What follows belongs to an exercise in optimizing a design on an open flow for small area; a production flow would make more cautious choices.
At most, simulation tests tie the RTL to the original design; equivalence was not proved.
The series may have gaps, and a smaller design here may also do less where the tests do not look.
Function not checked in runs 2 to 5, 10 and 11: the RTL went through the layout flow alone.
Power and IR-drop figures of this design are not reliable: the tool's default activity estimate is inflated in some of its runs. The flow treats the clock pin as an ideal source, which a real chip does not have.

==> flow/design.v <==
module ate(clk,reset,pix_data,bin,threshold);
input clk;
input reset;
input [7:0] pix_data;
output reg bin;
output reg [7:0] threshold;
reg [7:0] buffer [63:0];
reg [5:0] count;         
reg [2:0] block_count;   
reg [7:0] max;
reg [7:0] min;
integer i;
wire       last = &count;
wire [8:0] sum  = {1'b0, max} + {1'b0, min} + 9'd1;
wire       skip = (block_count == 3'd0) | (block_count[2] & (block_count[0] | block_count[1]));
wire [2:0] bc_next = (block_count[2] & ~block_count[1] & block_count[0]) ? 3'd0 : block_count + 3'd1;
wire [7:0] thr_next = last ? (skip ? 8'd0 : sum[8:1]) : threshold;
wire       valid_next = bc_next[1] ^ bc_next[2];
always @(posedge clk) begin
	buffer[0] <= pix_data;
	for (i = 1; i < 64; i = i + 1)
		buffer[i] <= buffer[i-1];
	if (last) begin
		max <= pix_data;
		min <= pix_data;
	end
	else begin
		if (pix_data > max)
			max <= pix_data;
		if (pix_data < min)
			min <= pix_data;
	end
end
always @(posedge reset or posedge clk) begin
	if (reset) begin
		count <= 6'd63;
		block_count <= 3'd7;
		threshold <= 8'd0;
		bin <= 1'b0;
	end
	else begin
		count <= count + 6'd1;
		if (last)
			block_count <= bc_next;
		threshold <= thr_next;
		bin <= (last ? valid_next : (block_count[1] ^ block_count[2])) & (buffer[63] >= thr_next);
	end
end
endmodule
==> flow/run.sh <==
#!/bin/bash
# synth_recipe.tcl (not shown) runs the flow's synth.tcl, then flattens the netlist and writes it again
# the make line also repeats each setting of config.mk as NAME=value (left out here)
make -C /OpenROAD-flow-scripts/flow DESIGN_CONFIG=/design/flow/config.mk WORK_HOME=/design/flow/orfs CLKGATE_MAP_FILE= SYNTH_SCRIPT=/design/flow/synth_recipe.tcl finish
==> flow/config.mk <==
export PLATFORM = sky130hd
export DESIGN_NAME = ate
export DESIGN_NICKNAME = ate
export VERILOG_FILES = /design/flow/design.v
export SDC_FILE = /design/flow/constraint.sdc
export NUM_CORES = 4
export LEC_CHECK = 0
export CAP_MARGIN = 20
export CORE_MARGIN = 2
export CORE_UTILIZATION = 45
export SLEW_MARGIN = 20
==> flow/constraint.sdc <==
create_clock -name core_clock -period 4.0 [get_ports {clk}]
set_input_delay 0.8000 -clock core_clock [delete_from_list [all_inputs] [get_ports {clk}]]
set_output_delay 0.8000 -clock core_clock [all_outputs]
set_load 0.01 [all_outputs]
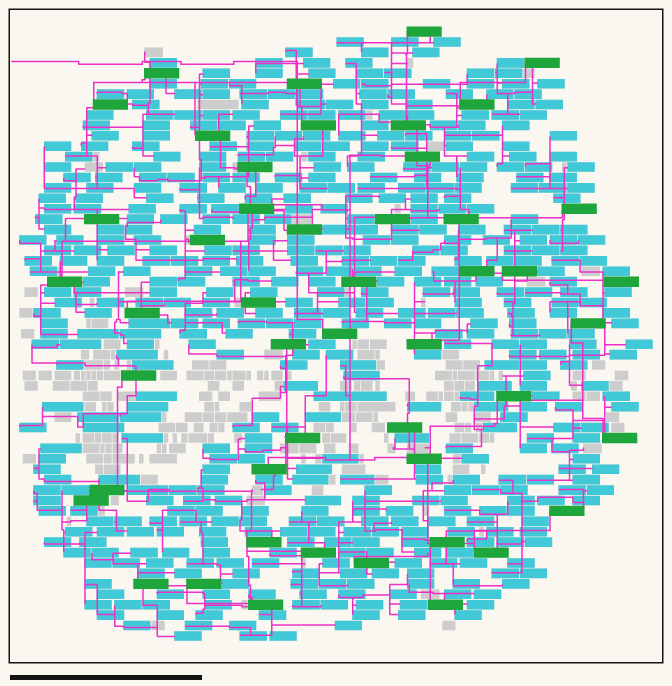
Fig. 1. Clock wires, drivers and flops (run 1).
Scale bar: 50 µm.
[clock wires] magenta | length: 4,990 µm
[flip-flops] cyan | count: 546
[clock drivers] green | count: 48
flops lie	all over the die
routed clock nets	49
Clock Skew: 0.0125 ns

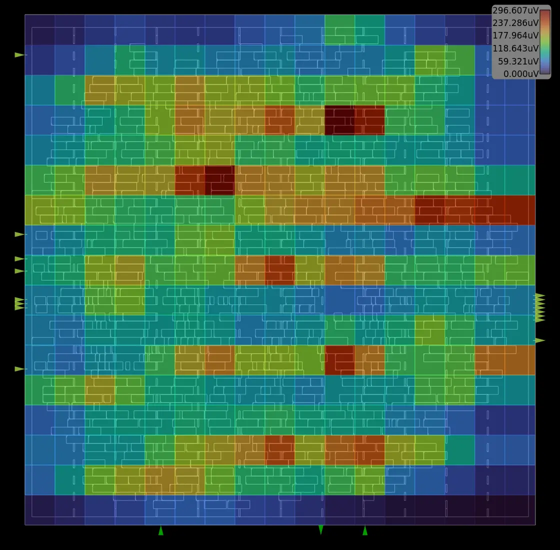
Fig. 2. IR drop over the die (run 1).

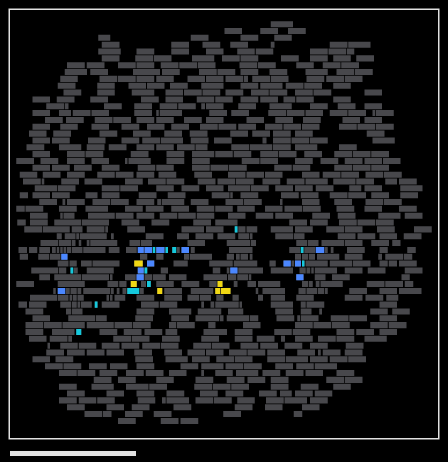
Fig. 3. Selected gate families (run 1).
Scale bar: 50 µm.
family	color	cells
and/or cells	yellow	6
non-inverting ao/oa cells	blue	14
nor cells	cyan	12
multi-input gate share of total cell area: 7.82%
Final Non-Filler Cells: 1,145
commonest non-fill, non-tap cell in the layout: dfxtp_1

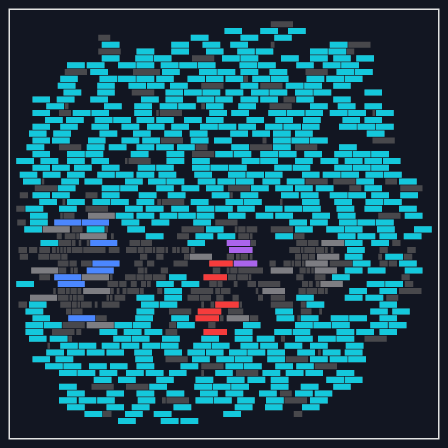
Fig. 4. Sequential cells grouped by signal name (run 1).
Other sequential cells in the stronger gray, the rest of the logic in the fainter gray.
signal	color	placed flops
block_count	purple	3
buffer	cyan	512
count	red	6
min	blue	8
not colored	17

==> metrics.cfg, run 1 <==
[synthesis]
synth_edf_count=16
synthFlopType=dfxtp_1
syn_inst=702
async_flop_share_pct=3.30
syn_area_um2=12400
yosys_warnings=2
netlist-cell-type-count=51

[global_routing]
met1_usage_pct=15.3
grt_pass1_vias=5023
grt.total_usage_pct=10.7
grt-busiest-layer=met1
grt_overflow=0
grt_max_degree=20
antenna_found_initial=0

[layout]
post-route-util_pct=53.9
final_area_um2=14600
fill_cells=2136
syn_to_final_growth_pct=17.2
diodes=0
drive_gt1_share_pct=12.2

[worst_setup_path]
r2r-start=min[0]
critPathRequiredTime_ns=4.41
arrival_ns=3.27
reg2reg_to=bin
cp_slowest_cell=edfxtp_1
path_cells=nor2_1 > fa_1 > nor2b_4 > o31a_1 > o22a_2 > xnor2_2 > o31a_1 > ha_1 > a21o_1 > a211oi_1 > a211oi_1
slowest_delay_ns=0.39

[timing]
slew_headroom_pct=40.8
fin_ws_ns=1.14
tightest_slew_ns=0.888
setup_violations=0
fin_crit_ns=2.86
finalCritPeriodShare_pct=71.5
finalHoldViolCount=0
rsz0062_at_grt=no
tns_ns=0

[clock_network]
cts.repair.resized=0
h-tree-depth=2
cts.sinks=546
cts_tree=done
cts_buffers=48
cts-hold-fix-buffers=0
cts_root_buf=clkbuf_16

[placement]
dp_worst_setup_slack_ns=0.802
io_buffers=18
placedCellCount=1059

[min_path]
hp-class=flip-flop to flip-flop
whs_path_depth=0
worstHoldStart=buffer[60][2]
holdPathEnd=buffer[61][2]

[drt]
routed_via_density=4.25
m1WireLength_um=7320
drc=0
antenna_left=0
dr_wl_met2_um=5930
detail_route.iter0.violations=195
wirelength_um=14500
post_drt_wl_per_cell_um=12.7

[floorplan]
die_y_um=170
dieArea_um2=29000
num_rows=60
die_w_um=170
start_util_pct=46.0
io_pins=19

[status]
status=complete, no violations

[job]
maxCapViolCount=0

[run 1: logic make-up (layout without fill, tap and decap cells)]
family	Yosys count	count (layout)	synth area share [%]
AO/OA/AOI/OAI	47	47	2.77
XOR/XNOR	12	12	1.06
adder cells (fa/ha/maj)	35	35	3.58
buffers and inverters	25	127	0.795
flip-flops	546	546	90.0
multiplexers	2	2	0.161
AND/OR/NAND/NOR	35	35	1.59
[run 1: cell usage after synthesis (all sizes together), types with 2 or more instances]
cell type  number  share of area (%)
a211oi          2               0.12
a21boi          2               0.12
a21o            4               0.25
a21oi          10               0.43
a22o            2               0.15
a22oi           2               0.12
a31o            2               0.14
a31oi           3               0.15
and3            3               0.19
buf             2               0.10
dfrtp           9                1.8
dfstp           9                1.9
dfxtp         512                 82
edfxtp         16                3.9
ha             34                3.4
inv            23               0.69
mux2i           2               0.16
nand2           9               0.27
nand3           5               0.30
nand4           2               0.10
nor2            8               0.24
nor2b           2               0.16
nor3            2              0.081
o2111ai         2               0.14
o21ai           5               0.23
o31a            3               0.21
o31ai           3               0.18
xnor2           7               0.55
xor2            5               0.50
[run 1: area by class of cell]
class	instances	area, µm²	share of cell area (%)
clock buffer	71	1420	9.74
clock inverter	15	120	0.825
inverter	23	86.3	0.593
multi-input combinational	131	1140	7.82
sequential	546	11200	76.9
tap	341	427	2.93
timing repair buffer	18	180	1.24
[run 1: critical path: cells and delay by family, from the launching register on]
| kind | cells | cell delay, ns |
|---|---|---|
| AOI/OAI and AO/OA | 6 | 1.27 |
| xor gates and xnor gates | 1 | 0.16 |
| adders and majority gates | 2 | 0.59 |
| DFF | 1 | 0.39 |
| and+or+nand+nor | 2 | 0.30 |
[run 1: state kept, by name (all words and copies together), names as in the netlist]
name	flops
threshold	8
max	8
count	6
buffer	512
block_count	3
bin	1
min	8
[run 1: worst max-delay path by stage]
stage,depth (start not counted),slack [ns],endpoint,start
floorplan,11,1.42,bin,min[0]
global route,10,0.91,bin,min[0]
global placement,5,0.98,min[0],pix_data[5]
finish,11,1.14,bin,min[0]
detailed placement,5,0.80,min[0],pix_data[5]
CTS,10,1.14,bin,max[0]
Fig. 5: run 1, placement density heat map
The die is cut into 17 by 17 equal tiles; black is low, pale yellow is high, 0 to 100% covered.
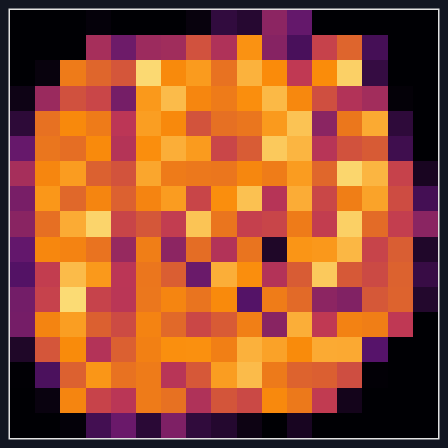

--- run 2 (diff from run 1) ---
==> flow/design.v (replaced) <==
module ate(clk,reset,pix_data,bin,threshold);
input clk;
input reset;
input [7:0] pix_data;
output reg bin;
output reg [7:0] threshold;
reg [7:0] buffer [64:0]; 
reg [6:0] count;  
reg [7:0] min;
reg [7:0] max;
reg [4:0] block_count;
reg [8:0] tmp;
integer i;
always @(*) begin    
bin= ~|block_count[2:1] ? 1'b0: (buffer[64]>= threshold);
end
always @(posedge reset or posedge clk) begin
if (reset) begin
    max<= 'b0;
	min<= 'hff;
	for(i=0; i<=64; i= i+1)
		buffer[i]<= 'b0;
	count<= 'b0; 
	block_count<= 'b0;
	tmp<= 'b0;
	threshold<= 'b0;
end
else begin
	buffer[0]<= pix_data;
	for(i=1; i<=64; i= i+1)
		buffer[i]<= buffer[i-1];
	if(count[6]) begin
		count<= 1;
		max<= pix_data;
		min<= pix_data;
	end
	else begin
		count<= count+ 1;
		if(pix_data> max)
			max<= pix_data;
		if(pix_data< min)
			min<= pix_data;
	end
	tmp= {1'b0, max}+ {1'b0, min};
	if(count[6]) begin
		if (block_count[2] & block_count[0])  
			block_count <= 5'b0;
		else 
			block_count<= block_count+ 1;
		if ((block_count[1]==0) & ~(block_count[0] ^ block_count[2]))  
			threshold<= 5'b0;
		else
			threshold= tmp[8:1]+ {7'b0, tmp[0]};
	end
end
end
endmodule
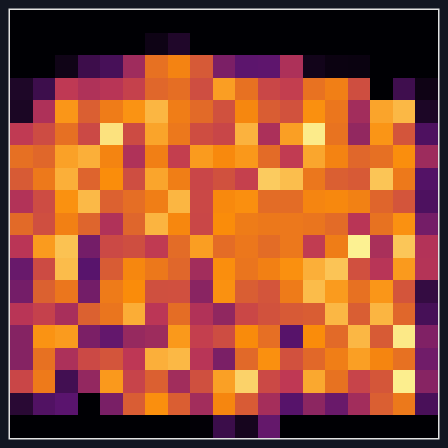
Fig. 6. Placement density heat map (run 2).
The die is cut into 19 by 19 equal tiles; black is low, pale yellow is high, 0 to 100% covered.
nearly empty tiles	16%
fullest tile	97%
tiles over 75% full	18%
mean over tiles	49%

==> metrics.cfg, run 2 <==
[clock_network]
cts-hold-fix-buffers=0
cts_root_buf=clkbuf_16
cts_tree=done
cts.repair.resized=0
cts_buffers=50
cts_setup_buffers=0
cts.sinks=554
h-tree-depth=2

[layout]
drive_gt1_share_pct=12.8
top_register=buffer
largest_reg_flops=520
syn_to_final_growth_pct=16.7
diodes=0
fill_cells=2668
final_common_cell=dfrtp_1

[synthesis]
synth_common_cells=dfrtp_1 (546), ha_1 (36), inv_1 (29), nand2_1 (13), nor3_1 (12)
yosysSeqAreaShare_pct=89.1
synth.most_common_cell=dfrtp_1
syn_inst=781
synth_top_area_cell=dfrtp_1
yosys_warnings=2
async_flop_share_pct=100
yosys-top-cells-area=dfrtp_1 (88%), ha_1 (2.9%), dfstp_2 (1.4%)
synth_edf_count=0
netlist-cell-type-count=49
syn_area_um2=15600
mappedNetlistNets=828
synth_top_area_share_pct=87.8
synthFlopType=dfrtp_1

[placement]
gp_congestion=0.713
io_buffers=18
hpwlAfterDp_um=10800

[timing]
finalCritPeriodShare_pct=84.4
tightest_slew_ns=0.992
slew_headroom_pct=33.3
tns_ns=0
rsz0062_at_grt=no
fin_crit_ns=3.38
fin_skew_ns=0.0110
max_freq_ghz=0.296
finalHoldViolCount=0
setup_violations=0

[min_path]
hp-class=flip-flop to flip-flop

[floorplan]
num_rows=68
start_util_pct=45.4
core_region_area_um2=34300
die_y_um=190
die_w_um=190
io_pins=19
dieArea_um2=36100

[drt]
antenna_left=0
wirelength_um=20300
routed_via_density=4.53
detail_route.iter0.violations=435
drc=0
post_drt_wl_per_cell_um=15.0

[global_routing]
grt_max_degree=167
grt_overflow=0
grt_pass1_vias=6516
grt.total_usage_pct=12.3
antenna_found_initial=0

[worst_setup_path]
cp_slowest_cell=clkdlybuf4s50_1
cp_num_buf_inv=1
arrival_ns=2.58
cpLargestDelayFamily=compound AO/OA/AOI/OAI gates
cp-start-kind=flip-flop
critPathRequiredTime_ns=3.20
path_cells=ha_1 > nand2b_1 > a21o_1 > a21oi_1 > nor2b_1 > o2111ai_1 > a21oi_1 > clkdlybuf4s50_1
crit_type=flip-flop to primary output
slowest_delay_ns=0.48
crit_fanout=3

[job]
maxCapViolCount=0

[status]
status=complete, no violations

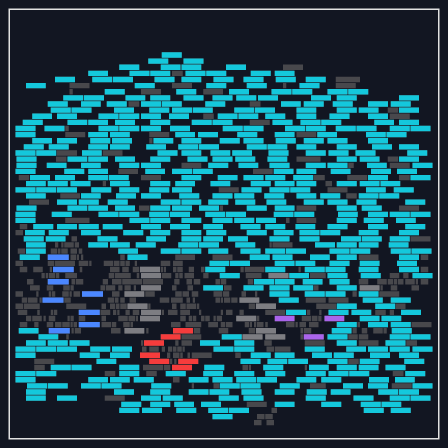
Fig. 7. Sequential cells grouped by signal name (run 2).
Other sequential cells in the stronger gray, the rest of the logic in the fainter gray.
signal	color	placed flops
min	blue	8
count	red	7
buffer	cyan	520
block_count	purple	3
not colored	16
Layout Utilization: 53.0%
sequential cell area share: 76.4%
sequential standard cell area: 13,900 µm²

-- run 2: changes by cell type in the layout (fill, tap and decap cells not counted), sizes merged, moves of 9 or more --
| cell | delta |
|---|---|
| a22o | +9 |
| buf | +9 |
| dfrtp | +537 |
| dfxtp | -512 |
| edfxtp | -16 |
| nor3 | +12 |
-- run 2: final timing paths --
| kind | end | startpoint | cells past startpoint | slack (ns) |
|---|---|---|---|---|
| setup / recovery | bin | threshold[0] | 8 | 0.62 |
| hold / removal | buffer[21][1] | buffer[20][1] | 0 | 0.34 |
| setup reg to reg | threshold[6] | max[0] | 8 | 1.46 |
| hold reg to reg | buffer[21][1] | buffer[20][1] | 0 | 0.34 |
| max in group asynchronous | buffer[19][5] | reset | 3 | 2.25 |
| min in group asynchronous | buffer[30][0] | reset | 2 | 0.59 |
-- run 2: layer usage --
layer | track usage, % | part of all wire (%)
met5 | 0 | 0
met4 | 4.53 | 2.4
met3 | 2.75 | 4.2
met2 | 16.3 | 41
met1 | 19.9 | 52
-- run 2: layout make-up --
type	instances	area [µm²]	share of cell area, %
flip-flops and latches	554	13900	76.4
clock buffers	78	1580	8.68
multi-input cells	194	1570	8.62
well taps	455	569	3.13
repair buffers	27	298	1.64
clock inverters	15	171	0.944
inverters	29	113	0.620
-- run 2: logic make-up after synthesis --
family	Yosys count	share of synthesized area [%]
compound gates	76	3.94
fa+ha+maj	37	3.02
buf+inv	33	0.796
mux	2	0.137
xor+xnor	12	0.675
flops	554	89.1
simple gates	67	2.28
-- run 2: metrics by stage --
step	cells	cell area, µm²	setup WS [ns]	hold WS (ns)
floorplan	781	15600	-4.33	0.331
global placement	1259	16400	1.00	0.332
detailed placement	1259	16400	0.951	0.335
CTS	1352	18200	0.576	0.329
global route	1352	18200	0.474	0.340
finish	1352	18200	0.622	0.336
Fig. 8: run 2, routing congestion
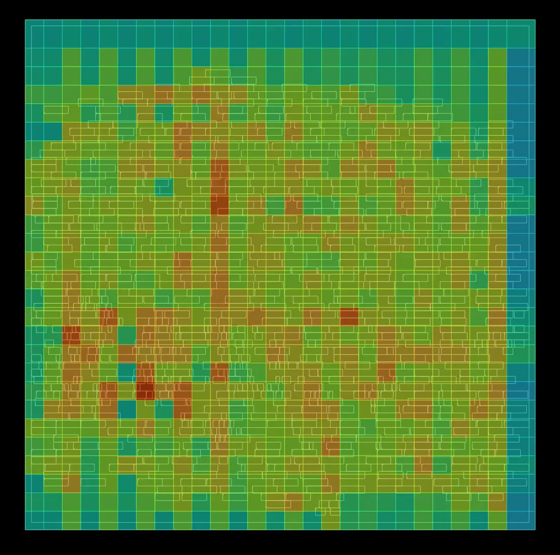

--- run 3 (diff from run 2) ---
==> flow/design.v (replaced) <==
module ate(clk,reset,pix_data,bin,threshold);
input clk;
input reset;
input [7:0] pix_data;
output reg bin;
output reg [7:0] threshold;
reg [7:0] buffer [63:0];
reg [5:0] count;    
reg [2:0] col;      
reg [7:0] max;
reg [7:0] min;
integer i;
function ge8;
	input [7:0] a;
	input [7:0] b;
	integer k;
	reg r;
	begin
		r = 1'b1;
		for (k = 0; k < 8; k = k + 1)
			r = (a[k] & ~b[k]) | ((a[k] | ~b[k]) & r);
		ge8 = r;
	end
endfunction
wire       low0     = ~|count[4:0];
wire       last     = low0 & ~count[5];
wire [2:0] col_next = last ? {col[1:0], ~col[2]} : col;
wire       act_next = ~col_next[0] | col_next[2];    
wire [8:0] sum      = {1'b0, max} + {1'b0, min} + 9'd1;
wire [7:0] thr_next = last ? (act_next ? sum[8:1] : 8'd0) : threshold;
always @(posedge clk) begin
	buffer[0] <= pix_data;
	for (i = 1; i < 64; i = i + 1)
		buffer[i] <= buffer[i-1];
	if (last | ~ge8(max, pix_data))
		max <= pix_data;
	if (last | ~ge8(pix_data, min))
		min <= pix_data;
end
always @(posedge reset or posedge clk) begin
	if (reset) begin
		count <= 6'd0;
		col <= 3'd0;
		threshold <= 8'd0;
		bin <= 1'b0;
	end
	else begin
		count <= {count[4:0], count[5] ^ count[4] ^ low0};
		col <= col_next;
		threshold <= thr_next;
		bin <= act_next & ge8(buffer[63], thr_next);
	end
end
endmodule
==> flow/flow/run.sh (new file) <==
#!/bin/bash
export CTS_ARGS="-sink_clustering_enable -repair_clock_nets -dont_use_dummy_load -buf_list sky130_fd_sc_hd__clkbuf_16 -sink_clustering_size 32 -sink_clustering_max_diameter 80"
export BUFFER_PORTS_ARGS="-buffer_cell sky130_fd_sc_hd__buf_1"
bash standard.sh > standard.log 2>&1
==> flow/standard.sh (new file) <==
#!/bin/bash
# synth_recipe.tcl (not shown) runs the flow's synth.tcl, then flattens the netlist and writes it again
# the make line also repeats each setting of config.mk as NAME=value (left out here)
make -C /OpenROAD-flow-scripts/flow DESIGN_CONFIG=/design/flow/config.mk WORK_HOME=/design/flow/orfs CLKGATE_MAP_FILE= SYNTH_SCRIPT=/design/flow/synth_recipe.tcl "${@:-finish}"
--- a/flow/config.mk
+++ b/flow/config.mk
@@ -8,4 +8,4 @@
 export CAP_MARGIN = 20
 export CORE_MARGIN = 2
-export CORE_UTILIZATION = 45
+export CORE_UTILIZATION = 65
 export SLEW_MARGIN = 20
removed: flow/run.sh
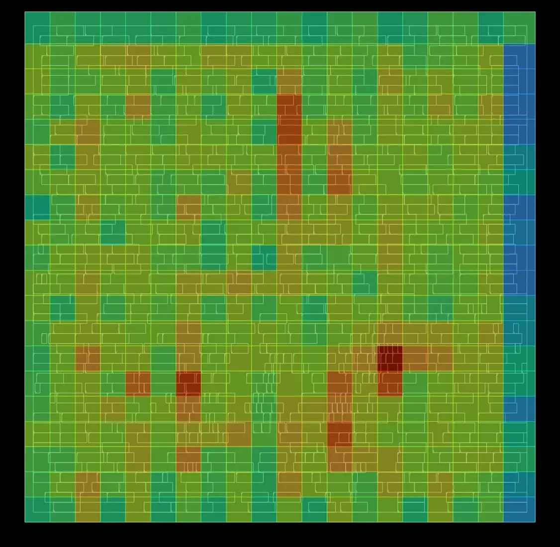
Fig. 9. Routing congestion (run 3).
met2 GRT Util: 18.8%
met3 Use GR: 2.65%
GRT busiest layer: met1

==> metrics.cfg, run 3 <==
[status]
status=complete, no violations

[min_path]
worstHoldStart=buffer[2][3]
holdPathEnd=buffer[3][3]
whs_path_depth=0
hp-class=flip-flop to flip-flop

[worst_setup_path]
reg2reg_to=max[7]
arrival_ns=3.60
r2r_cells=9
r2r-start=max[0]
crit_type=flip-flop to flip-flop
cp-start-kind=flip-flop
reg2reg_slack_ns=0.59
critPathRequiredTime_ns=4.19

[clock_network]
cts_root_buf=clkbuf_16
cts-hold-fix-buffers=0
cts.sinks=546
cts_buffers=21
cts_setup_buffers=0
cts.repair.resized=0
cts_tree=done
clock_latency_ns=0.52
h-tree-depth=1

[layout]
final_common_cell=dfxtp_1
largest_reg_flops=512
multi_input_area_um2=731
diodes=0
final_area_um2=12900
drive_gt1_share_pct=4.54
fill_cells=1169
top_register=buffer
syn_to_final_growth_pct=7.27

[job]
maxCapViolCount=0

[timing]
max_freq_ghz=0.293
tns_ns=0
timing.hold.ws_ns=0.259
fin_skew_ns=0.0616
slew_headroom_pct=51.6
setup_violations=0
rsz0062_at_grt=no
fin_crit_ns=3.41
tightest_slew_ns=0.721
finalHoldViolCount=0
finalCritPeriodShare_pct=85.2
fin_ws_ns=0.592

[synthesis]
synth_fa_ha_area_share_pct=2.09
yosysSeqAreaShare_pct=93.2
mappedNetlistNets=686
synth.most_common_cell=dfxtp_1
synthFlopType=dfxtp_1
synth_edf_count=16
synth_xor_area_share_pct=0.292
yosys-top-cells-area=dfxtp_1 (85%), edfxtp_1 (4.0%), dfrtp_1 (3.8%)
synth_common_cells=dfxtp_1 (512), inv_1 (19), dfrtp_1 (18), edfxtp_1 (16), nand2_1 (14)
synthMuxAreaShare_pct=0.177
syn_inst=668
synth_top_area_cell=dfxtp_1
yosys_warnings=2
netlist-cell-type-count=41
yosys.area_share.simple_pct=1.54
async_flop_share_pct=3.30
synth_top_area_share_pct=85.5
avgSynthCellArea_um2=17.9
syn_area_um2=12000
synth_compound_area_share_pct=1.99

[global_routing]
grt_pass1_wl_um=21000
grt_pass1_vias=4272
grt.total_usage_pct=13.1
grt_max_degree=33
antenna_found_initial=0

[floorplan]
core_region_area_um2=18000
dieArea_um2=19500
num_rows=49
die_w_um=140
die_y_um=140
start_util_pct=66.5
io_pins=19

[drt]
wirelength_um=12400
routed_via_density=4.61
post_drt_wl_per_cell_um=13.3
detail_route.iter0.violations=136
drc=0

[placement]
hpwlAfterDp_um=7150
dp_worst_setup_slack_ns=0.0734
place_area_um2=12300
io_buffers=18
gp_congestion=0.808

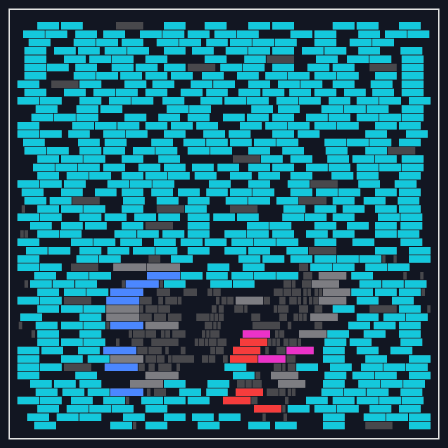
Fig. 10. Sequential cells grouped by signal name (run 3).
Other sequential cells in the stronger gray, the rest of the logic in the fainter gray.
signal	color	placed flops
buffer	cyan	512
min	blue	8
count	red	6
col	magenta	3
Layout Utilization: 71.4%
sequential standard cell area: 11,200 µm²
sequential cell area share: 86.9%

## run 3: area by class of cell
| type | instances | share of cell area [%] |
|---|---|---|
| Multi-Input combinational cell | 101 | 5.68 |
| Tap cell | 229 | 2.23 |
| Clock buffer | 21 | 4.09 |
| Inverter | 19 | 0.554 |
| Sequential cell | 546 | 86.9 |
| Timing Repair Buffer | 18 | 0.525 |
## run 3: worst max-delay path by stage
stage	start	endpoint	slack [ns]	depth (start not counted)
2_1_floorplan	pix_data[0]	max[0]	0.50	9
3_3_place_gp	pix_data[0]	max[0]	0.20	10
3_5_place_dp	pix_data[0]	max[2]	0.07	10
4_1_cts	max[0]	max[7]	0.56	9
5_1_grt	max[0]	max[7]	0.46	9
6_report	max[0]	max[7]	0.59	9
## run 3: metal layers
metal	share of wire, %	global-route usage (%)
met5	0	0
met4	2.8	4.37
met3	3.0	2.65
met2	40	18.8
met1	54	20.2
## run 3: stage by stage
stage	std cells	utilization, %
floorplan	668	-
global placement	913	68.4
detailed placement	913	68.4
CTS	934	71.4
global route	934	71.4
finish	934	71.4
## run 3: critical path, stage by stage, from the launching register on
cell	delay (ns)
edfxtp_1	0.43
nand2b_1	0.17
maj3_2	0.32
maj3_2	0.31
maj3_2	0.31
maj3_2	0.31
maj3_2	0.31
maj3_2	0.31
maj3_2	0.30
nand2_1	0.29
## run 3: cell families after synthesis
family	Yosys count
multiplexers	2
AO/OA/AOI/OAI	35
buffers and inverters	21
XOR/XNOR	4
flip-flops	546
adder cells (fa/ha/maj)	21
AND/OR/NAND/NOR	39
Fig. 11: run 3, selected gate families
Scale bar: 50 µm.
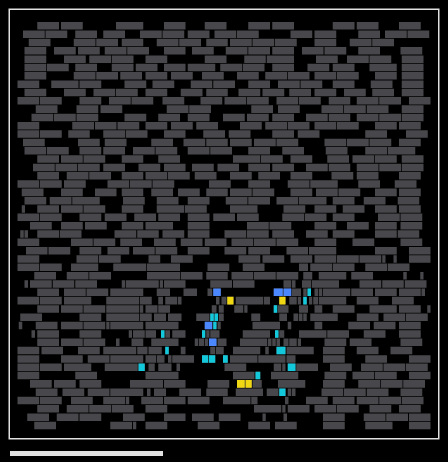

--- run 4 (diff from run 3) ---
==> flow/flow/run.sh (replaced) <==
#!/bin/bash
export CTS_ARGS="-sink_clustering_enable -repair_clock_nets -dont_use_dummy_load -buf_list sky130_fd_sc_hd__clkbuf_8 -sink_clustering_size 20 -sink_clustering_max_diameter 60"
export BUFFER_PORTS_ARGS="-buffer_cell sky130_fd_sc_hd__buf_1"
bash standard.sh > standard.log 2>&1
--- a/flow/config.mk
+++ b/flow/config.mk
@@ -8,4 +8,4 @@
 export CAP_MARGIN = 20
 export CORE_MARGIN = 2
-export CORE_UTILIZATION = 65
+export CORE_UTILIZATION = 45
 export SLEW_MARGIN = 20
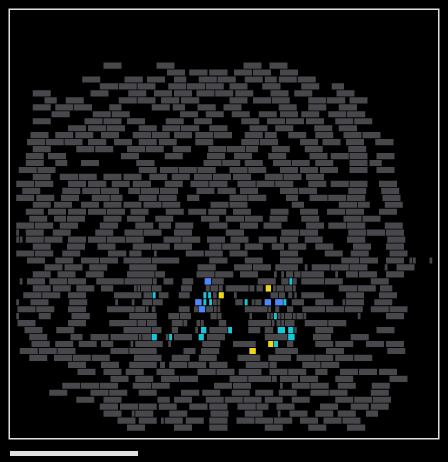
Fig. 12. Selected gate families (run 4).
Scale bar: 50 µm.
family	color	cells
and/or cells	yellow	4
nor cells	cyan	18
non-inverting ao/oa cells	blue	5

==> metrics.cfg, run 4 <==
[status]
status=complete, no violations

[timing]
fin_crit_ns=3.40
finalCritPeriodShare_pct=85.0
finalMaxSlewViolations=0
max_freq_ghz=0.294
fin_skew_ns=0.0622
tightest_slew_ns=0.746
rsz0062_at_grt=no
slew_headroom_pct=49.9
setup_violations=0
finalHoldViolCount=0
tns_ns=0

[min_path]
hp-class=flip-flop to flip-flop
whs_path_depth=0
worstHoldStart=buffer[55][2]
holdPathEnd=buffer[56][2]

[worst_setup_path]
r2r_cells=9
crit_top_cell=maj3_2
slowest_delay_ns=0.42
reg2reg_to=max[2]
path_cells=nand2b_1 > maj3_2 > maj3_2 > maj3_2 > maj3_2 > maj3_2 > maj3_2 > maj3_2 > nand2_1
crit_start=max[0]
cp-start-kind=flip-flop
arrival_ns=3.56
crit_path_end_kind=flip-flop
crit_fanout=8
cp_slowest_cell=edfxtp_1
r2r-start=max[0]
critPathRequiredTime_ns=4.16
reg2reg_slack_ns=0.60
crit_type=flip-flop to flip-flop

[drt]
drc=0
antenna_left=0
routed_via_density=4.19
post_drt_wl_per_cell_um=12.0
wirelength_um=12700
first_pass_iters=17
detail_route.iter0.violations=177
vias=4417

[global_routing]
grt_pass1_wl_um=22200
grt_overflow=0
grt_max_degree=21
antenna_found_initial=0
grt.total_usage_pct=9.64
grt_pass1_vias=4619

[layout]
top_register=buffer
layout.nets=739
largest_reg_flops=512
final_area_um2=13000
multi_input_area_um2=731
register_area_um2=11200
post-route-util_pct=49.6
drive_gt1_share_pct=6.40
diodes=0
final_common_cell=dfxtp_1
mostFrequentLayoutCells=dfxtp_1 (512), clkbuf_8 (35), inv_1 (19), dfrtp_1 (18), buf_1 (18)
syn_to_final_growth_pct=8.01
fill_cells=2211

[placement]
io_buffers=18
place_area_um2=12500
gp_congestion=0.762
hpwlAfterDp_um=7250

[synthesis]
async_flop_share_pct=3.30
syn_inst=668
synth_edf_count=16
synth-seq-cells=546
avgSynthCellArea_um2=17.9
yosys-top-cells-area=dfxtp_1 (85%), edfxtp_1 (4.0%), dfrtp_1 (3.8%)
yosysSeqAreaShare_pct=93.2
synth.most_common_cell=dfxtp_1
synth_top_area_cell=dfxtp_1
syn_area_um2=12000
synth_top_area_share_pct=85.5
synthFlopType=dfxtp_1
netlist-cell-type-count=41
mappedNetlistNets=686
yosys_warnings=2
synth_common_cells=dfxtp_1 (512), inv_1 (19), dfrtp_1 (18), edfxtp_1 (16), nand2_1 (14)

[clock_network]
cts_root_buf=clkbuf_8
clock_latency_ns=0.54
clkSlewWorstSetupHoldPaths_ns=0.10
cts-hold-fix-buffers=0
cts_buffers=35
h-tree-depth=2
cts_buffer_depth=3
cts.repair.resized=0
cts_tree=done
cts.sinks=546
cts_setup_buffers=0

[floorplan]
dieArea_um2=28000
io_pins=19
core_region_area_um2=26100
start_util_pct=45.9
die_w_um=167
die_y_um=167
num_rows=59

[job]
maxCapViolCount=0

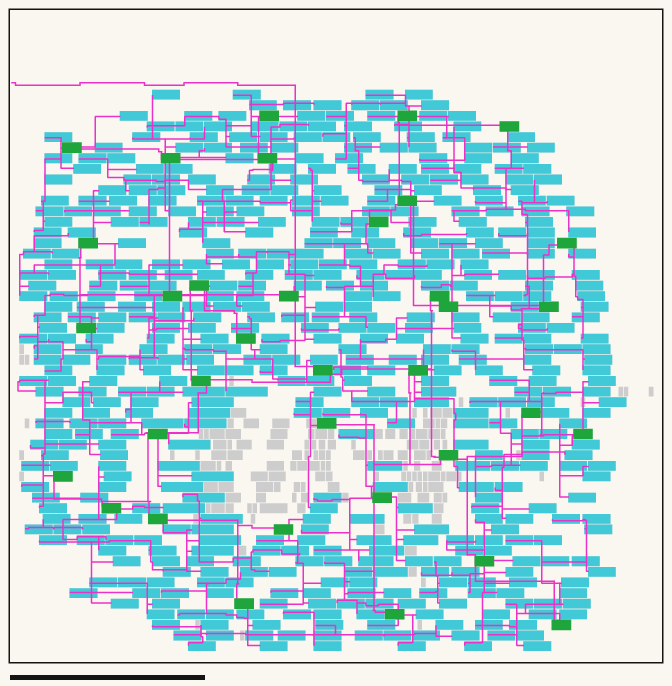
Fig. 13. Clock wires, drivers and flops (run 4).
Scale bar: 50 µm.
[clock drivers] green | count: 35
[flip-flops] cyan | count: 546
[clock wires] magenta | length: 4,620 µm
flops lie	all over the die
routed clock nets	36

run 4: cell counts after synthesis:
No cell type changed its count.
run 4: layer usage:
layer | global-route usage, % | vias up | share of wire [%]
li1 | - | 2206 | -
met1 | 14.5 | 2104 | 53
met2 | 13.0 | 76 | 38
met3 | 2.72 | 31 | 6.0
met4 | 4.12 | 0 | 2.8
met5 | 0 | - | 0
run 4: worst max path at each step:
stage	end	slack (ns)	depth (start not counted)
after floorplan	max[0]	0.50	9
after global placement	max[0]	0.17	10
after detailed placement	max[4]	0.06	10
after CTS	max[2]	0.57	9
after global routing	min[2]	0.47	9
final	max[2]	0.60	9
run 4: area by class of cell:
cell class,count,share of cell area (%)
clock buffer,35,3.72
inverter,19,0.551
tap,335,3.24
multi-input combinational,101,5.64
sequential,546,86.3
timing repair buffer,18,0.522
run 4: worst max-delay path: cells and delay by family (launching register included):
kind                     cells  cell delay [ns]
flip-flops                   1             0.42
adder cells (fa/ha/maj)      7             2.19
AND/OR/NAND/NOR              2             0.45
run 4: stage by stage:
step	hold slack, ns	worst slack (ns)	instances
after detailed placement	0.312	0.0573	1019
after global placement	0.312	0.173	1019
after floorplan	0.310	0.496	668
after global routing	0.263	0.465	1054
after CTS	0.273	0.568	1054
final	0.272	0.601	1054
run 4: kinds of logic after synthesis:
logic type | Yosys count | share of synthesized area [%]
xor gates and xnor gates | 4 | 0.292
muxes | 2 | 0.177
DFF | 546 | 93.2
and+or+nand+nor | 39 | 1.54
buffers and inverters | 21 | 0.657
adders and majority gates | 21 | 2.09
AOI/OAI and AO/OA | 35 | 1.99
Fig. 14: run 4, IR drop over the die
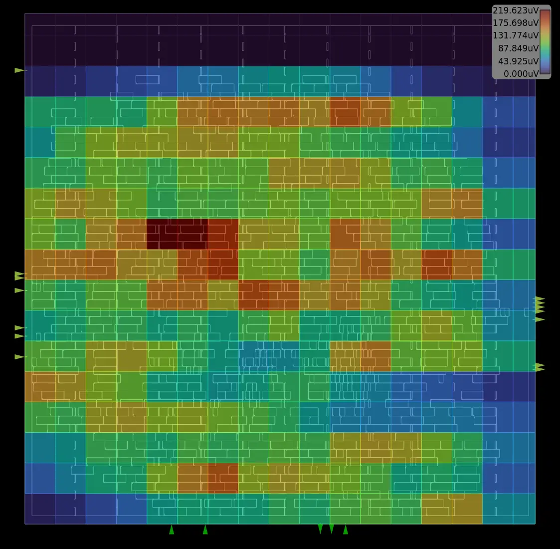

--- run 5 (diff from run 4) ---
==> flow/flow/run.sh (replaced) <==
#!/bin/bash
export CTS_ARGS="-sink_clustering_enable -repair_clock_nets -dont_use_dummy_load -buf_list sky130_fd_sc_hd__clkbuf_4 -sink_clustering_size 12 -sink_clustering_max_diameter 50"
export BUFFER_PORTS_ARGS="-buffer_cell sky130_fd_sc_hd__buf_1"
bash standard.sh > standard.log 2>&1
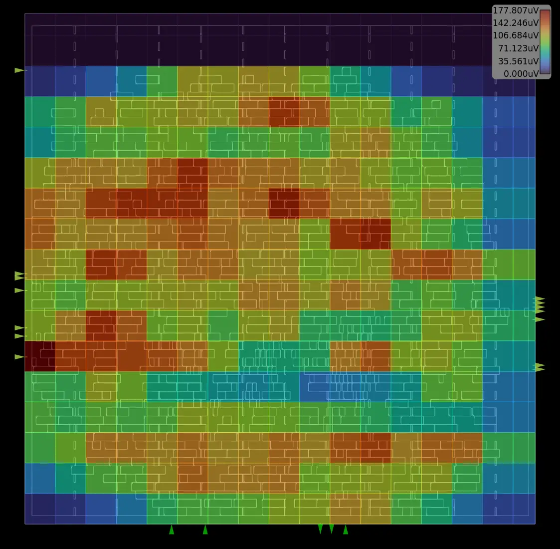
Fig. 15. IR drop over the die (run 5).

==> metrics.cfg, run 5 <==
[layout]
final_common_cell=dfxtp_1
drive_gt1_share_pct=8.56
layout.nets=756
top_register=buffer
largest_reg_flops=512
syn_to_final_growth_pct=7.27
fill_cells=2222
final_area_um2=12900
mostFrequentLayoutCells=dfxtp_1 (512), clkbuf_4 (52), inv_1 (19), dfrtp_1 (18), buf_1 (18)

[floorplan]
die_y_um=167
num_rows=59
io_pins=19
core_region_area_um2=26100
dieArea_um2=28000
die_w_um=167
start_util_pct=45.9

[worst_setup_path]
reg2reg_slack_ns=0.60
endpoint=max[3]
crit_type=flip-flop to flip-flop
reg2reg_to=max[3]
r2r-start=max[0]
critPathRequiredTime_ns=4.31
r2r_cells=9
crit_path_end_kind=flip-flop
crit_start=max[0]
arrival_ns=3.71
crit_fanout=8
cp-start-kind=flip-flop

[synthesis]
netlist-cell-type-count=41
yosysSeqAreaShare_pct=93.2
syn_inst=668
yosys-top-cells-area=dfxtp_1 (85%), edfxtp_1 (4.0%), dfrtp_1 (3.8%)
synth.most_common_cell=dfxtp_1
syn_area_um2=12000
avgSynthCellArea_um2=17.9
synth_top_area_share_pct=85.5
yosys_warnings=2
synth-seq-cells=546
synth_edf_count=16
synth_top_area_cell=dfxtp_1
synth_common_cells=dfxtp_1 (512), inv_1 (19), dfrtp_1 (18), edfxtp_1 (16), nand2_1 (14)
mappedNetlistNets=686
async_flop_share_pct=3.30
synthFlopType=dfxtp_1

[clock_network]
h-tree-depth=2
clkSlewWorstSetupHoldPaths_ns=0.12
cts_tree=done
cts_setup_buffers=0
cts.repair.resized=0
cts.sinks=546
cts_buffers=52
clock_latency_ns=0.63
cts_buffer_depth=3
cts-hold-fix-buffers=0
cts_root_buf=clkbuf_4

[global_routing]
grt.total_usage_pct=9.92
use_met3_pct=3.10
grt_max_degree=19
grt_pass1_vias=4740
grt_overflow=0
met1_usage_pct=14.5
grt-busiest-layer=met1
grt_pass1_wl_um=22800
antenna_found_initial=1
met2_usage_pct=13.1

[timing]
fin_crit_ns=3.40
fin_skew_ns=0.0678
setup_violations=0
finalHoldViolCount=0
tightest_slew_ns=0.761
timing.hold.ws_ns=0.187
finalMaxSlewViolations=0
finalCritPeriodShare_pct=85.0
rsz0062_at_grt=no
slew_headroom_pct=48.9
max_freq_ghz=0.294
fin_ws_ns=0.601
tns_ns=0

[placement]
io_buffers=18
gp_congestion=0.762
hpwlAfterDp_um=7250
dp_worst_setup_slack_ns=0.0573
place_area_um2=12500

[drt]
post_drt_wl_per_cell_um=12.0
drc=0
wirelength_um=12900
antenna_left=0
vias=4536
detail_route.iter0.violations=207
first_pass_iters=18
routed_via_density=4.23

[job]
maxCapViolCount=0

[status]
status=complete, no violations

[min_path]
hp-class=primary input to asynchronous set/reset pin

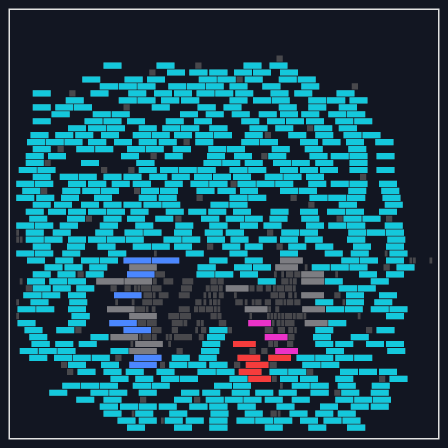
Fig. 16. Sequential cells grouped by signal name (run 5).
Other sequential cells in the stronger gray, the rest of the logic in the fainter gray.
signal	color	placed flops
buffer	cyan	512
count	red	6
min	blue	8
col	magenta	3
not colored	17
Layout Utilization: 49.2%

## run 5: cell counts after synthesis
Identical to the previous run, type by type.
## run 5: kinds of logic (layout without fill, tap and decap cells)
kind of cell / Yosys count / after routing / share of synthesized area, %
AOI/OAI and AO/OA: 35 / 35 / 1.99
adders and majority gates: 21 / 21 / 2.09
other: 0 / 1 / 0
muxes: 2 / 2 / 0.177
DFF: 546 / 546 / 93.2
xor gates and xnor gates: 4 / 4 / 0.292
buffers and inverters: 21 / 89 / 0.657
and+or+nand+nor: 39 / 39 / 1.54
## run 5: per-stage QoR
step	cells
floorplan	668
global placement	1019
detailed placement	1019
CTS	1071
global route	1072
finish	1072
## run 5: worst min path at each step
stage | from | end | slack (ns) | cells after the start
after floorplan | buffer[9][0] | buffer[10][0] | 0.31 | 0
after global placement | buffer[9][0] | buffer[10][0] | 0.31 | 0
after detailed placement | buffer[3][0] | buffer[4][0] | 0.31 | 0
after CTS | reset | threshold[1] | 0.14 | 2
after global routing | reset | threshold[0] | 0.18 | 2
final | reset | count[4] | 0.19 | 2
## run 5: per-layer routing
metal  wire length, µm  share of wire (%)
met1              6870                 53
met2              4860                 38
met3               789                6.1
met4               389                3.0
met5                 0                  0
## run 5: area by class of cell
type / count / area [µm²] / share of cell area [%]
clock buffer: 52 / 390 / 3.04
timing repair buffer: 18 / 67.6 / 0.525
sequential: 546 / 11200 / 86.9
multi-input combinational: 101 / 731 / 5.68
inverter: 19 / 71.3 / 0.554
tap: 335 / 419 / 3.26
antenna: 1 / 2.50 / 0.0195
## run 5: critical path, stage by stage, from the launching register on
cell,delay [ns]
edfxtp_1,0.43
nand2b_1,0.18
maj3_2,0.32
maj3_2,0.32
maj3_2,0.31
maj3_2,0.31
maj3_2,0.31
maj3_2,0.32
maj3_2,0.31
nand2_1,0.27
Fig. 17: run 5, placement density heat map
The die is cut into 17 by 17 equal tiles; black is low, pale yellow is high, 0 to 100% covered.
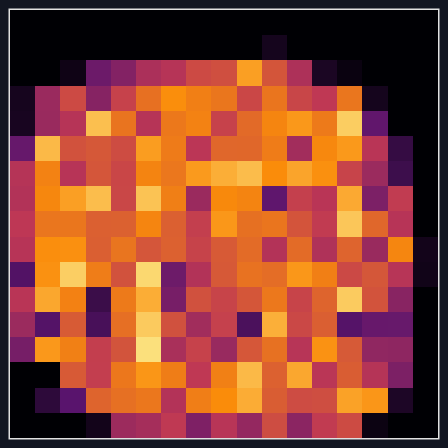

--- run 6 (diff from run 5) ---
--- a/flow/design.v
+++ b/flow/design.v
@@ -27,5 +27,16 @@
 wire [2:0] col_next = last ? {col[1:0], ~col[2]} : col;
 wire       act_next = ~col_next[0] | col_next[2];    
-wire [8:0] sum      = {1'b0, max} + {1'b0, min} + 9'd1;
+reg  [8:0] sum;      
+reg        cy;
+integer j;
+always @(*) begin
+	cy = max[0] | min[0];
+	sum[0] = 1'b0;
+	for (j = 1; j < 8; j = j + 1) begin
+		sum[j] = max[j] ^ min[j] ^ cy;
+		cy = (max[j] & min[j]) | (max[j] & cy) | (min[j] & cy);
+	end
+	sum[8] = cy;
+end
 wire [7:0] thr_next = last ? (act_next ? sum[8:1] : 8'd0) : threshold;
 always @(posedge clk) begin
--- a/flow/config.mk
+++ b/flow/config.mk
@@ -9,3 +9,5 @@
 export CORE_MARGIN = 2
 export CORE_UTILIZATION = 45
+export PLACE_DENSITY = 0.85
+export SETUP_SLACK_MARGIN = 0.15
 export SLEW_MARGIN = 20
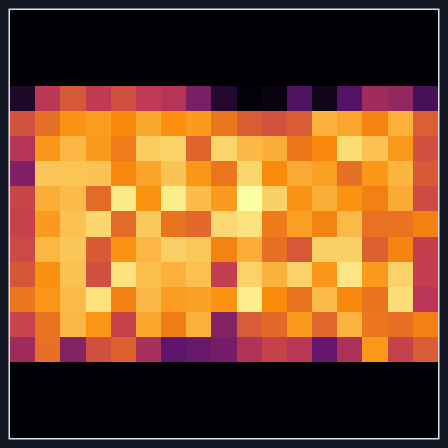
Fig. 18. Placement density heat map (run 6).
The die is cut into 17 by 17 equal tiles; black is low, pale yellow is high, 0 to 100% covered.
fullest tile	100%
nearly empty tiles	36%
mean over tiles	45%
tiles over 75% full	31%

==> metrics.cfg, run 6 <==
[synthesis]
synth_xor_area_share_pct=0.0736
synth.most_common_cell=dfxtp_1
avgSynthCellArea_um2=18.2
syn_area_um2=11900
yosys-top-cells-area=dfxtp_1 (86%), edfxtp_1 (4.0%), dfrtp_1 (3.8%)
synth-seq-cells=546
synth_edf_count=16
synth_top_area_cell=dfxtp_1
synthFlopType=dfxtp_1
syn_inst=655
synth_fa_ha_area_share_pct=1.99
synth_top_family_by_area=adder cells
async_flop_share_pct=3.30
synthMuxAreaShare_pct=0
synth_common_cells=dfxtp_1 (512), inv_1 (26), dfrtp_1 (18), edfxtp_1 (16), nand2_1 (12)
mappedNetlistNets=672
yosysSeqAreaShare_pct=94.0
netlist-cell-type-count=30
yosys_warnings=2
synth_compound_area_share_pct=1.75
synth_top_area_share_pct=86.2
yosys.area_share.simple_pct=1.36

[drt]
wirelength_um=12800
first_pass_iters=4
drc=0
routed_via_density=4.11
antenna_left=0
detail_route.iter0.violations=277
vias=4372

[clock_network]
clkSlewWorstSetupHoldPaths_ns=0.12
cts_root_buf=clkbuf_4
cts_buffer_depth=3
cts.sinks=546
h-tree-depth=2
cts_tree=done
cts-hold-fix-buffers=0
clock_latency_ns=0.65
cts_buffers=51

[min_path]
hp-class=primary input to asynchronous set/reset pin

[worst_setup_path]
r2r_cells=14
crit_type=flip-flop to flip-flop
critPathRequiredTime_ns=4.54
reg2reg_slack_ns=0.13
r2r-start=min[1]
cp-start-kind=flip-flop
arrival_ns=4.40
crit_fanout=3
crit_path_end_kind=flip-flop
reg2reg_to=bin

[global_routing]
grt_pass1_wl_um=21700
grt_pass1_vias=4556
antenna_found_initial=0
grt_overflow=0
grt_max_degree=19

[timing]
finalCritPeriodShare_pct=96.6
finalHoldViolCount=0
max_freq_ghz=0.259
fin_crit_ns=3.87
rsz0062_at_grt=yes
setup_violations=0
tightest_slew_ns=0.743
tns_ns=0
slew_headroom_pct=50.1
fin_skew_ns=0.0594
finalMaxSlewViolations=0

[floorplan]
die_w_um=167
start_util_pct=45.8
io_pins=19
dieArea_um2=27800
die_y_um=167
num_rows=59
core_region_area_um2=26000

[layout]
top_register=buffer
final_area_um2=12800
final_common_cell=dfxtp_1
mostFrequentLayoutCells=dfxtp_1 (512), clkbuf_4 (51), inv_1 (23), dfrtp_1 (18), buf_1 (18)
drive_gt1_share_pct=10.1
syn_to_final_growth_pct=7.76
layout.nets=745
largest_reg_flops=512

[placement]
hpwlAfterDp_um=7660
place_area_um2=12400
io_buffers=18
gp_congestion=0.749

[job]
maxCapViolCount=0

[status]
status=complete, no violations

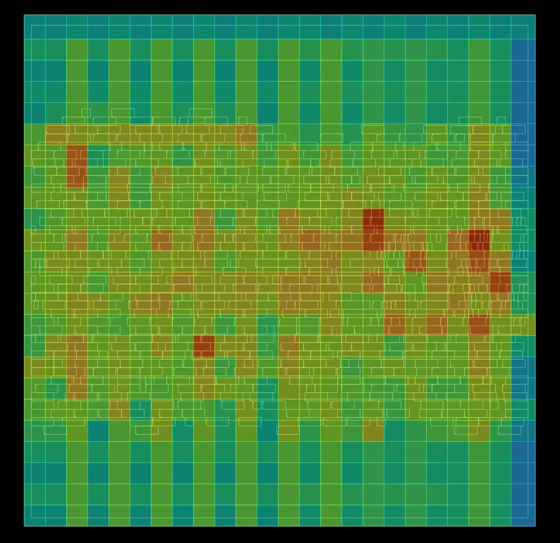
Fig. 19. Routing congestion (run 6).
GRT met1 Usage: 13.8%
met2 GRT Util: 13.8%
Tot GR Track Use: 9.65%
wire per inst: 12.0 µm
Layout Utilization: 49.3%

## run 6: what timing repair did
| item | in CTS | in global routing |
|---|---|---|
| pin swaps | 1 | 1 |
| hold endpoints to repair | 0 | 0 |
| setup buffers | 1 | 0 |
| resized for setup | 4 | 4 |
| endpoints found under the setup margin | 1 | 1 |
## run 6: worst max path at each step
stage,start,endpoint,slack (ns)
floorplan,max[1],bin,0.18
global placement,max[1],bin,0.07
detailed placement,min[1],bin,0.01
CTS,max[1],bin,0.05
global route,max[1],bin,0.005
finish,min[1],bin,0.13
## run 6: metrics by stage
step | setup slack [ns] | hold slack [ns] | std cells | util [%]
after global placement | 0.0735 | 0.311 | 1009 | 47.7
after global routing | 0.00466 | 0.215 | 1061 | 49.3
after CTS | 0.0516 | 0.185 | 1061 | 49.3
final | 0.134 | 0.225 | 1064 | 49.3
after floorplan | 0.181 | 0.310 | 655 | -
after detailed placement | 0.0101 | 0.312 | 1009 | 47.7
## run 6: final cells by class
class | instances | area [µm²]
diodes | 3 | 7.51
clock buffers | 51 | 383
fillers | 2125 | 13200
inverters | 26 | 97.6
multi-input cells | 82 | 642
flip-flops and latches | 546 | 11200
well taps | 335 | 419
repair buffers | 21 | 90.1
## run 6: critical path: stages (launching register included)
cell      delay (ns)
edfxtp_1        0.38
inv_2           0.05
fa_2            0.36
fa_2            0.36
fa_2            0.35
fa_2            0.35
fa_2            0.35
fa_2            0.34
inv_2           0.06
fa_1            0.40
nor3b_2         0.18
a21oi_2         0.18
o31ai_1         0.10
a31o_2          0.25
a21oi_2         0.10
## run 6: layer usage
layer | share of wire [%] | global-route usage [%]
met3 | 4.9 | 2.99
met4 | 1.7 | 3.56
met5 | 0 | 0
met1 | 52 | 13.8
met2 | 41 | 13.8
## run 6: kinds of logic after synthesis
family	count (synthesis)
AOI/OAI and AO/OA	32
xor gates and xnor gates	1
adders and majority gates	16
buffers and inverters	27
DFF	546
and+or+nand+nor	33
Fig. 20: run 6, clock wires, drivers and flops
Scale bar: 50 µm.
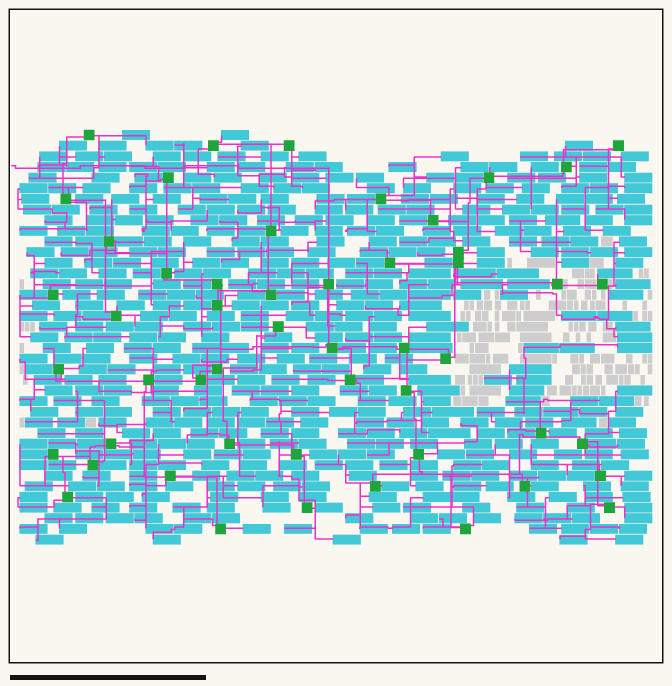

--- run 7 (diff from run 6) ---
--- a/flow/config.mk
+++ b/flow/config.mk
@@ -9,5 +9,4 @@
 export CORE_MARGIN = 2
 export CORE_UTILIZATION = 45
-export PLACE_DENSITY = 0.85
 export SETUP_SLACK_MARGIN = 0.15
 export SLEW_MARGIN = 20
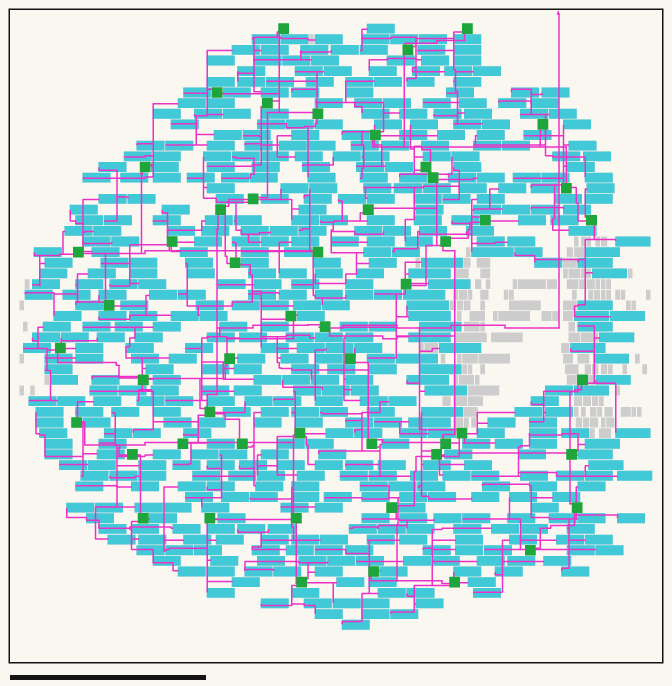
Fig. 21. Clock wires, drivers and flops (run 7).
Scale bar: 50 µm.
[clock drivers] green | count: 51
[flip-flops] cyan | count: 546
[clock wires] magenta | length: 4,680 µm
flops lie	all over the die
routed clock nets	52
Clock Skew: 0.0403 ns
worst-skew pair later-pin latency: 0.68 ns

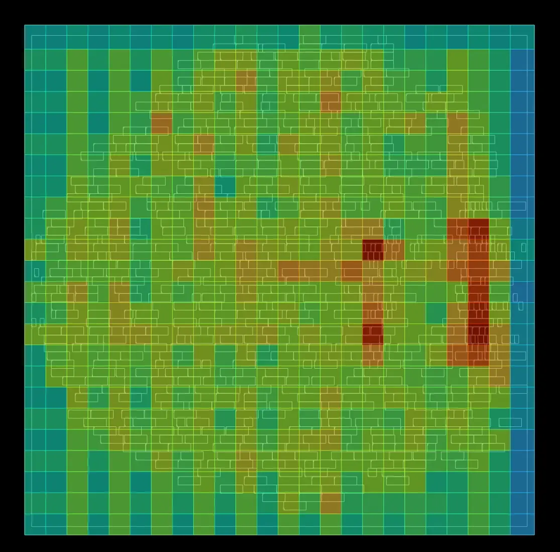
Fig. 22. Routing congestion (run 7).
GRT busiest layer: met2
met3 Use GR: 2.88%
met2 GRT Util: 13.4%
Layout Utilization: 49.2%

==> metrics.cfg, run 7 <==
[status]
status=complete, no violations

[clock_network]
clkSlewWorstSetupHoldPaths_ns=0.11
cts_root_buf=clkbuf_4
cts_setup_buffers=0
cts.sinks=546
h-tree-depth=2
cts_buffers=51
cts_buffer_depth=3
cts_tree=done

[layout]
drive_gt1_share_pct=9.53
top_register=buffer
final_common_cell=dfxtp_1
layout.nets=743
mostFrequentLayoutCells=dfxtp_1 (512), clkbuf_4 (51), inv_1 (24), dfrtp_1 (18), buf_1 (18)
syn_to_final_growth_pct=7.57
largest_reg_flops=512

[floorplan]
die_w_um=167
start_util_pct=45.8
core_region_area_um2=26000
die_y_um=167
io_pins=19
dieArea_um2=27800
num_rows=59

[drt]
first_pass_iters=4
post_drt_wl_per_cell_um=11.8
detail_route.iter0.violations=237
routed_via_density=4.13
drc=0
wirelength_um=12600
antenna_left=0
vias=4380

[synthesis]
synthFlopType=dfxtp_1
synth_common_cells=dfxtp_1 (512), inv_1 (26), dfrtp_1 (18), edfxtp_1 (16), nand2_1 (12)
mappedNetlistNets=672
yosysSeqAreaShare_pct=94.0
yosys_warnings=2
synth_edf_count=16
synth.most_common_cell=dfxtp_1
yosys-top-cells-area=dfxtp_1 (86%), edfxtp_1 (4.0%), dfrtp_1 (3.8%)
syn_area_um2=11900
synth_top_area_cell=dfxtp_1
async_flop_share_pct=3.30
synth-seq-cells=546
syn_inst=655
synth_top_area_share_pct=86.2
avgSynthCellArea_um2=18.2
netlist-cell-type-count=30

[worst_setup_path]
crit_type=flip-flop to flip-flop
crit_path_end_kind=flip-flop
cp_slowest_cell=fa_1
crit_fanout=3
slowest_delay_ns=0.40
cpLargestDelayFamily=adder cells
cp-start-kind=flip-flop
arrival_ns=4.45
critPathRequiredTime_ns=4.59
path_cells=inv_2 > fa_2 > fa_2 > fa_2 > fa_2 > fa_2 > fa_2 > inv_1 > fa_1 > nor3b_1 > a21oi_2 > o21ai_1 > a31o_2 > a21oi_2
crit_top_cell=fa_2
cp_num_buf_inv=2

[timing]
tightest_slew_ns=0.663
finalHoldViolCount=0
finalMaxSlewViolations=0
rsz0062_at_grt=yes
slew_headroom_pct=55.5
setup_violations=0
tns_ns=0
max_freq_ghz=0.259
finalCritPeriodShare_pct=96.6
fin_crit_ns=3.86

[global_routing]
antenna_found_initial=1
grt.total_usage_pct=9.58
grt_max_degree=19
grt_overflow=0
grt_pass1_vias=4600
grt_pass1_wl_um=21800

[min_path]
hp-class=primary input to asynchronous set/reset pin

[placement]
gp_congestion=0.726
hpwlAfterDp_um=7240
io_buffers=18

[job]
maxCapViolCount=0

## run 7: cell counts after synthesis
Identical to the previous run, type by type.
## run 7: timing repair
action | CTS | global route
endpoints found under the setup margin | 1 | 2
hold buffers | 0 | 0
pin swaps | 0 | 0
gates resized for setup | 5 | 1
## run 7: area by class of cell
| type | instances | area (µm²) |
|---|---|---|
| timing repair buffer | 19 | 75.1 |
| clock buffer | 51 | 383 |
| antenna | 2 | 5.00 |
| fill | 2149 | 13200 |
| tap | 335 | 419 |
| multi-input combinational | 82 | 637 |
| sequential | 546 | 11200 |
| inverter | 26 | 97.6 |
## run 7: metrics by stage
step / instances / hold WS, ns / setup slack (ns) / area, µm²
detailed placement: 1008 / 0.312 / -0.0360 / 12400
floorplan: 655 / 0.310 / 0.181 / 11900
finish: 1061 / 0.187 / 0.136 / 12800
CTS: 1059 / 0.123 / 0.0631 / 12800
global placement: 1008 / 0.311 / 0.0820 / 12400
global route: 1060 / 0.186 / -0.119 / 12800
## run 7: path summary, 6_finish.rpt
| check | startpoint | end | slack [ns] | depth (start not counted) |
|---|---|---|---|---|
| worst max-delay path | max[1] | bin | 0.14 | 14 |
| worst max register to register | max[1] | bin | 0.14 | 14 |
| min in group core_clock | buffer[12][4] | buffer[13][4] | 0.30 | 0 |
| max in group asynchronous | reset | col[0] | 3.40 | 2 |
| worst min-delay path | reset | count[0] | 0.19 | 2 |
| worst min register to register | buffer[12][4] | buffer[13][4] | 0.30 | 0 |
## run 7: cell families after synthesis
kind of cell	share of synthesized area [%]
compound gates	1.75
simple gates	1.36
xor+xnor	0.0736
flops	94.0
buf+inv	0.852
fa+ha+maj	1.99
## run 7: metal layers
| layer | GRT usage, % | routed length [µm] |
|---|---|---|
| met5 | 0 | 0 |
| met4 | 5.28 | 363 |
| met3 | 2.88 | 654 |
| met2 | 13.4 | 5020 |
| met1 | 13.4 | 6520 |
Fig. 23: run 7, sequential cells grouped by signal name
Other sequential cells in the stronger gray, the rest of the logic in the fainter gray.
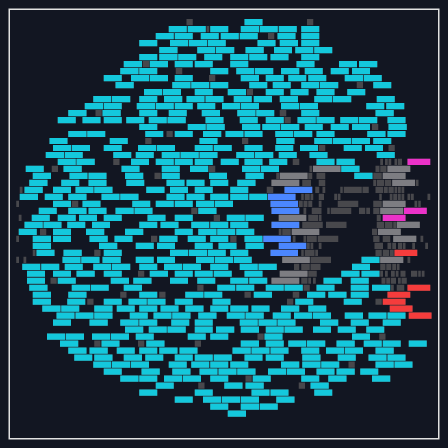

--- run 8 (diff from run 7) ---
==> flow/flow/run.sh (replaced) <==
#!/bin/bash
export CTS_ARGS="-sink_clustering_enable -repair_clock_nets -dont_use_dummy_load -buf_list sky130_fd_sc_hd__clkbuf_16 -sink_clustering_size 40 -sink_clustering_max_diameter 40"
export BUFFER_PORTS_ARGS="-buffer_cell sky130_fd_sc_hd__buf_1"
bash standard.sh > standard.log 2>&1
--- a/flow/config.mk
+++ b/flow/config.mk
@@ -8,5 +8,5 @@
 export CAP_MARGIN = 20
 export CORE_MARGIN = 2
-export CORE_UTILIZATION = 45
+export CORE_UTILIZATION = 65
 export SETUP_SLACK_MARGIN = 0.15
 export SLEW_MARGIN = 20
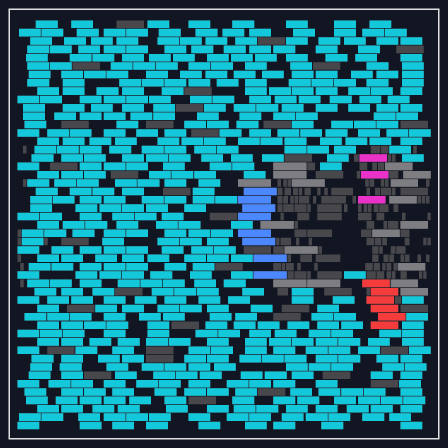
Fig. 24. Sequential cells grouped by signal name (run 8).
Other sequential cells in the stronger gray, the rest of the logic in the fainter gray.
signal	color	placed flops
col	magenta	3
count	red	6
min	blue	8
buffer	cyan	512
not colored	17
Layout Utilization: 73.7%
sequential cell area share: 84.4%

==> metrics.cfg, run 8 <==
[status]
status=complete, no violations

[layout]
top_register=buffer
syn_to_final_growth_pct=11.3
final_common_cell=dfxtp_1
largest_reg_flops=512
layoutNonFillerInstCount=941
register_area_um2=11200
diodes=0
fill_cells=1110
layout.nets=731
mostFrequentLayoutCells=dfxtp_1 (512), clkbuf_16 (38), inv_1 (25), dfrtp_1 (18), buf_1 (18)
multi_input_area_um2=642
drive_gt1_share_pct=8.01

[floorplan]
io_pins=19
die_w_um=139
die_y_um=139
start_util_pct=66.2
dieArea_um2=19400
num_rows=49
core_region_area_um2=18000

[min_path]
worstHoldStart=buffer[57][6]
hp-class=flip-flop to flip-flop
holdPathEnd=buffer[58][6]
whs_path_depth=0

[clock_network]
clock_latency_ns=0.52
cts_root_buf=clkbuf_16
cts-hold-fix-buffers=0
cts_buffers=38
cts_buffer_depth=3
cts.sinks=546
clkSlewWorstSetupHoldPaths_ns=0.07
h-tree-depth=2
cts_tree=done

[timing]
timing.hold.ws_ns=0.289
rsz0062_at_grt=yes
tns_ns=0
max_freq_ghz=0.257
tightest_slew_ns=1.00
finalHoldViolCount=0
fin_crit_ns=3.89
setup_violations=0
fin_skew_ns=0.0491
finalMaxSlewViolations=0
slew_headroom_pct=32.3
finalCritPeriodShare_pct=97.2

[placement]
io_buffers=18
gp_congestion=0.738
hpwlAfterDp_um=7110
placedCellCount=902

[synthesis]
synth.most_common_cell=dfxtp_1
yosysSeqAreaShare_pct=94.0
synth_fa_ha_area_share_pct=1.99
synth_edf_count=16
synth_top_family_by_area=adder cells
synth_xor_area_share_pct=0.0736
syn_area_um2=11900
yosys_warnings=2
yosys.area_share.simple_pct=1.36
syn_inst=655
synth_top_area_cell=dfxtp_1
synth_common_cells=dfxtp_1 (512), inv_1 (26), dfrtp_1 (18), edfxtp_1 (16), nand2_1 (12)
netlist-cell-type-count=30
synth_top_area_share_pct=86.2
mappedNetlistNets=672
synthMuxAreaShare_pct=0
synth-seq-cells=546
yosys-top-cells-area=dfxtp_1 (86%), edfxtp_1 (4.0%), dfrtp_1 (3.8%)
synth_compound_area_share_pct=1.75
async_flop_share_pct=3.30
avgSynthCellArea_um2=18.2
synthFlopType=dfxtp_1

[drt]
post_drt_wl_per_cell_um=13.6
detail_route.iter0.violations=165
vias=4330
first_pass_iters=4
drc=0
routed_via_density=4.60
antenna_left=0
wirelength_um=12800

[global_routing]
grt_pass1_wl_um=21600
grt_overflow=0
antenna_found_initial=0
grt.total_usage_pct=13.9
grt_pass1_vias=4430
grt_max_degree=29

[worst_setup_path]
crit_fanout=3
reg2reg_slack_ns=0.11
arrival_ns=4.30
reg2reg_to=bin
r2r-start=min[1]
crit_path_end_kind=flip-flop
r2r_cells=14
cp-start-kind=flip-flop
critPathRequiredTime_ns=4.42
crit_type=flip-flop to flip-flop

[job]
maxCapViolCount=0

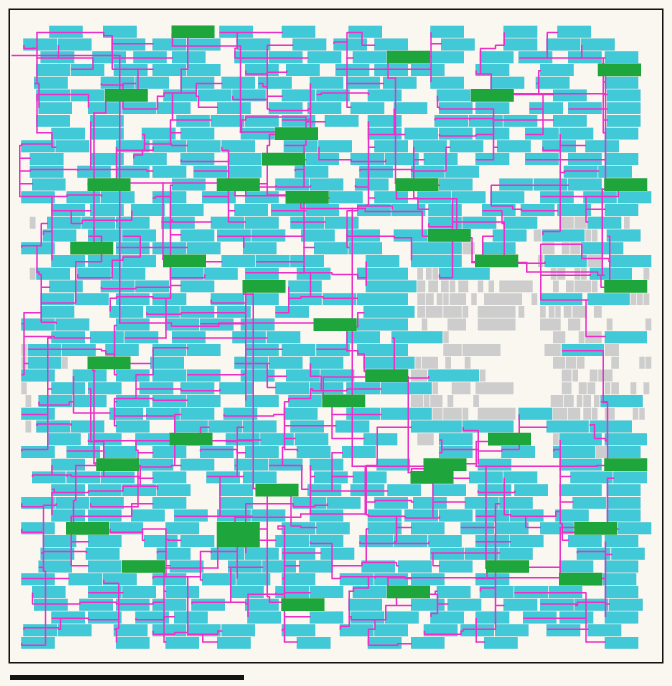
Fig. 25. Clock wires, drivers and flops (run 8).
Scale bar: 50 µm.
[clock wires] magenta | length: 4,460 µm
[clock drivers] green | count: 38
[flip-flops] cyan | count: 546
routed clock nets	39
flops lie	all over the die

## run 8: cell counts after synthesis
Identical to the previous run, type by type.
## run 8: timing repair
action / 4_1_cts / 5_1_grt
resized for setup: 3 / 3
endpoints found under the setup margin: 1 / 1
setup buffers: 1 / 0
## run 8: layer usage
layer	vias to the layer above	track usage, %	share of wire [%]
met5	-	0	0
met4	0	5.58	2.7
met3	30	3.82	4.0
met2	66	20.0	42
met1	2071	20.2	51
li1	2163	-	-
## run 8: kinds of logic after synthesis
kind of cell,count (synthesis)
buffers and inverters,27
adder cells (fa/ha/maj),16
XOR/XNOR,1
AND/OR/NAND/NOR,33
AO/OA/AOI/OAI,32
flip-flops,546
## run 8: critical path, cell delays in order, from the launching register on
cell and delay [ns]:
edfxtp_1 0.35, inv_1 0.06, fa_2 0.36, fa_2 0.35, fa_2 0.35, fa_2 0.35, fa_2 0.35, fa_2 0.34
inv_1 0.07, fa_1 0.41, nor3b_2 0.18, a21oi_2 0.19, o21ai_1 0.10, a31o_2 0.26, a21oi_2 0.09
## run 8: layout make-up
class	count	area share, %
multi-input combinational	82	4.85
clock buffer	38	7.18
inverter	26	0.737
timing repair buffer	20	0.624
sequential	546	84.4
tap	229	2.16
## run 8: worst max-delay path by stage
| stage | startpoint | end | slack (ns) | cells after the start |
|---|---|---|---|---|
| 2_1_floorplan | max[1] | bin | 0.18 | 14 |
| 3_3_place_gp | max[1] | bin | 0.09 | 14 |
| 3_5_place_dp | max[1] | bin | -0.08 | 14 |
| 4_1_cts | max[1] | bin | 0.07 | 14 |
| 5_1_grt | min[1] | bin | -0.02 | 14 |
| 6_report | min[1] | bin | 0.11 | 14 |
## run 8: through the flow
stage	instance area, µm²	setup WS, ns
finish	13200	0.112
global route	13200	-0.0226
CTS	13200	0.0727
detailed placement	12300	-0.0849
global placement	12300	0.0934
floorplan	11900	0.181
Fig. 26: run 8, placement density heat map
The die is cut into 14 by 14 equal tiles; black is low, pale yellow is high, 0 to 100% covered.
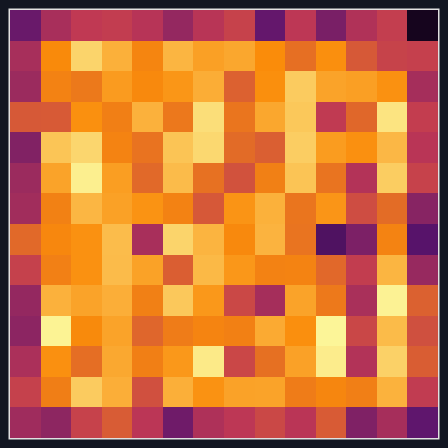

--- run 9 (diff from run 8) ---
==> flow/flow/run.sh (replaced) <==
#!/bin/bash
export CTS_ARGS="-sink_clustering_enable -repair_clock_nets -dont_use_dummy_load -buf_list sky130_fd_sc_hd__clkbuf_4 -sink_clustering_size 13 -sink_clustering_max_diameter 40"
export BUFFER_PORTS_ARGS="-buffer_cell sky130_fd_sc_hd__buf_1"
bash standard.sh > standard.log 2>&1
--- a/flow/config.mk
+++ b/flow/config.mk
@@ -8,5 +8,5 @@
 export CAP_MARGIN = 20
 export CORE_MARGIN = 2
-export CORE_UTILIZATION = 65
+export CORE_UTILIZATION = 45
 export SETUP_SLACK_MARGIN = 0.15
 export SLEW_MARGIN = 20
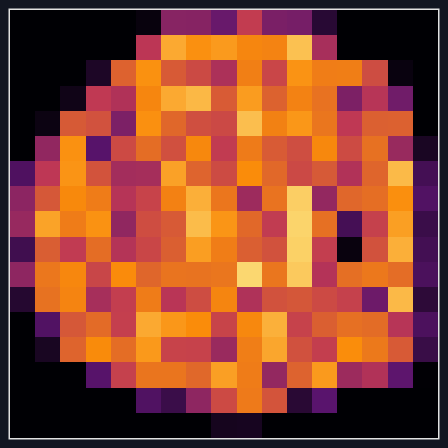
Fig. 27. Placement density heat map (run 9).
The die is cut into 17 by 17 equal tiles; black is low, pale yellow is high, 0 to 100% covered.
densest ninth of the die	middle
mean over tiles	45%
nearly empty tiles	20%
fullest tile	91%
tiles over 75% full	14%
emptiest ninth of the die	top left

==> metrics.cfg, run 9 <==
[status]
status=complete, no violations

[timing]
slew_headroom_pct=55.5
fin_ws_ns=0.0984
finalHoldViolCount=0
timing.hold.ws_ns=0.180
tightest_slew_ns=0.663
fin_crit_ns=3.90
tns_ns=0
finalMaxSlewViolations=0
setup_violations=0
max_freq_ghz=0.256
finalCritPeriodShare_pct=97.5
rsz0062_at_grt=yes

[clock_network]
cts.sinks=546
cts_buffer_depth=3
cts_buffers=53
cts_tree=done
h-tree-depth=2
cts-hold-fix-buffers=0
clkSlewWorstSetupHoldPaths_ns=0.12
cts_root_buf=clkbuf_4

[placement]
hpwlAfterDp_um=7240
dp_worst_setup_slack_ns=-0.0360
gp_congestion=0.726
placedCellCount=1008
place_area_um2=12400
io_buffers=18

[global_routing]
grt_pass1_vias=4591
antenna_found_initial=1
grt_max_degree=19
grt.total_usage_pct=9.62
grt_overflow=0
grt_pass1_wl_um=21900

[synthesis]
yosys-top-cells-area=dfxtp_1 (86%), edfxtp_1 (4.0%), dfrtp_1 (3.8%)
synth_common_cells=dfxtp_1 (512), inv_1 (26), dfrtp_1 (18), edfxtp_1 (16), nand2_1 (12)
mappedNetlistNets=672
synth.most_common_cell=dfxtp_1
yosys_warnings=2
avgSynthCellArea_um2=18.2
synth_top_area_cell=dfxtp_1
synth-seq-cells=546
yosysSeqAreaShare_pct=94.0
syn_inst=655
synth_edf_count=16
netlist-cell-type-count=30
syn_area_um2=11900
synth_top_area_share_pct=86.2
synthFlopType=dfxtp_1
async_flop_share_pct=3.30

[layout]
top_register=buffer
final_area_um2=12800
fill_cells=2159
syn_to_final_growth_pct=7.78
final_common_cell=dfxtp_1
register_area_um2=11200
post-route-util_pct=49.3
largest_reg_flops=512
multi_input_area_um2=637
mostFrequentLayoutCells=dfxtp_1 (512), clkbuf_4 (53), inv_1 (26), dfrtp_1 (18), buf_1 (18)
layoutNonFillerInstCount=1065
drive_gt1_share_pct=9.63
layout.nets=746

[drt]
drc=0
post_drt_wl_per_cell_um=11.8
routed_via_density=4.15
wirelength_um=12600
detail_route.iter0.violations=254
antenna_left=0
vias=4418
first_pass_iters=4

[worst_setup_path]
crit_path_end_kind=flip-flop
critPathRequiredTime_ns=4.50
crit_fanout=3
arrival_ns=4.40
cp-start-kind=flip-flop
crit_type=flip-flop to flip-flop

[min_path]
hp-class=primary input to asynchronous set/reset pin

[floorplan]
dieArea_um2=27800
core_region_area_um2=26000
io_pins=19
die_y_um=167
num_rows=59
die_w_um=167
start_util_pct=45.8

[job]
maxCapViolCount=0

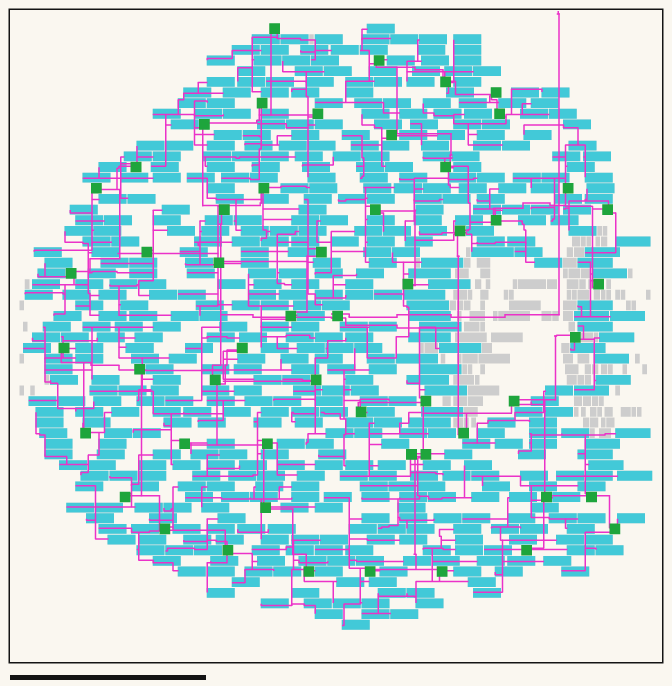
Fig. 28. Clock wires, drivers and flops (run 9).
Scale bar: 50 µm.
[clock drivers] green | count: 53
[clock wires] magenta | length: 4,690 µm
[flip-flops] cyan | count: 546
flops lie	all over the die
routed clock nets	54
worst-skew pair later-pin latency: 0.67 ns
Clock Skew: 0.0659 ns

-- run 9: cell counts after synthesis --
No cell type changed its count.
-- run 9: final timing paths --
kind,endpoint,start,slack [ns],cells after the start
worst max-delay path,bin,max[0],0.1,14
worst min-delay path,count[0],reset,0.18,2
worst max register to register,bin,max[0],0.1,14
worst min register to register,buffer[43][7],buffer[42][7],0.25,0
max in group asynchronous,bin,reset,3.36,2
min in group core_clock,buffer[43][7],buffer[42][7],0.25,0
-- run 9: routing by layer --
layer / global-route usage (%) / vias to the layer above / routed length (µm)
met5: 0 / - / 0
li1: - / 2208 / -
met4: 5.36 / 0 / 462
met2: 13.3 / 97 / 5020
met1: 13.5 / 2067 / 6350
met3: 2.80 / 46 / 725
-- run 9: layout make-up --
type	instances	share of cell area, %
flip-flops and latches	546	87.2
diodes	3	0.0585
inverters	26	0.761
well taps	335	3.27
clock buffers	53	3.10
repair buffers	20	0.644
multi-input cells	82	4.97
-- run 9: cell families after synthesis --
group | count (synthesis) | share of synthesized area, %
AO/OA/AOI/OAI | 32 | 1.75
flip-flops | 546 | 94.0
buffers and inverters | 27 | 0.852
XOR/XNOR | 1 | 0.0736
AND/OR/NAND/NOR | 33 | 1.36
adder cells (fa/ha/maj) | 16 | 1.99
-- run 9: timing repair --
| item | CTS | global route |
|---|---|---|
| setup buffers | 1 | 0 |
| resized for setup | 3 | 1 |
| setup endpoints to repair | 1 | 2 |
-- run 9: worst max-delay path, cell delays in order (launching register included) --
cell and delay, ns:
edfxtp_1 0.37, nor2_1 0.06, fa_2 0.35, fa_2 0.35, fa_2 0.35, fa_2 0.35
fa_2 0.35, fa_2 0.33, inv_1 0.07, fa_1 0.15, nor3b_1 0.29, a21oi_2 0.08
buf_4 0.16, a222oi_1 0.37, a21oi_2 0.09
Fig. 29: run 9, IR drop over the die
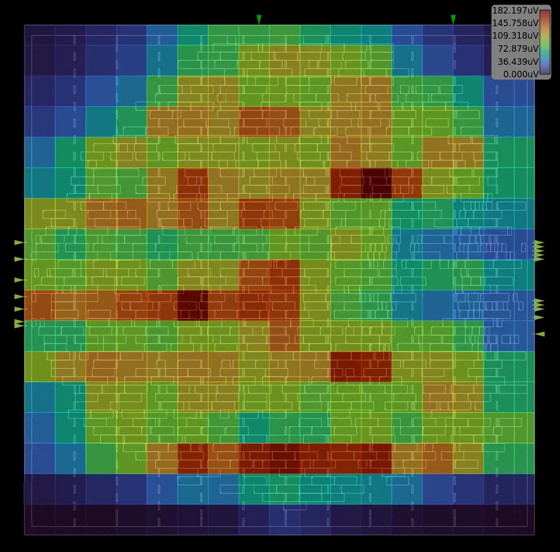

--- run 10 (diff from run 9) ---
--- a/flow/design.v
+++ b/flow/design.v
@@ -8,6 +8,8 @@
 reg [5:0] count;    
 reg [2:0] col;      
-reg [7:0] max;
-reg [7:0] min;
+reg [7:0] nmax;        
+reg [7:0] nmin;        
+wire [7:0] max = ~nmax;
+wire [7:0] min = ~nmin;
 integer i;
 function ge8;
@@ -28,14 +30,17 @@
 wire       act_next = ~col_next[0] | col_next[2];    
 reg  [8:0] sum;      
-reg        cy;
+reg        ncy;
+reg  [7:0] nmx, nmn;
 integer j;
 always @(*) begin
-	cy = max[0] | min[0];
+	nmx = nmax;
+	nmn = nmin;
+	ncy = nmx[0] & nmn[0];
 	sum[0] = 1'b0;
 	for (j = 1; j < 8; j = j + 1) begin
-		sum[j] = max[j] ^ min[j] ^ cy;
-		cy = (max[j] & min[j]) | (max[j] & cy) | (min[j] & cy);
+		sum[j] = ~(nmx[j] ^ nmn[j] ^ ncy);
+		ncy = (nmx[j] & nmn[j]) | (nmx[j] & ncy) | (nmn[j] & ncy);
 	end
-	sum[8] = cy;
+	sum[8] = ~ncy;
 end
 wire [7:0] thr_next = last ? (act_next ? sum[8:1] : 8'd0) : threshold;
@@ -45,7 +50,7 @@
 		buffer[i] <= buffer[i-1];
 	if (last | ~ge8(max, pix_data))
-		max <= pix_data;
+		nmax <= ~pix_data;
 	if (last | ~ge8(pix_data, min))
-		min <= pix_data;
+		nmin <= ~pix_data;
 end
 always @(posedge reset or posedge clk) begin
==> flow/flow/run.sh (replaced) <==
#!/bin/bash
export CTS_ARGS="-sink_clustering_enable -repair_clock_nets -dont_use_dummy_load -buf_list sky130_fd_sc_hd__clkbuf_4 -sink_clustering_size 12 -sink_clustering_max_diameter 50"
export BUFFER_PORTS_ARGS="-buffer_cell sky130_fd_sc_hd__buf_1"
bash standard.sh > standard.log 2>&1
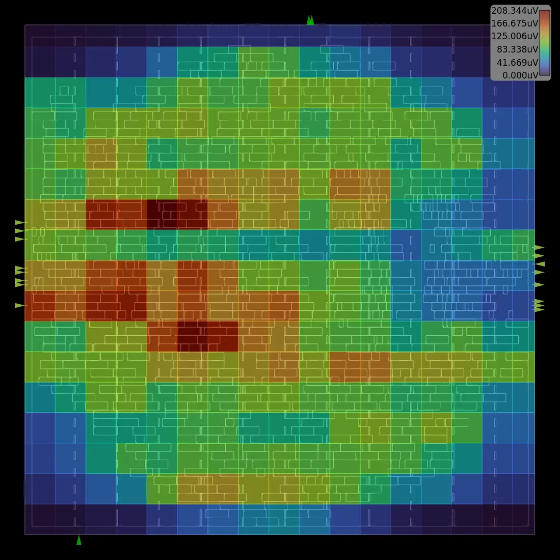
Fig. 30. IR drop over the die (run 10).

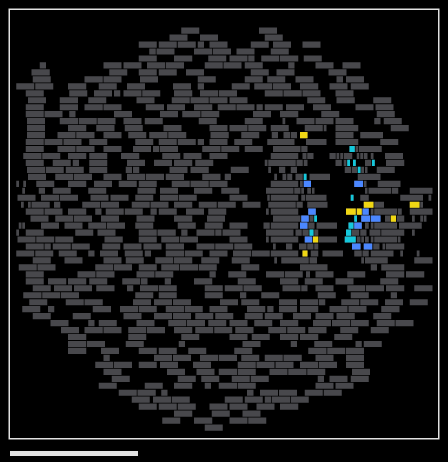
Fig. 31. Selected gate families (run 10).
Scale bar: 50 µm.
family	color	cells	where
and/or cells	yellow	8	right middle
non-inverting ao/oa cells	blue	12	right middle
nor cells	cyan	13	right middle

==> metrics.cfg, run 10 <==
[drt]
wirelength_um=13000
vias=4527
antenna_left=0
first_pass_iters=15
post_drt_wl_per_cell_um=12.1
drc=0
routed_via_density=4.24
detail_route.iter0.violations=153

[status]
status=complete, but fails checks
violations=negative setup slack

[timing]
finalCritPeriodShare_pct=105
fin_ws_ns=-0.189
fin_crit_ns=4.19
finalHoldViolCount=0
rsz0062_at_grt=yes
setup_violations=1
slew_headroom_pct=57.1
max_freq_ghz=0.239
fin_skew_ns=0.0489
tightest_slew_ns=0.643
finalMaxSlewViolations=0

[global_routing]
grt_max_degree=19
grt_pass1_vias=4684
antenna_found_initial=3
grt_overflow=0
grt_pass1_wl_um=22400
grt.total_usage_pct=9.93

[synthesis]
synth_compound_area_share_pct=2.85
synthFlopType=dfxtp_1
yosys-top-cells-area=dfxtp_1 (86%), edfxtp_1 (4.0%), dfrtp_1 (3.8%)
yosysSeqAreaShare_pct=93.3
synth_xor_area_share_pct=0.0731
synth_top_area_share_pct=85.5
netlist-cell-type-count=46
synth_top_area_cell=dfxtp_1
avgSynthCellArea_um2=18.2
synth_top_family_by_area=compound AO/OA/AOI/OAI gates
synth-seq-cells=546
synth_common_cells=dfxtp_1 (512), dfrtp_1 (18), edfxtp_1 (16), inv_1 (15), nand2_1 (14)
synth.most_common_cell=dfxtp_1
async_flop_share_pct=3.30
synth_fa_ha_area_share_pct=1.35
synth_edf_count=16
syn_area_um2=12000
yosys_warnings=2
synthMuxAreaShare_pct=0.0835
mappedNetlistNets=677
syn_inst=660
yosys.area_share.simple_pct=1.66

[layout]
layoutNonFillerInstCount=1068
syn_to_final_growth_pct=7.72
drive_gt1_share_pct=10.4
final_common_cell=dfxtp_1
fill_cells=2201
final_area_um2=12900
layout.nets=751
register_area_um2=11200
mostFrequentLayoutCells=dfxtp_1 (512), clkbuf_4 (52), dfrtp_1 (18), buf_1 (18), edfxtp_1 (16)
multi_input_area_um2=744
largest_reg_flops=512
top_register=buffer

[worst_setup_path]
reg2reg_slack_ns=-0.19
cpLargestDelayFamily=adder cells
reg2reg_to=bin
slowest_delay_ns=0.45
cp-start-kind=flip-flop
arrival_ns=4.70
crit_path_end_kind=flip-flop
cp_num_buf_inv=0
crit_type=flip-flop to flip-flop
crit_fanout=4
path_cells=and2_4 > fa_2 > fa_2 > fa_2 > fa_2 > fa_2 > fa_2 > fa_1 > nor4_2 > a21oi_2 > a221o_1 > a211oi_2 > a211oi_1
critPathRequiredTime_ns=4.51
r2r_cells=13
r2r-start=nmin[0]
crit_top_cell=fa_2
cp_slowest_cell=fa_1

[placement]
placedCellCount=1014
place_area_um2=12500
io_buffers=18
gp_congestion=0.765
hpwlAfterDp_um=7430

[clock_network]
h-tree-depth=2
cts_root_buf=clkbuf_4
cts_buffers=52
cts_buffer_depth=3
cts.sinks=546
clock_latency_ns=0.67
cts-hold-fix-buffers=0
cts_tree=done
clkSlewWorstSetupHoldPaths_ns=0.11

[floorplan]
dieArea_um2=27900
start_util_pct=45.8
io_pins=19
num_rows=59
die_y_um=167
core_region_area_um2=26100
die_w_um=167

[min_path]
hp-class=primary input to asynchronous set/reset pin

[job]
maxCapViolCount=0

[run 10: cell count changes after synthesis, sizes merged, moves of 3 or more]
| cell | delta |
|---|---|
| nor3 | -3 |
| a211oi | +7 |
| nand3 | +3 |
| o211ai | +3 |
| and3 | +3 |
| maj3 | -7 |
| a21oi | -6 |
| inv | -11 |
[run 10: cell type report]
class | instances | share of cell area [%]
sequential | 546 | 86.6
multi-input combinational | 95 | 5.77
tap | 335 | 3.25
clock buffer | 52 | 3.02
timing repair buffer | 24 | 0.873
inverter | 15 | 0.436
antenna | 1 | 0.0194
[run 10: how the worst max path moves through the flow]
stage	startpoint	end	slack, ns	cells after the start
global route	nmin[0]	bin	-0.32	13
global placement	nmin[0]	bin	-0.10	13
floorplan	nmin[0]	bin	0.009	13
finish	nmin[0]	bin	-0.19	13
CTS	nmin[0]	bin	-0.21	13
detailed placement	nmax[0]	bin	-0.17	13
[run 10: through the flow]
step                      hold slack, ns  setup slack (ns)  setup TNS, ns  utilization [%]
final                              0.186            -0.189         -0.189             49.4
after detailed placement           0.312            -0.173         -0.173             47.8
after floorplan                    0.310           0.00920              0                -
after CTS                          0.133            -0.207         -0.207             49.3
after global placement             0.311            -0.103         -0.103             47.8
after global routing               0.176            -0.323         -0.323             49.4
[run 10: kinds of logic (layout without fill, tap and decap cells)]
| logic type | after synthesis | after routing |
|---|---|---|
| buf+inv | 19 | 91 |
| flops | 546 | 546 |
| compound gates | 45 | 45 |
| mux | 1 | 1 |
| simple gates | 39 | 39 |
| fa+ha+maj | 9 | 9 |
| xor+xnor | 1 | 1 |
| other cells | 0 | 1 |
[run 10: per-layer routing]
metal  share of wire [%]  vias to the layer above  GRT usage, %
met5                   0                        -             0
met4                 3.0                        0          4.54
met3                 5.9                       37          3.64
met2                  39                       91          13.8
met1                  52                     2145          13.9
li1                    -                     2254             -
[run 10: timing repair]
action | 4_1_cts | 5_1_grt
endpoints found under the setup margin | 1 | 1
gates resized for setup | 1 | 1
setup buffers | 0 | 1
Fig. 32: run 10, placement density heat map
The die is cut into 17 by 17 equal tiles; black is low, pale yellow is high, 0 to 100% covered.
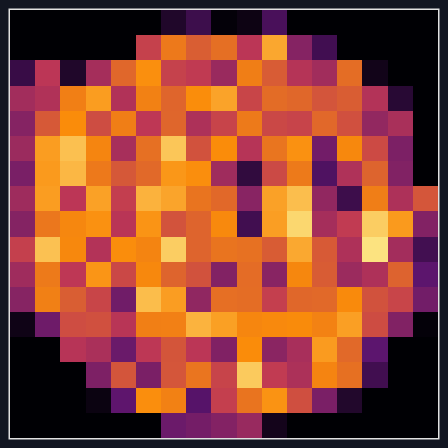

--- run 11 (diff from run 10) ---
--- a/flow/design.v
+++ b/flow/design.v
@@ -13,4 +13,17 @@
 wire [7:0] min = ~nmin;
 integer i;
+function cy8;
+	input [7:0] x;
+	input [7:0] y;
+	input       cin;
+	integer k;
+	reg c;
+	begin
+		c = cin;
+		for (k = 0; k < 8; k = k + 1)
+			c = (x[k] & y[k]) | (x[k] & c) | (y[k] & c);
+		cy8 = c;
+	end
+endfunction
 function ge8;
 	input [7:0] a;
@@ -49,7 +62,7 @@
 	for (i = 1; i < 64; i = i + 1)
 		buffer[i] <= buffer[i-1];
-	if (last | ~ge8(max, pix_data))
+	if (last | cy8(pix_data, nmax, 1'b0))      
 		nmax <= ~pix_data;
-	if (last | ~ge8(pix_data, min))
+	if (last | ~cy8(pix_data, nmin, 1'b1))     
 		nmin <= ~pix_data;
 end
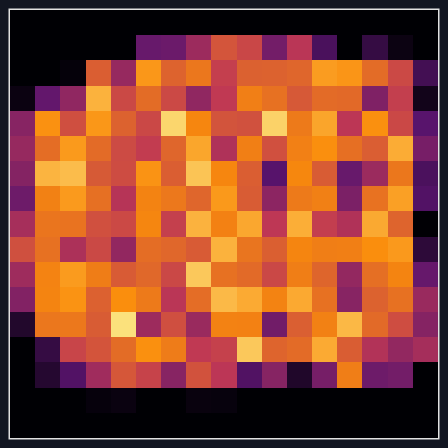
Fig. 33. Placement density heat map (run 11).
The die is cut into 17 by 17 equal tiles; black is low, pale yellow is high, 0 to 100% covered.
mean over tiles	45%
tiles over 75% full	14%
fullest tile	93%
nearly empty tiles	22%

==> metrics.cfg, run 11 <==
[status]
status=complete, but fails checks
violations=negative setup slack

[floorplan]
core_region_area_um2=26100
die_w_um=167
start_util_pct=45.8
die_y_um=167
dieArea_um2=27800
io_pins=19
num_rows=59

[global_routing]
grt_pass1_wl_um=21500
grt_max_degree=20
grt_overflow=0
grt_pass1_vias=4583
antenna_found_initial=1
grt.total_usage_pct=9.45

[timing]
finalHoldViolCount=0
setup_violations=1
finalMaxSlewViolations=0
fin_skew_ns=0.0488
timing.hold.ws_ns=0.198
finalCritPeriodShare_pct=101
slew_headroom_pct=55.1
fin_ws_ns=-0.0576
rsz0062_at_grt=yes
max_freq_ghz=0.246
fin_crit_ns=4.06
tightest_slew_ns=0.671

[worst_setup_path]
critPathRequiredTime_ns=4.55
cp-start-kind=flip-flop
arrival_ns=4.61
crit_path_end_kind=flip-flop
crit_type=flip-flop to flip-flop
crit_fanout=4

[synthesis]
netlist-cell-type-count=36
syn_area_um2=11900
synth-seq-cells=546
async_flop_share_pct=3.30
synth_top_area_share_pct=85.9
synth_edf_count=16
synth.most_common_cell=dfxtp_1
yosys_warnings=2
avgSynthCellArea_um2=18.2
synthFlopType=dfxtp_1
synth_top_area_cell=dfxtp_1
mappedNetlistNets=674
yosys-top-cells-area=dfxtp_1 (86%), edfxtp_1 (4.0%), dfrtp_1 (3.8%)
synth_common_cells=dfxtp_1 (512), dfrtp_1 (18), inv_1 (17), edfxtp_1 (16), nor2_1 (15)
yosysSeqAreaShare_pct=93.7
syn_inst=657

[clock_network]
cts_buffer_depth=3
cts-hold-fix-buffers=0
clock_latency_ns=0.67
cts_buffers=51
cts_tree=done
clkSlewWorstSetupHoldPaths_ns=0.12
h-tree-depth=2
cts_root_buf=clkbuf_4
cts.sinks=546

[job]
maxCapViolCount=0

[layout]
fill_cells=2177
top_register=buffer
drive_gt1_share_pct=9.99
mostFrequentLayoutCells=dfxtp_1 (512), clkbuf_4 (51), dfrtp_1 (18), buf_1 (18), inv_1 (17)
layout.nets=750
final_common_cell=dfxtp_1
post-route-util_pct=49.4
syn_to_final_growth_pct=7.87
largest_reg_flops=512

[drt]
vias=4455
drc=0
wirelength_um=12800
detail_route.iter0.violations=208
antenna_left=0
first_pass_iters=4
post_drt_wl_per_cell_um=12.0
routed_via_density=4.17

[placement]
gp_congestion=0.714
dp_worst_setup_slack_ns=-0.134
io_buffers=18
hpwlAfterDp_um=7350

[min_path]
hp-class=primary input to asynchronous set/reset pin

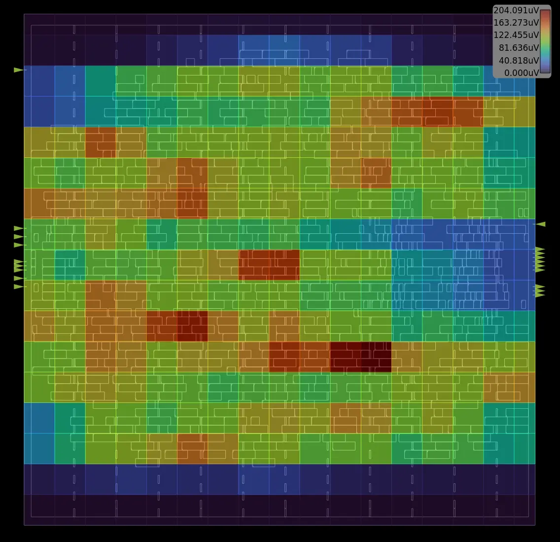
Fig. 34. IR drop over the die (run 11).

-- run 11: path summary, 6_finish.rpt --
kind	startpoint	to	slack, ns	cells past startpoint
max in group asynchronous	reset	col[2]	3.38	2
worst min-delay path	reset	threshold[4]	0.20	2
worst min register to register	buffer[44][0]	buffer[45][0]	0.31	0
min in group core_clock	buffer[44][0]	buffer[45][0]	0.31	0
worst max register to register	nmax[0]	bin	-0.06	13
worst max-delay path	nmax[0]	bin	-0.06	13
-- run 11: per-layer routing --
layer	share of wire, %	global-route usage (%)	wire length [µm]	vias to the layer above
li1	-	-	-	2231
met1	52	13.5	6660	2084
met2	40	12.8	5060	105
met3	5.6	3.04	710	35
met4	2.8	4.87	361	0
met5	0	0	0	-
-- run 11: cell type report --
cell class              instances  area, µm²  area share [%]
clock buffers                  51        383            2.97
repair buffers                 24        113           0.875
multi-input cells              93        709            5.51
inverters                      17       63.8           0.496
diodes                          2       5.00          0.0389
flip-flops and latches        546      11200            86.8
well taps                     335        419            3.26
-- run 11: what timing repair did --
item,CTS,global route
setup endpoints to repair,1,1
hold endpoints to repair,0,0
buffers inserted,1,2
pin swaps,1,3
gates resized for setup,1,2
-- run 11: critical path: stages (launching register included) --
cell      delay [ns]
edfxtp_1        0.42
and2_4          0.16
fa_2            0.33
fa_2            0.35
fa_2            0.36
fa_2            0.35
fa_2            0.35
fa_2            0.34
fa_1            0.44
nor2_2          0.10
mux2i_2         0.10
a222oi_1        0.40
o31a_1          0.22
a21oi_2         0.05
-- run 11: per-stage QoR --
stage               std cells  setup TNS (ns)  instance area (µm²)
detailed placement       1012          -0.134                12500
CTS                      1064          -0.108                12800
global route             1067          -0.230                12900
floorplan                 657               0                11900
global placement         1012               0                12500
finish                   1068         -0.0576                12900
-- run 11: cell families after synthesis --
logic type,count (synthesis),synth area share [%]
AOI/OAI and AO/OA,40,2.21
xor gates and xnor gates,1,0.0734
adders and majority gates,9,1.34
buffers and inverters,18,0.566
DFF,546,93.7
muxes,8,0.723
and+or+nand+nor,35,1.39
Fig. 35: run 11, selected gate families
Scale bar: 50 µm.
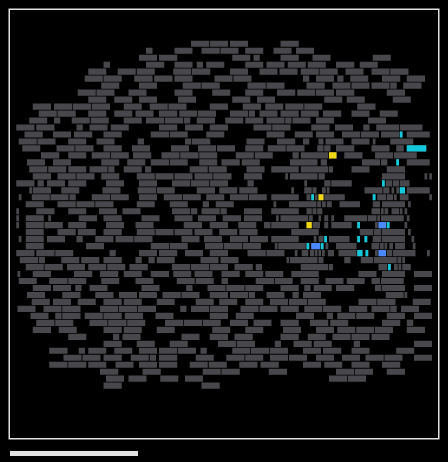

--- run 12 (diff from run 11) ---
--- a/flow/design.v
+++ b/flow/design.v
@@ -59,5 +59,5 @@
 wire [7:0] thr_next = last ? (act_next ? sum[8:1] : 8'd0) : threshold;
 always @(posedge clk) begin
-	buffer[0] <= pix_data;
+	buffer[0] <= ~pix_data;
 	for (i = 1; i < 64; i = i + 1)
 		buffer[i] <= buffer[i-1];
@@ -78,5 +78,5 @@
 		col <= col_next;
 		threshold <= thr_next;
-		bin <= act_next & ge8(buffer[63], thr_next);
+		bin <= act_next & ~cy8(buffer[63], thr_next, 1'b0);    
 	end
 end
==> flow/flow/run.sh (replaced) <==
#!/bin/bash
# The standard layout with three changes:
#  - synthesis is the standard flow's own (same passes, flatten and rename) except that abc
#    maps the logic with flow/area.script; registers are untouched;
#  - CTS builds the clock tree from clkbuf_4 in clusters of at most 12 sinks
#    and inserts no dummy loads;
#  - the port buffers are buf_1.
# Tool logs stay under orfs/logs; make's output goes to synth.log and standard.log.
set -e
here=$PWD
export MY_ABC_SCRIPT=$here/flow/area.script
export CTS_ARGS="-sink_clustering_enable -repair_clock_nets -dont_use_dummy_load -buf_list sky130_fd_sc_hd__clkbuf_4 -sink_clustering_size 12 -sink_clustering_max_diameter 50"
export BUFFER_PORTS_ARGS="-buffer_cell sky130_fd_sc_hd__buf_1"
sed "s#SYNTH_SCRIPT=[^ ]*#SYNTH_SCRIPT=$here/flow/my_synth.tcl#" standard.sh > my_standard.sh
bash my_standard.sh synth > synth.log 2>&1
bash standard.sh > standard.log 2>&1
==> flow/flow/area.script (new file) <==
strash
dch
amap
topo
==> flow/flow/my_synth.tcl (new file) <==
# synth_recipe.tcl with one change: abc maps the logic with flow/area.script
# (an area-oriented script) in place of ORFS's delay-oriented one.
proc synth {args} { yosys synth -nofsm -noshare {*}$args }
proc abc {args} {
  set i [lsearch $args -script]
  if {$i >= 0} { lset args [expr {$i+1}] $::env(MY_ABC_SCRIPT) }
  yosys abc {*}$args
}
source $::env(SCRIPTS_DIR)/synth.tcl
# left out here: clear keep_hierarchy, flatten, clean up, hide names made inside functions, write 1_2_yosys.v
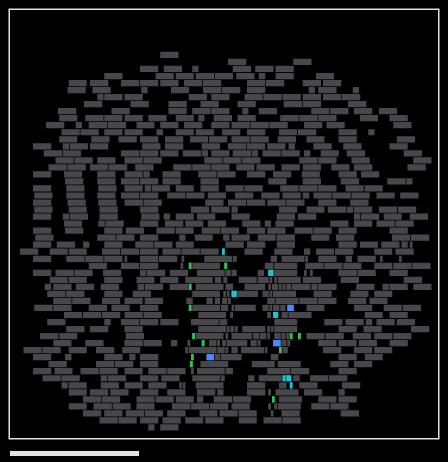
Fig. 36. Selected gate families (run 12).
Scale bar: 50 µm.
family	color	cells
inv cells	green	12
non-inverting ao/oa cells	blue	3
nor cells	cyan	7

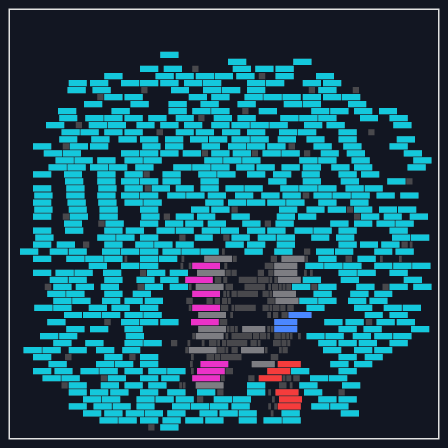
Fig. 37. Sequential cells grouped by signal name (run 12).
Other sequential cells in the stronger gray, the rest of the logic in the fainter gray.
signal	color	placed flops
buffer	cyan	512
count	red	6
nmax	magenta	8
col	blue	3
not colored	17

==> metrics.cfg, run 12 <==
[synthesis]
yosys.area_share.simple_pct=1.30
synth_top_family_by_area=compound AO/OA/AOI/OAI gates
yosys_warnings=2
mappedNetlistNets=650
synth_compound_area_share_pct=1.94
synthFlopType=dfxtp_1
synthMuxAreaShare_pct=0
synth_xor_area_share_pct=0.0745
synth-seq-cells=546
syn_inst=633
synth_top_area_share_pct=87.2
yosysSeqAreaShare_pct=95.1
synth_fa_ha_area_share_pct=1.19
synth.most_common_cell=dfxtp_1

[timing]
fin_ws_ns=-0.129
tns_ns=-0.129
rsz0062_at_grt=yes
max_freq_ghz=0.242
finalCritPeriodShare_pct=103
setup_violations=1
fin_crit_ns=4.13
finalMaxSlewViolations=0

[floorplan]
start_util_pct=45.5
io_pins=19
dieArea_um2=27400
die_y_um=166
core_region_area_um2=25800
die_w_um=166

[worst_setup_path]
crit_type=flip-flop to flip-flop
cp-start-kind=flip-flop

[drt]
first_pass_iters=4
antenna_left=0
drc=0
post_drt_wl_per_cell_um=12.2
detail_route.iter0.violations=217

[placement]
io_buffers=18
gp_congestion=0.728
hpwlAfterDp_um=7010

[layout]
largest_reg_flops=512
top_register=buffer
fill_cells=2141
syn_to_final_growth_pct=8.14
drive_gt1_share_pct=9.44

[status]
violations=negative setup slack
status=complete, but fails checks

[global_routing]
grt_overflow=0
grt_max_degree=19
grt_pass1_vias=4489
grt_pass1_wl_um=21900
antenna_found_initial=3

[clock_network]
cts_buffers=52
cts_tree=done
clock_latency_ns=0.70
cts_buffer_depth=3
cts_root_buf=clkbuf_4

[min_path]
hp-class=primary input to asynchronous set/reset pin

-- run 12: path summary, 6_finish.rpt --
path,from,to,slack (ns),cells past startpoint
max,nmin[0],bin,-0.13,14
min,reset,count[0],0.10,2
max reg2reg,nmin[0],bin,-0.13,14
min reg2reg,buffer[39][0],buffer[40][0],0.28,0
max in group asynchronous,reset,col[1],3.57,2
min in group core_clock,buffer[39][0],buffer[40][0],0.28,0
-- run 12: metal layers --
layer / vias up / routed length, µm / part of all wire [%] / track usage (%)
li1: 2168 / - / - / -
met1: 2032 / 6620 / 52 / 13.8
met2: 83 / 4880 / 38 / 13.0
met3: 46 / 824 / 6.4 / 3.63
met4: 2 / 448 / 3.5 / 5.10
met5: - / 16 / 0.13 / 0
-- run 12: what timing repair did --
action / 4_1_cts / 5_1_grt
setup endpoints to repair: 1 / 1
setup buffers: 1 / 0
gates resized for setup: 1 / 0
pin swaps: 1 / 0
-- run 12: cell families after synthesis --
group / count (synthesis)
xor+xnor: 1
simple gates: 36
flops: 546
compound gates: 31
fa+ha+maj: 7
buf+inv: 12
-- run 12: final cells by class --
class | instances | area, µm² | share of cell area, %
inverter | 12 | 45.0 | 0.354
antenna | 2 | 5.00 | 0.0394
timing repair buffer | 25 | 120 | 0.945
clock buffer | 52 | 390 | 3.07
sequential | 546 | 11200 | 88.0
tap | 335 | 419 | 3.30
multi-input combinational | 75 | 552 | 4.34
-- run 12: critical path, stage by stage (launching register included) --
cell and delay [ns]:
edfxtp_1 0.40, and2_4 0.17, fa_2 0.34, fa_2 0.35, fa_2 0.35, fa_2 0.35
fa_2 0.35, fa_2 0.34, fa_1 0.50, o31ai_2 0.07, o22ai_1 0.12, a31oi_1 0.06
a21o_1 0.18, a222oi_1 0.28, nor2b_1 0.16
-- run 12: per-stage QoR --
stage               util (%)  worst slack, ns  instances  instance area, µm²
floorplan                  -           0.0560        633               11800
global placement        47.6          -0.0340        992               12300
detailed placement      47.6          -0.0735        992               12300
CTS                     49.2           -0.157       1045               12700
global route            49.2           -0.267       1046               12700
finish                  49.2           -0.129       1047               12700
Fig. 38: run 12, IR drop over the die
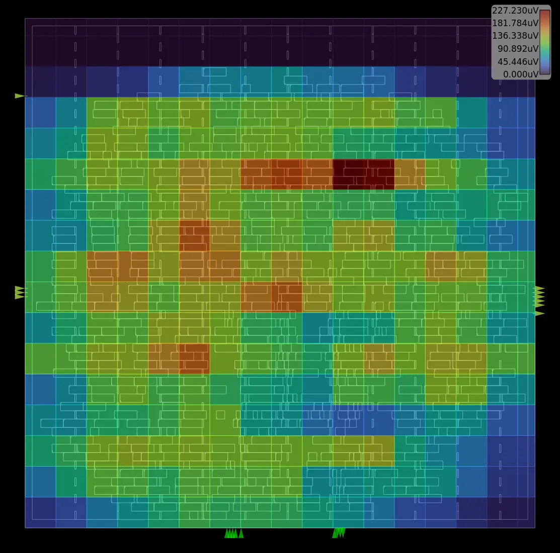

--- run 13 (diff from run 12) ---
==> flow/flow/area.script (replaced) <==
strash
&get -n
&st
&dch -f
&nf -a -R 1000
&put
topo
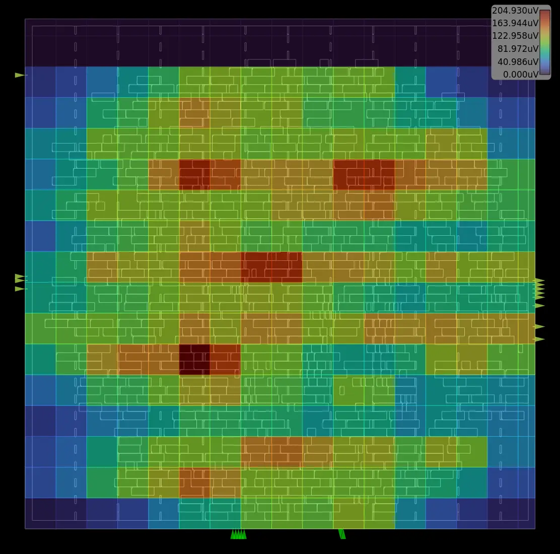
Fig. 39. IR drop over the die (run 13).

==> metrics.cfg, run 13 <==
[worst_setup_path]
slowest_delay_ns=0.44
critPathRequiredTime_ns=4.56
cp-start-kind=flip-flop
path_cells=and2_1 > fa_2 > fa_2 > fa_2 > fa_2 > fa_2 > fa_2 > fa_2 > o31ai_4 > o221ai_2 > a21oi_1 > nor2_1
crit_top_cell=fa_2
r2r_cells=12
crit_path_end_kind=flip-flop
reg2reg_slack_ns=0.13
crit_fanout=3
arrival_ns=4.42
cp_slowest_cell=fa_2
crit_type=flip-flop to flip-flop

[global_routing]
grt_overflow=0
grt_pass1_wl_um=21900
antenna_found_initial=4
grt_max_degree=23
use_met3_pct=4.00
met2_usage_pct=14.0
grt-busiest-layer=met2
grt_pass1_vias=4571
grt.total_usage_pct=10.2
met1_usage_pct=13.9

[floorplan]
num_rows=59
die_y_um=165
die_w_um=165
core_region_area_um2=25800
io_pins=19
dieArea_um2=27400
start_util_pct=45.4

[synthesis]
yosys-top-cells-area=dfxtp_1 (87%), edfxtp_1 (4.1%), dfrtp_1 (3.8%)
mappedNetlistNets=642
avgSynthCellArea_um2=18.8
synth_top_area_share_pct=87.4
async_flop_share_pct=3.30
syn_inst=625
synth_edf_count=16
synth_common_cells=dfxtp_1 (512), dfrtp_1 (18), edfxtp_1 (16), nand2_1 (14), clkinv_1 (9)
yosys_warnings=2
synth-seq-cells=546
synth.most_common_cell=dfxtp_1
syn_area_um2=11700
synth_top_area_cell=dfxtp_1
synthFlopType=dfxtp_1
netlist-cell-type-count=22
yosysSeqAreaShare_pct=95.3

[status]
status=complete, no violations

[drt]
detail_route.iter0.violations=231
drc=0
first_pass_iters=4
post_drt_wl_per_cell_um=12.6
antenna_left=0
wirelength_um=13000
routed_via_density=4.21
vias=4349

[placement]
gp_congestion=0.761
hpwlAfterDp_um=7080
place_area_um2=12200
io_buffers=18

[layout]
layout.nets=716
largest_reg_flops=512
final_area_um2=12700
final_common_cell=dfxtp_1
post-route-util_pct=49.1
top_register=buffer
syn_to_final_growth_pct=8.19
drive_gt1_share_pct=9.61
mostFrequentLayoutCells=dfxtp_1 (512), clkbuf_4 (51), dfrtp_1 (18), buf_1 (18), edfxtp_1 (16)
fill_cells=2127

[min_path]
hp-class=primary input to asynchronous set/reset pin

[timing]
finalHoldViolCount=0
tightest_slew_ns=0.807
finalMaxSlewViolations=0
rsz0062_at_grt=yes
finalCritPeriodShare_pct=96.7
slew_headroom_pct=46.0
max_freq_ghz=0.259
fin_crit_ns=3.87
timing.hold.ws_ns=0.0903
setup_violations=0

[clock_network]
clkSlewWorstSetupHoldPaths_ns=0.13
cts-hold-fix-buffers=0
h-tree-depth=2
cts.sinks=546
cts_tree=done
cts_buffers=51
cts_root_buf=clkbuf_4
cts_buffer_depth=3

[job]
maxCapViolCount=0

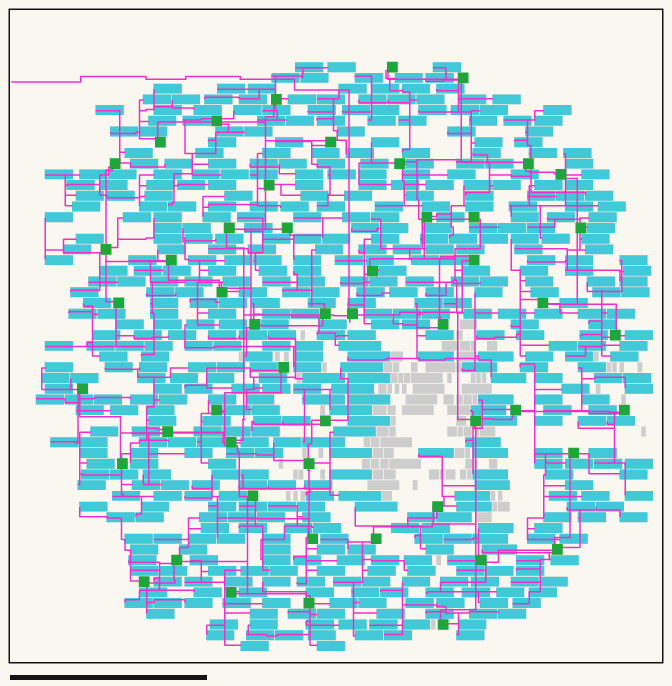
Fig. 40. Clock wires, drivers and flops (run 13).
Scale bar: 50 µm.
[flip-flops] cyan | count: 546
[clock wires] magenta | length: 4,730 µm
[clock drivers] green | count: 51
routed clock nets	52
worst-skew pair later-pin latency: 0.68 ns
Clock Skew: 0.0667 ns

-- run 13: per-layer routing --
layer  routed length, µm  share of wire [%]
met1                6560                 50
met2                5080                 39
met3                 886                6.8
met4                 446                3.4
met5                  28               0.22
-- run 13: critical path, delay by kind of cell, from the launching register on --
| family | cells | cell delay [ns] |
|---|---|---|
| adder cells (fa/ha/maj) | 7 | 2.55 |
| AO/OA/AOI/OAI | 3 | 0.57 |
| AND/OR/NAND/NOR | 2 | 0.24 |
| flip-flops | 1 | 0.39 |
-- run 13: cell type report --
class                   instances  area [µm²]  area share (%)
flip-flops and latches        546       11200            88.1
multi-input cells              70         583            4.59
well taps                     335         419            3.30
clock buffers                  51         383            3.02
repair buffers                 21        90.1           0.710
inverters                       9        33.8           0.266
diodes                          2        5.00          0.0394
-- run 13: worst paths after layout --
check / startpoint / to
min in group core_clock: buffer[8][0] / buffer[9][0]
max in group asynchronous: reset / threshold[0]
min: reset / bin
min reg2reg: buffer[8][0] / buffer[9][0]
max reg2reg: nmax[0] / bin
max: nmax[0] / bin
-- run 13: logic make-up (layout without fill, tap and decap cells) --
family	after synthesis	in the layout	synth area share [%]
compound gates	36	36	2.12
xor+xnor	1	1	0.0747
fa+ha+maj	7	7	1.19
buf+inv	9	81	0.288
flops	546	546	95.3
mux	2	2	0.192
other cells	0	2	0
simple gates	24	24	0.842
-- run 13: per-stage QoR --
step	setup TNS [ns]	setup slack, ns	instances
global route	0	0.0330	1034
CTS	0	0.0672	1030
detailed placement	-0.0630	-0.0630	978
floorplan	0	0.185	625
global placement	0	0.0286	978
finish	0	0.132	1034
-- run 13: timing repair --
item / 4_1_cts / 5_1_grt
cloned: 0 / 0
pin swaps: 3 / 2
gates resized for setup: 5 / 7
buffers inserted: 1 / 2
setup endpoints to repair: 1 / 1
Fig. 41: run 13, routing congestion
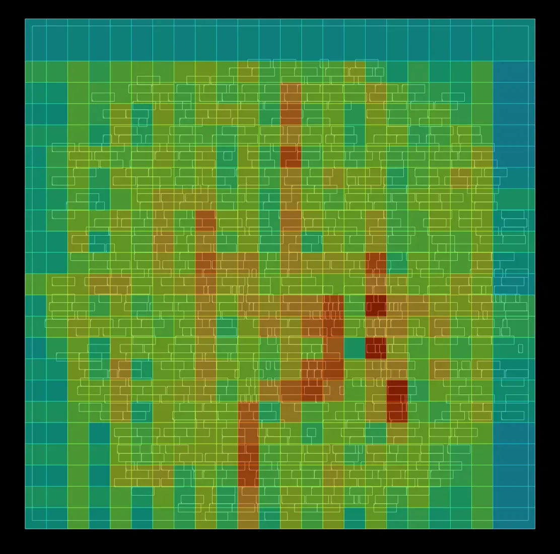

--- run 14 (diff from run 13) ---
==> flow/flow/area.script (replaced) <==
strash
&get -n
&st
&dch
&nf -a
&put
topo
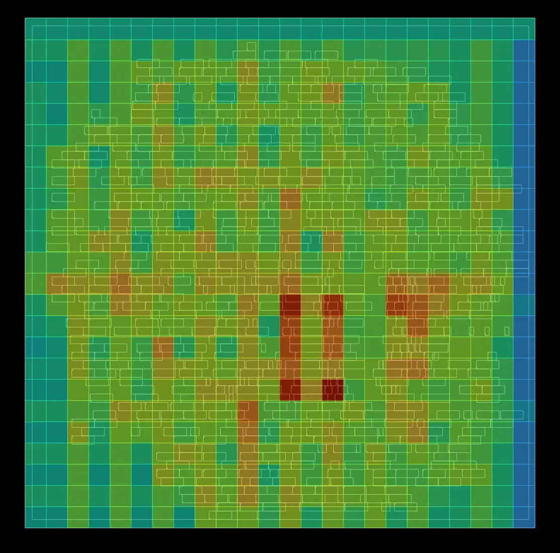
Fig. 42. Routing congestion (run 14).
met3 Use GR: 4.22%
wire per inst: 12.4 µm

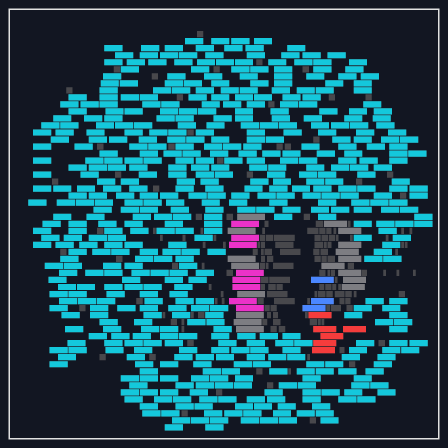
Fig. 43. Sequential cells grouped by signal name (run 14).
Other sequential cells in the stronger gray, the rest of the logic in the fainter gray.
signal	color	placed flops
count	red	6
nmax	magenta	8
buffer	cyan	512
col	blue	3
not colored	17

==> metrics.cfg, run 14 <==
[status]
status=complete, no violations

[placement]
hpwlAfterDp_um=7160
dp_worst_setup_slack_ns=-0.0503
io_buffers=18
place_area_um2=12300
gp_congestion=0.767

[drt]
routed_via_density=4.19
detail_route.iter0.violations=200
wirelength_um=12800
vias=4353
antenna_left=0
drc=0
first_pass_iters=4

[floorplan]
num_rows=59
core_region_area_um2=25900
dieArea_um2=27500
start_util_pct=45.4
die_y_um=166
io_pins=19
die_w_um=166

[timing]
fin_crit_ns=3.95
tns_ns=0
rsz0062_at_grt=yes
finalMaxSlewViolations=0
slew_headroom_pct=39.8
finalCritPeriodShare_pct=98.7
tightest_slew_ns=0.901
fin_ws_ns=0.0520
finalHoldViolCount=0
setup_violations=0
fin_skew_ns=0.0618
max_freq_ghz=0.253

[worst_setup_path]
cp-start-kind=flip-flop
arrival_ns=4.54
slowest_delay_ns=0.51
r2r-start=nmax[0]
cp_slowest_cell=fa_1
r2r_cells=13
reg2reg_slack_ns=0.05
crit_type=flip-flop to flip-flop
crit_top_cell=fa_2
crit_path_end_kind=flip-flop
critPathRequiredTime_ns=4.59
reg2reg_to=bin
path_cells=and2_4 > fa_2 > fa_2 > fa_2 > fa_2 > fa_2 > fa_2 > fa_1 > o31ai_2 > o22ai_1 > a21oi_1 > a221o_1 > a21oi_2
crit_fanout=2

[global_routing]
grt_overflow=0
met1_usage_pct=14.0
grt_max_degree=21
antenna_found_initial=5
grt_pass1_wl_um=22300
met2_usage_pct=13.1
grt_pass1_vias=4504
grt-busiest-layer=met1
grt.total_usage_pct=9.87

[clock_network]
cts_buffer_depth=3
cts_buffers=51
cts-hold-fix-buffers=0
cts_setup_buffers=0
cts_tree=done
clock_latency_ns=0.70
h-tree-depth=2
clkSlewWorstSetupHoldPaths_ns=0.11
cts_root_buf=clkbuf_4
cts.sinks=546

[layout]
top_register=buffer
final_area_um2=12700
largest_reg_flops=512
syn_to_final_growth_pct=7.74
post-route-util_pct=49.0
layout.nets=719
mostFrequentLayoutCells=dfxtp_1 (512), clkbuf_4 (51), dfrtp_1 (18), buf_1 (18), edfxtp_1 (16)
final_common_cell=dfxtp_1
drive_gt1_share_pct=8.71

[synthesis]
async_flop_share_pct=3.30
synth_top_area_share_pct=87.0
yosysSeqAreaShare_pct=95.0
synth_fa_ha_area_share_pct=1.19
yosys.area_share.simple_pct=0.967
syn_inst=630
synth.most_common_cell=dfxtp_1
synthFlopType=dfxtp_1
synth_edf_count=16
avgSynthCellArea_um2=18.7
synth-seq-cells=546
syn_area_um2=11800
netlist-cell-type-count=31
synth_top_family_by_area=compound AO/OA/AOI/OAI gates
synth_compound_area_share_pct=2.40
mappedNetlistNets=647
yosys_warnings=2
synth_common_cells=dfxtp_1 (512), dfrtp_1 (18), edfxtp_1 (16), nand2_1 (13), clkinv_1 (10)
synth_xor_area_share_pct=0.0744
yosys-top-cells-area=dfxtp_1 (87%), edfxtp_1 (4.1%), dfrtp_1 (3.8%)
synth_top_area_cell=dfxtp_1
synthMuxAreaShare_pct=0.0956

[job]
maxCapViolCount=0

[min_path]
hp-class=primary input to asynchronous set/reset pin

==> run 14: cell count changes after synthesis, moves of 2 or more <==
cell,delta
nor2_1,-2
or2_0,+2
o31ai_1,-2
a21oi_1,+3
o21ai_0,-2
==> run 14: worst max path at each step <==
stage               slack, ns  cells past startpoint  endpoint     from
finish                   0.05                     13       bin  nmax[0]
global route            -0.06                     13       bin  nmax[0]
CTS                      0.06                     12       bin  nmax[0]
detailed placement      -0.05                     12       bin  nmax[0]
global placement         0.03                     13       bin  nmax[0]
floorplan                0.15                     13       bin  nmax[0]
==> run 14: worst max-delay path, delay by kind of cell (launching register included) <==
family | cells | cell delay [ns]
AOI/OAI and AO/OA | 5 | 0.74
adders and majority gates | 7 | 2.58
DFF | 1 | 0.41
and+or+nand+nor | 1 | 0.18
==> run 14: final cells by class <==
class	count	area (µm²)
Antenna cell	3	7.51
Inverter	10	37.5
Clock buffer	51	383
Sequential cell	546	11200
Tap cell	335	419
Multi-Input combinational cell	74	583
Fill cell	2124	13200
Timing Repair Buffer	19	75.1
==> run 14: cell families after synthesis <==
group	after synthesis
adder cells (fa/ha/maj)	7
AO/OA/AOI/OAI	40
flip-flops	546
buffers and inverters	10
AND/OR/NAND/NOR	25
XOR/XNOR	1
multiplexers	1
==> run 14: stage by stage <==
step                      instances  hold slack [ns]
after detailed placement        984            0.312
after global placement          984            0.312
after floorplan                 630            0.310
after CTS                      1035           0.0367
after global routing           1037           0.0705
final                          1038            0.106
==> run 14: per-layer routing <==
metal | wire length, µm | up-vias
met5 | 45 | -
met3 | 909 | 44
met4 | 398 | 6
met1 | 6600 | 2050
li1 | - | 2156
met2 | 4880 | 97
==> run 14: timing repair <==
| action | CTS | global route |
|---|---|---|
| setup endpoints to repair | 1 | 1 |
| hold endpoints to repair | 0 | 0 |
| pin swaps | 1 | 2 |
| resized for setup | 5 | 0 |

==> notes/layouts.md <==
Pictures saved along the way, in no particular order.

Clock wires, drivers and flops.
Scale bar: 50 µm.
shot_01.png
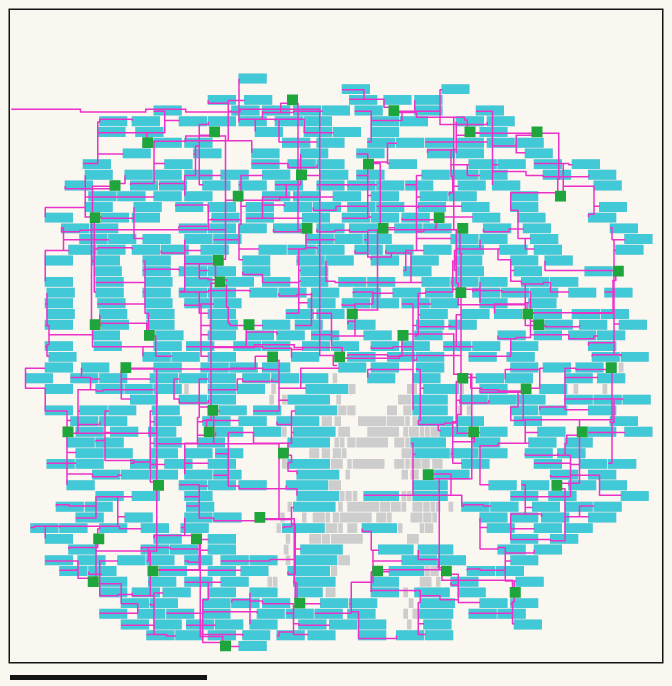
shot_02.png
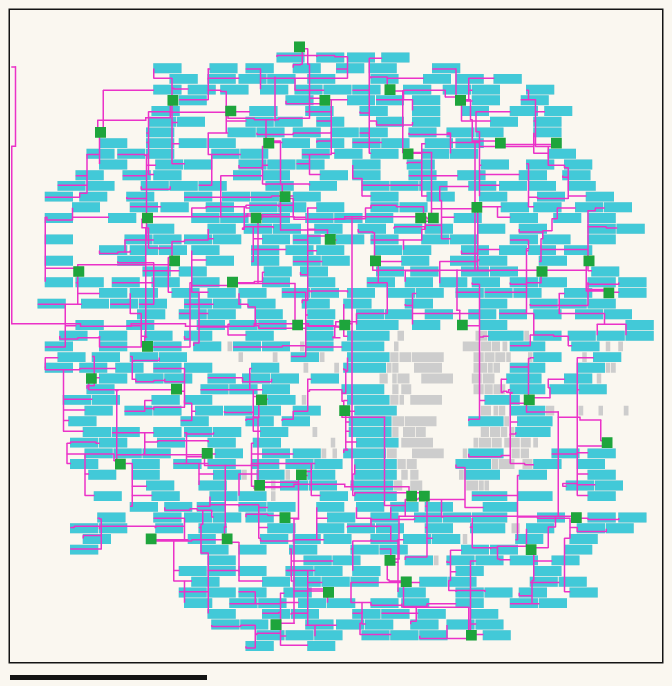
shot_03.png
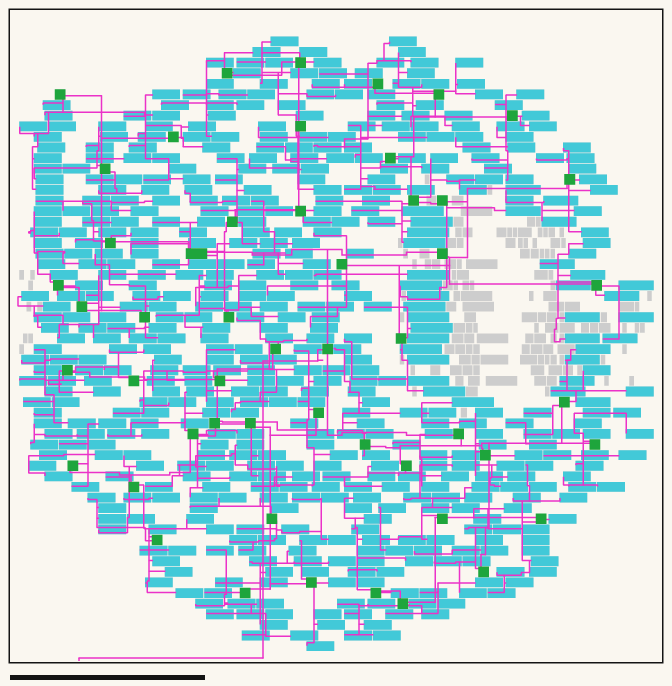
shot_04.png
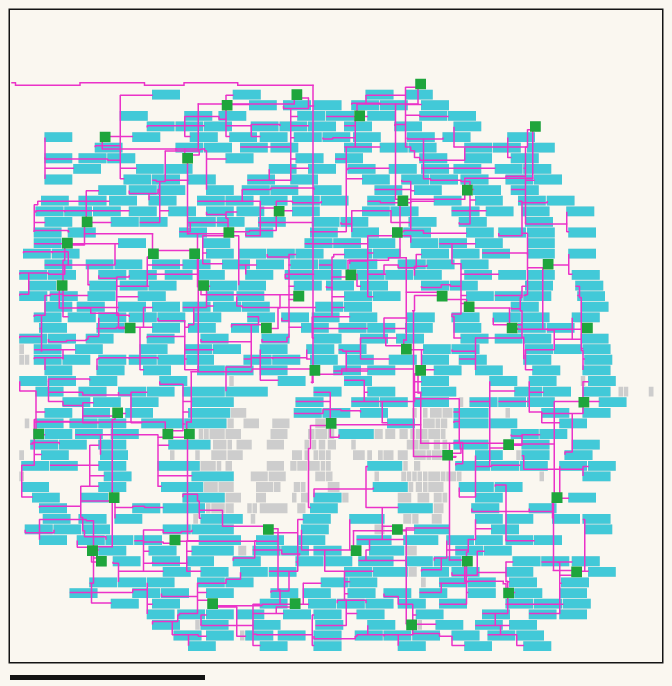
shot_05.png
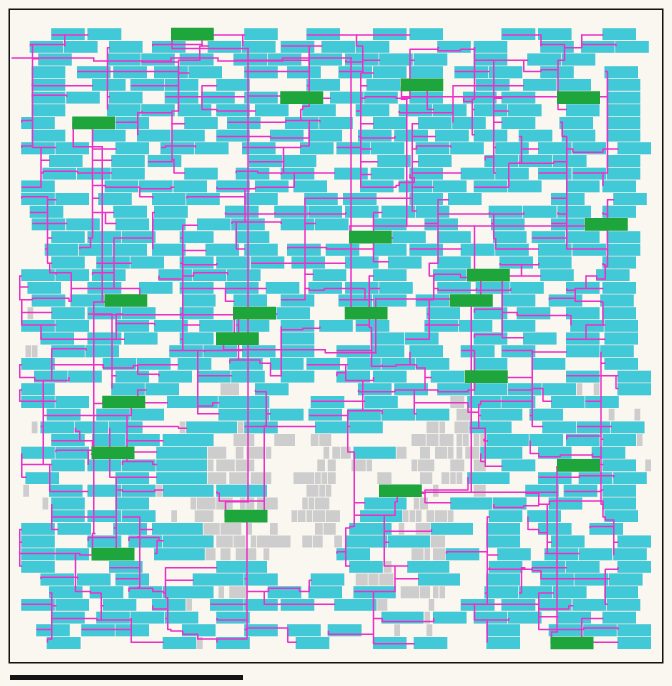
shot_06.png
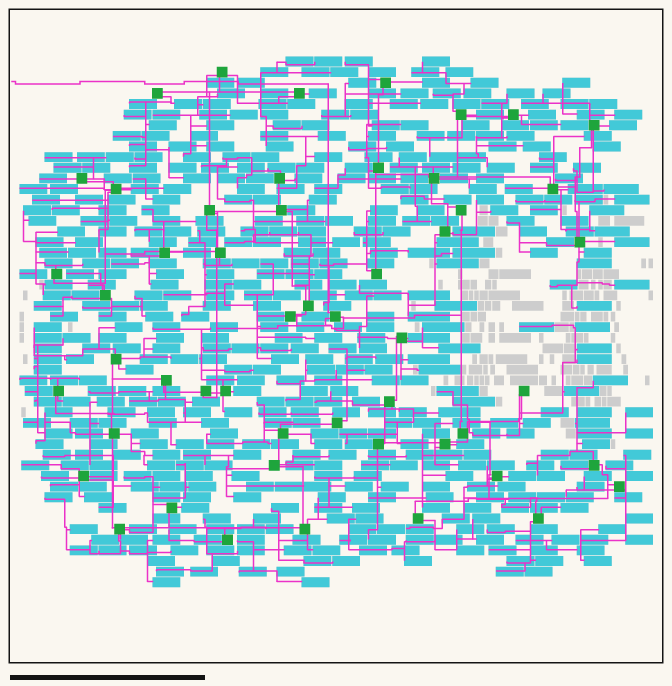
shot_04.png comes from run 5.
shot_06.png comes from run 11.
shot_01.png comes from run 12.
shot_05.png comes from run 3.
shot_03.png comes from run 10.
shot_02.png comes from run 14.
The one with the smallest die is shot_05.png.

separate check: timing with driven ports:
Ports are ideal in the flow. The routed layouts listed here were re-timed in OpenROAD.
Step 1 sets driving cells, clkbuf_16 on the clock port and buf_2 on the other inputs (assumed; they add their load-dependent delay and slew).
Step 2 moves the port delays by t, midway between the first and last clock arrival at a register: inputs arrive t later, outputs are due t later. That takes back most of the time a late clock gives input paths.
Three values: ideal ports, drivers, drivers and shift; two values: the first two.
run	t, ns	slack for setup (ns)	hold slack, ns	clock arrival spread, ns	worst data-port slew with drivers (ns)
run 1	0.579	1.138 / 1.138 / 0.799	0.321 / 0.321 / 0.321	0.016 / 0.015	0.03
run 2	0.601	0.622 / 0.573 / 0.930	0.336 / 0.336 / 0.336	0.016 / 0.016	0.03
run 3	0.535	0.592 / 0.592 / 0.132	0.259 / 0.259 / 0.259	0.066 / 0.066	0.03
run 4	0.549	0.601 / 0.601 / 0.071	0.272 / 0.272 / 0.272	0.063 / 0.063	0.03
run 5	0.661	0.601 / 0.601 / 0.103	0.187 / 0.170 / 0.248	0.113 / 0.112	0.03
run 6	0.657	0.134 / 0.134 / 0.134	0.225 / 0.209 / 0.294	0.061 / 0.061	0.03
run 7	0.701	0.136 / 0.136 / 0.136	0.187 / 0.167 / 0.299	0.049 / 0.049	0.03
run 8	0.533	0.112 / 0.112 / 0.112	0.289 / 0.289 / 0.289	0.050 / 0.050	0.03
run 9	0.681	0.098 / 0.098 / 0.098	0.180 / 0.161 / 0.248	0.083 / 0.083	0.03
run 10	0.688	-0.189 / -0.189 / -0.189	0.186 / 0.172 / 0.296	0.082 / 0.082	0.03
run 11	0.688	-0.058 / -0.058 / -0.058	0.198 / 0.181 / 0.308	0.053 / 0.053	0.03
run 12	0.697	-0.129 / -0.129 / -0.129	0.104 / 0.089 / 0.280	0.077 / 0.077	0.08
run 13	0.686	0.132 / 0.132 / 0.132	0.090 / 0.076 / 0.283	0.067 / 0.067	0.07
run 14	0.702	0.052 / 0.052 / 0.052	0.106 / 0.100 / 0.293	0.066 / 0.066	0.09
The setup slack of run 4, which loses most, moves by 0.000 ns with the drivers and by -0.530 ns with both steps.
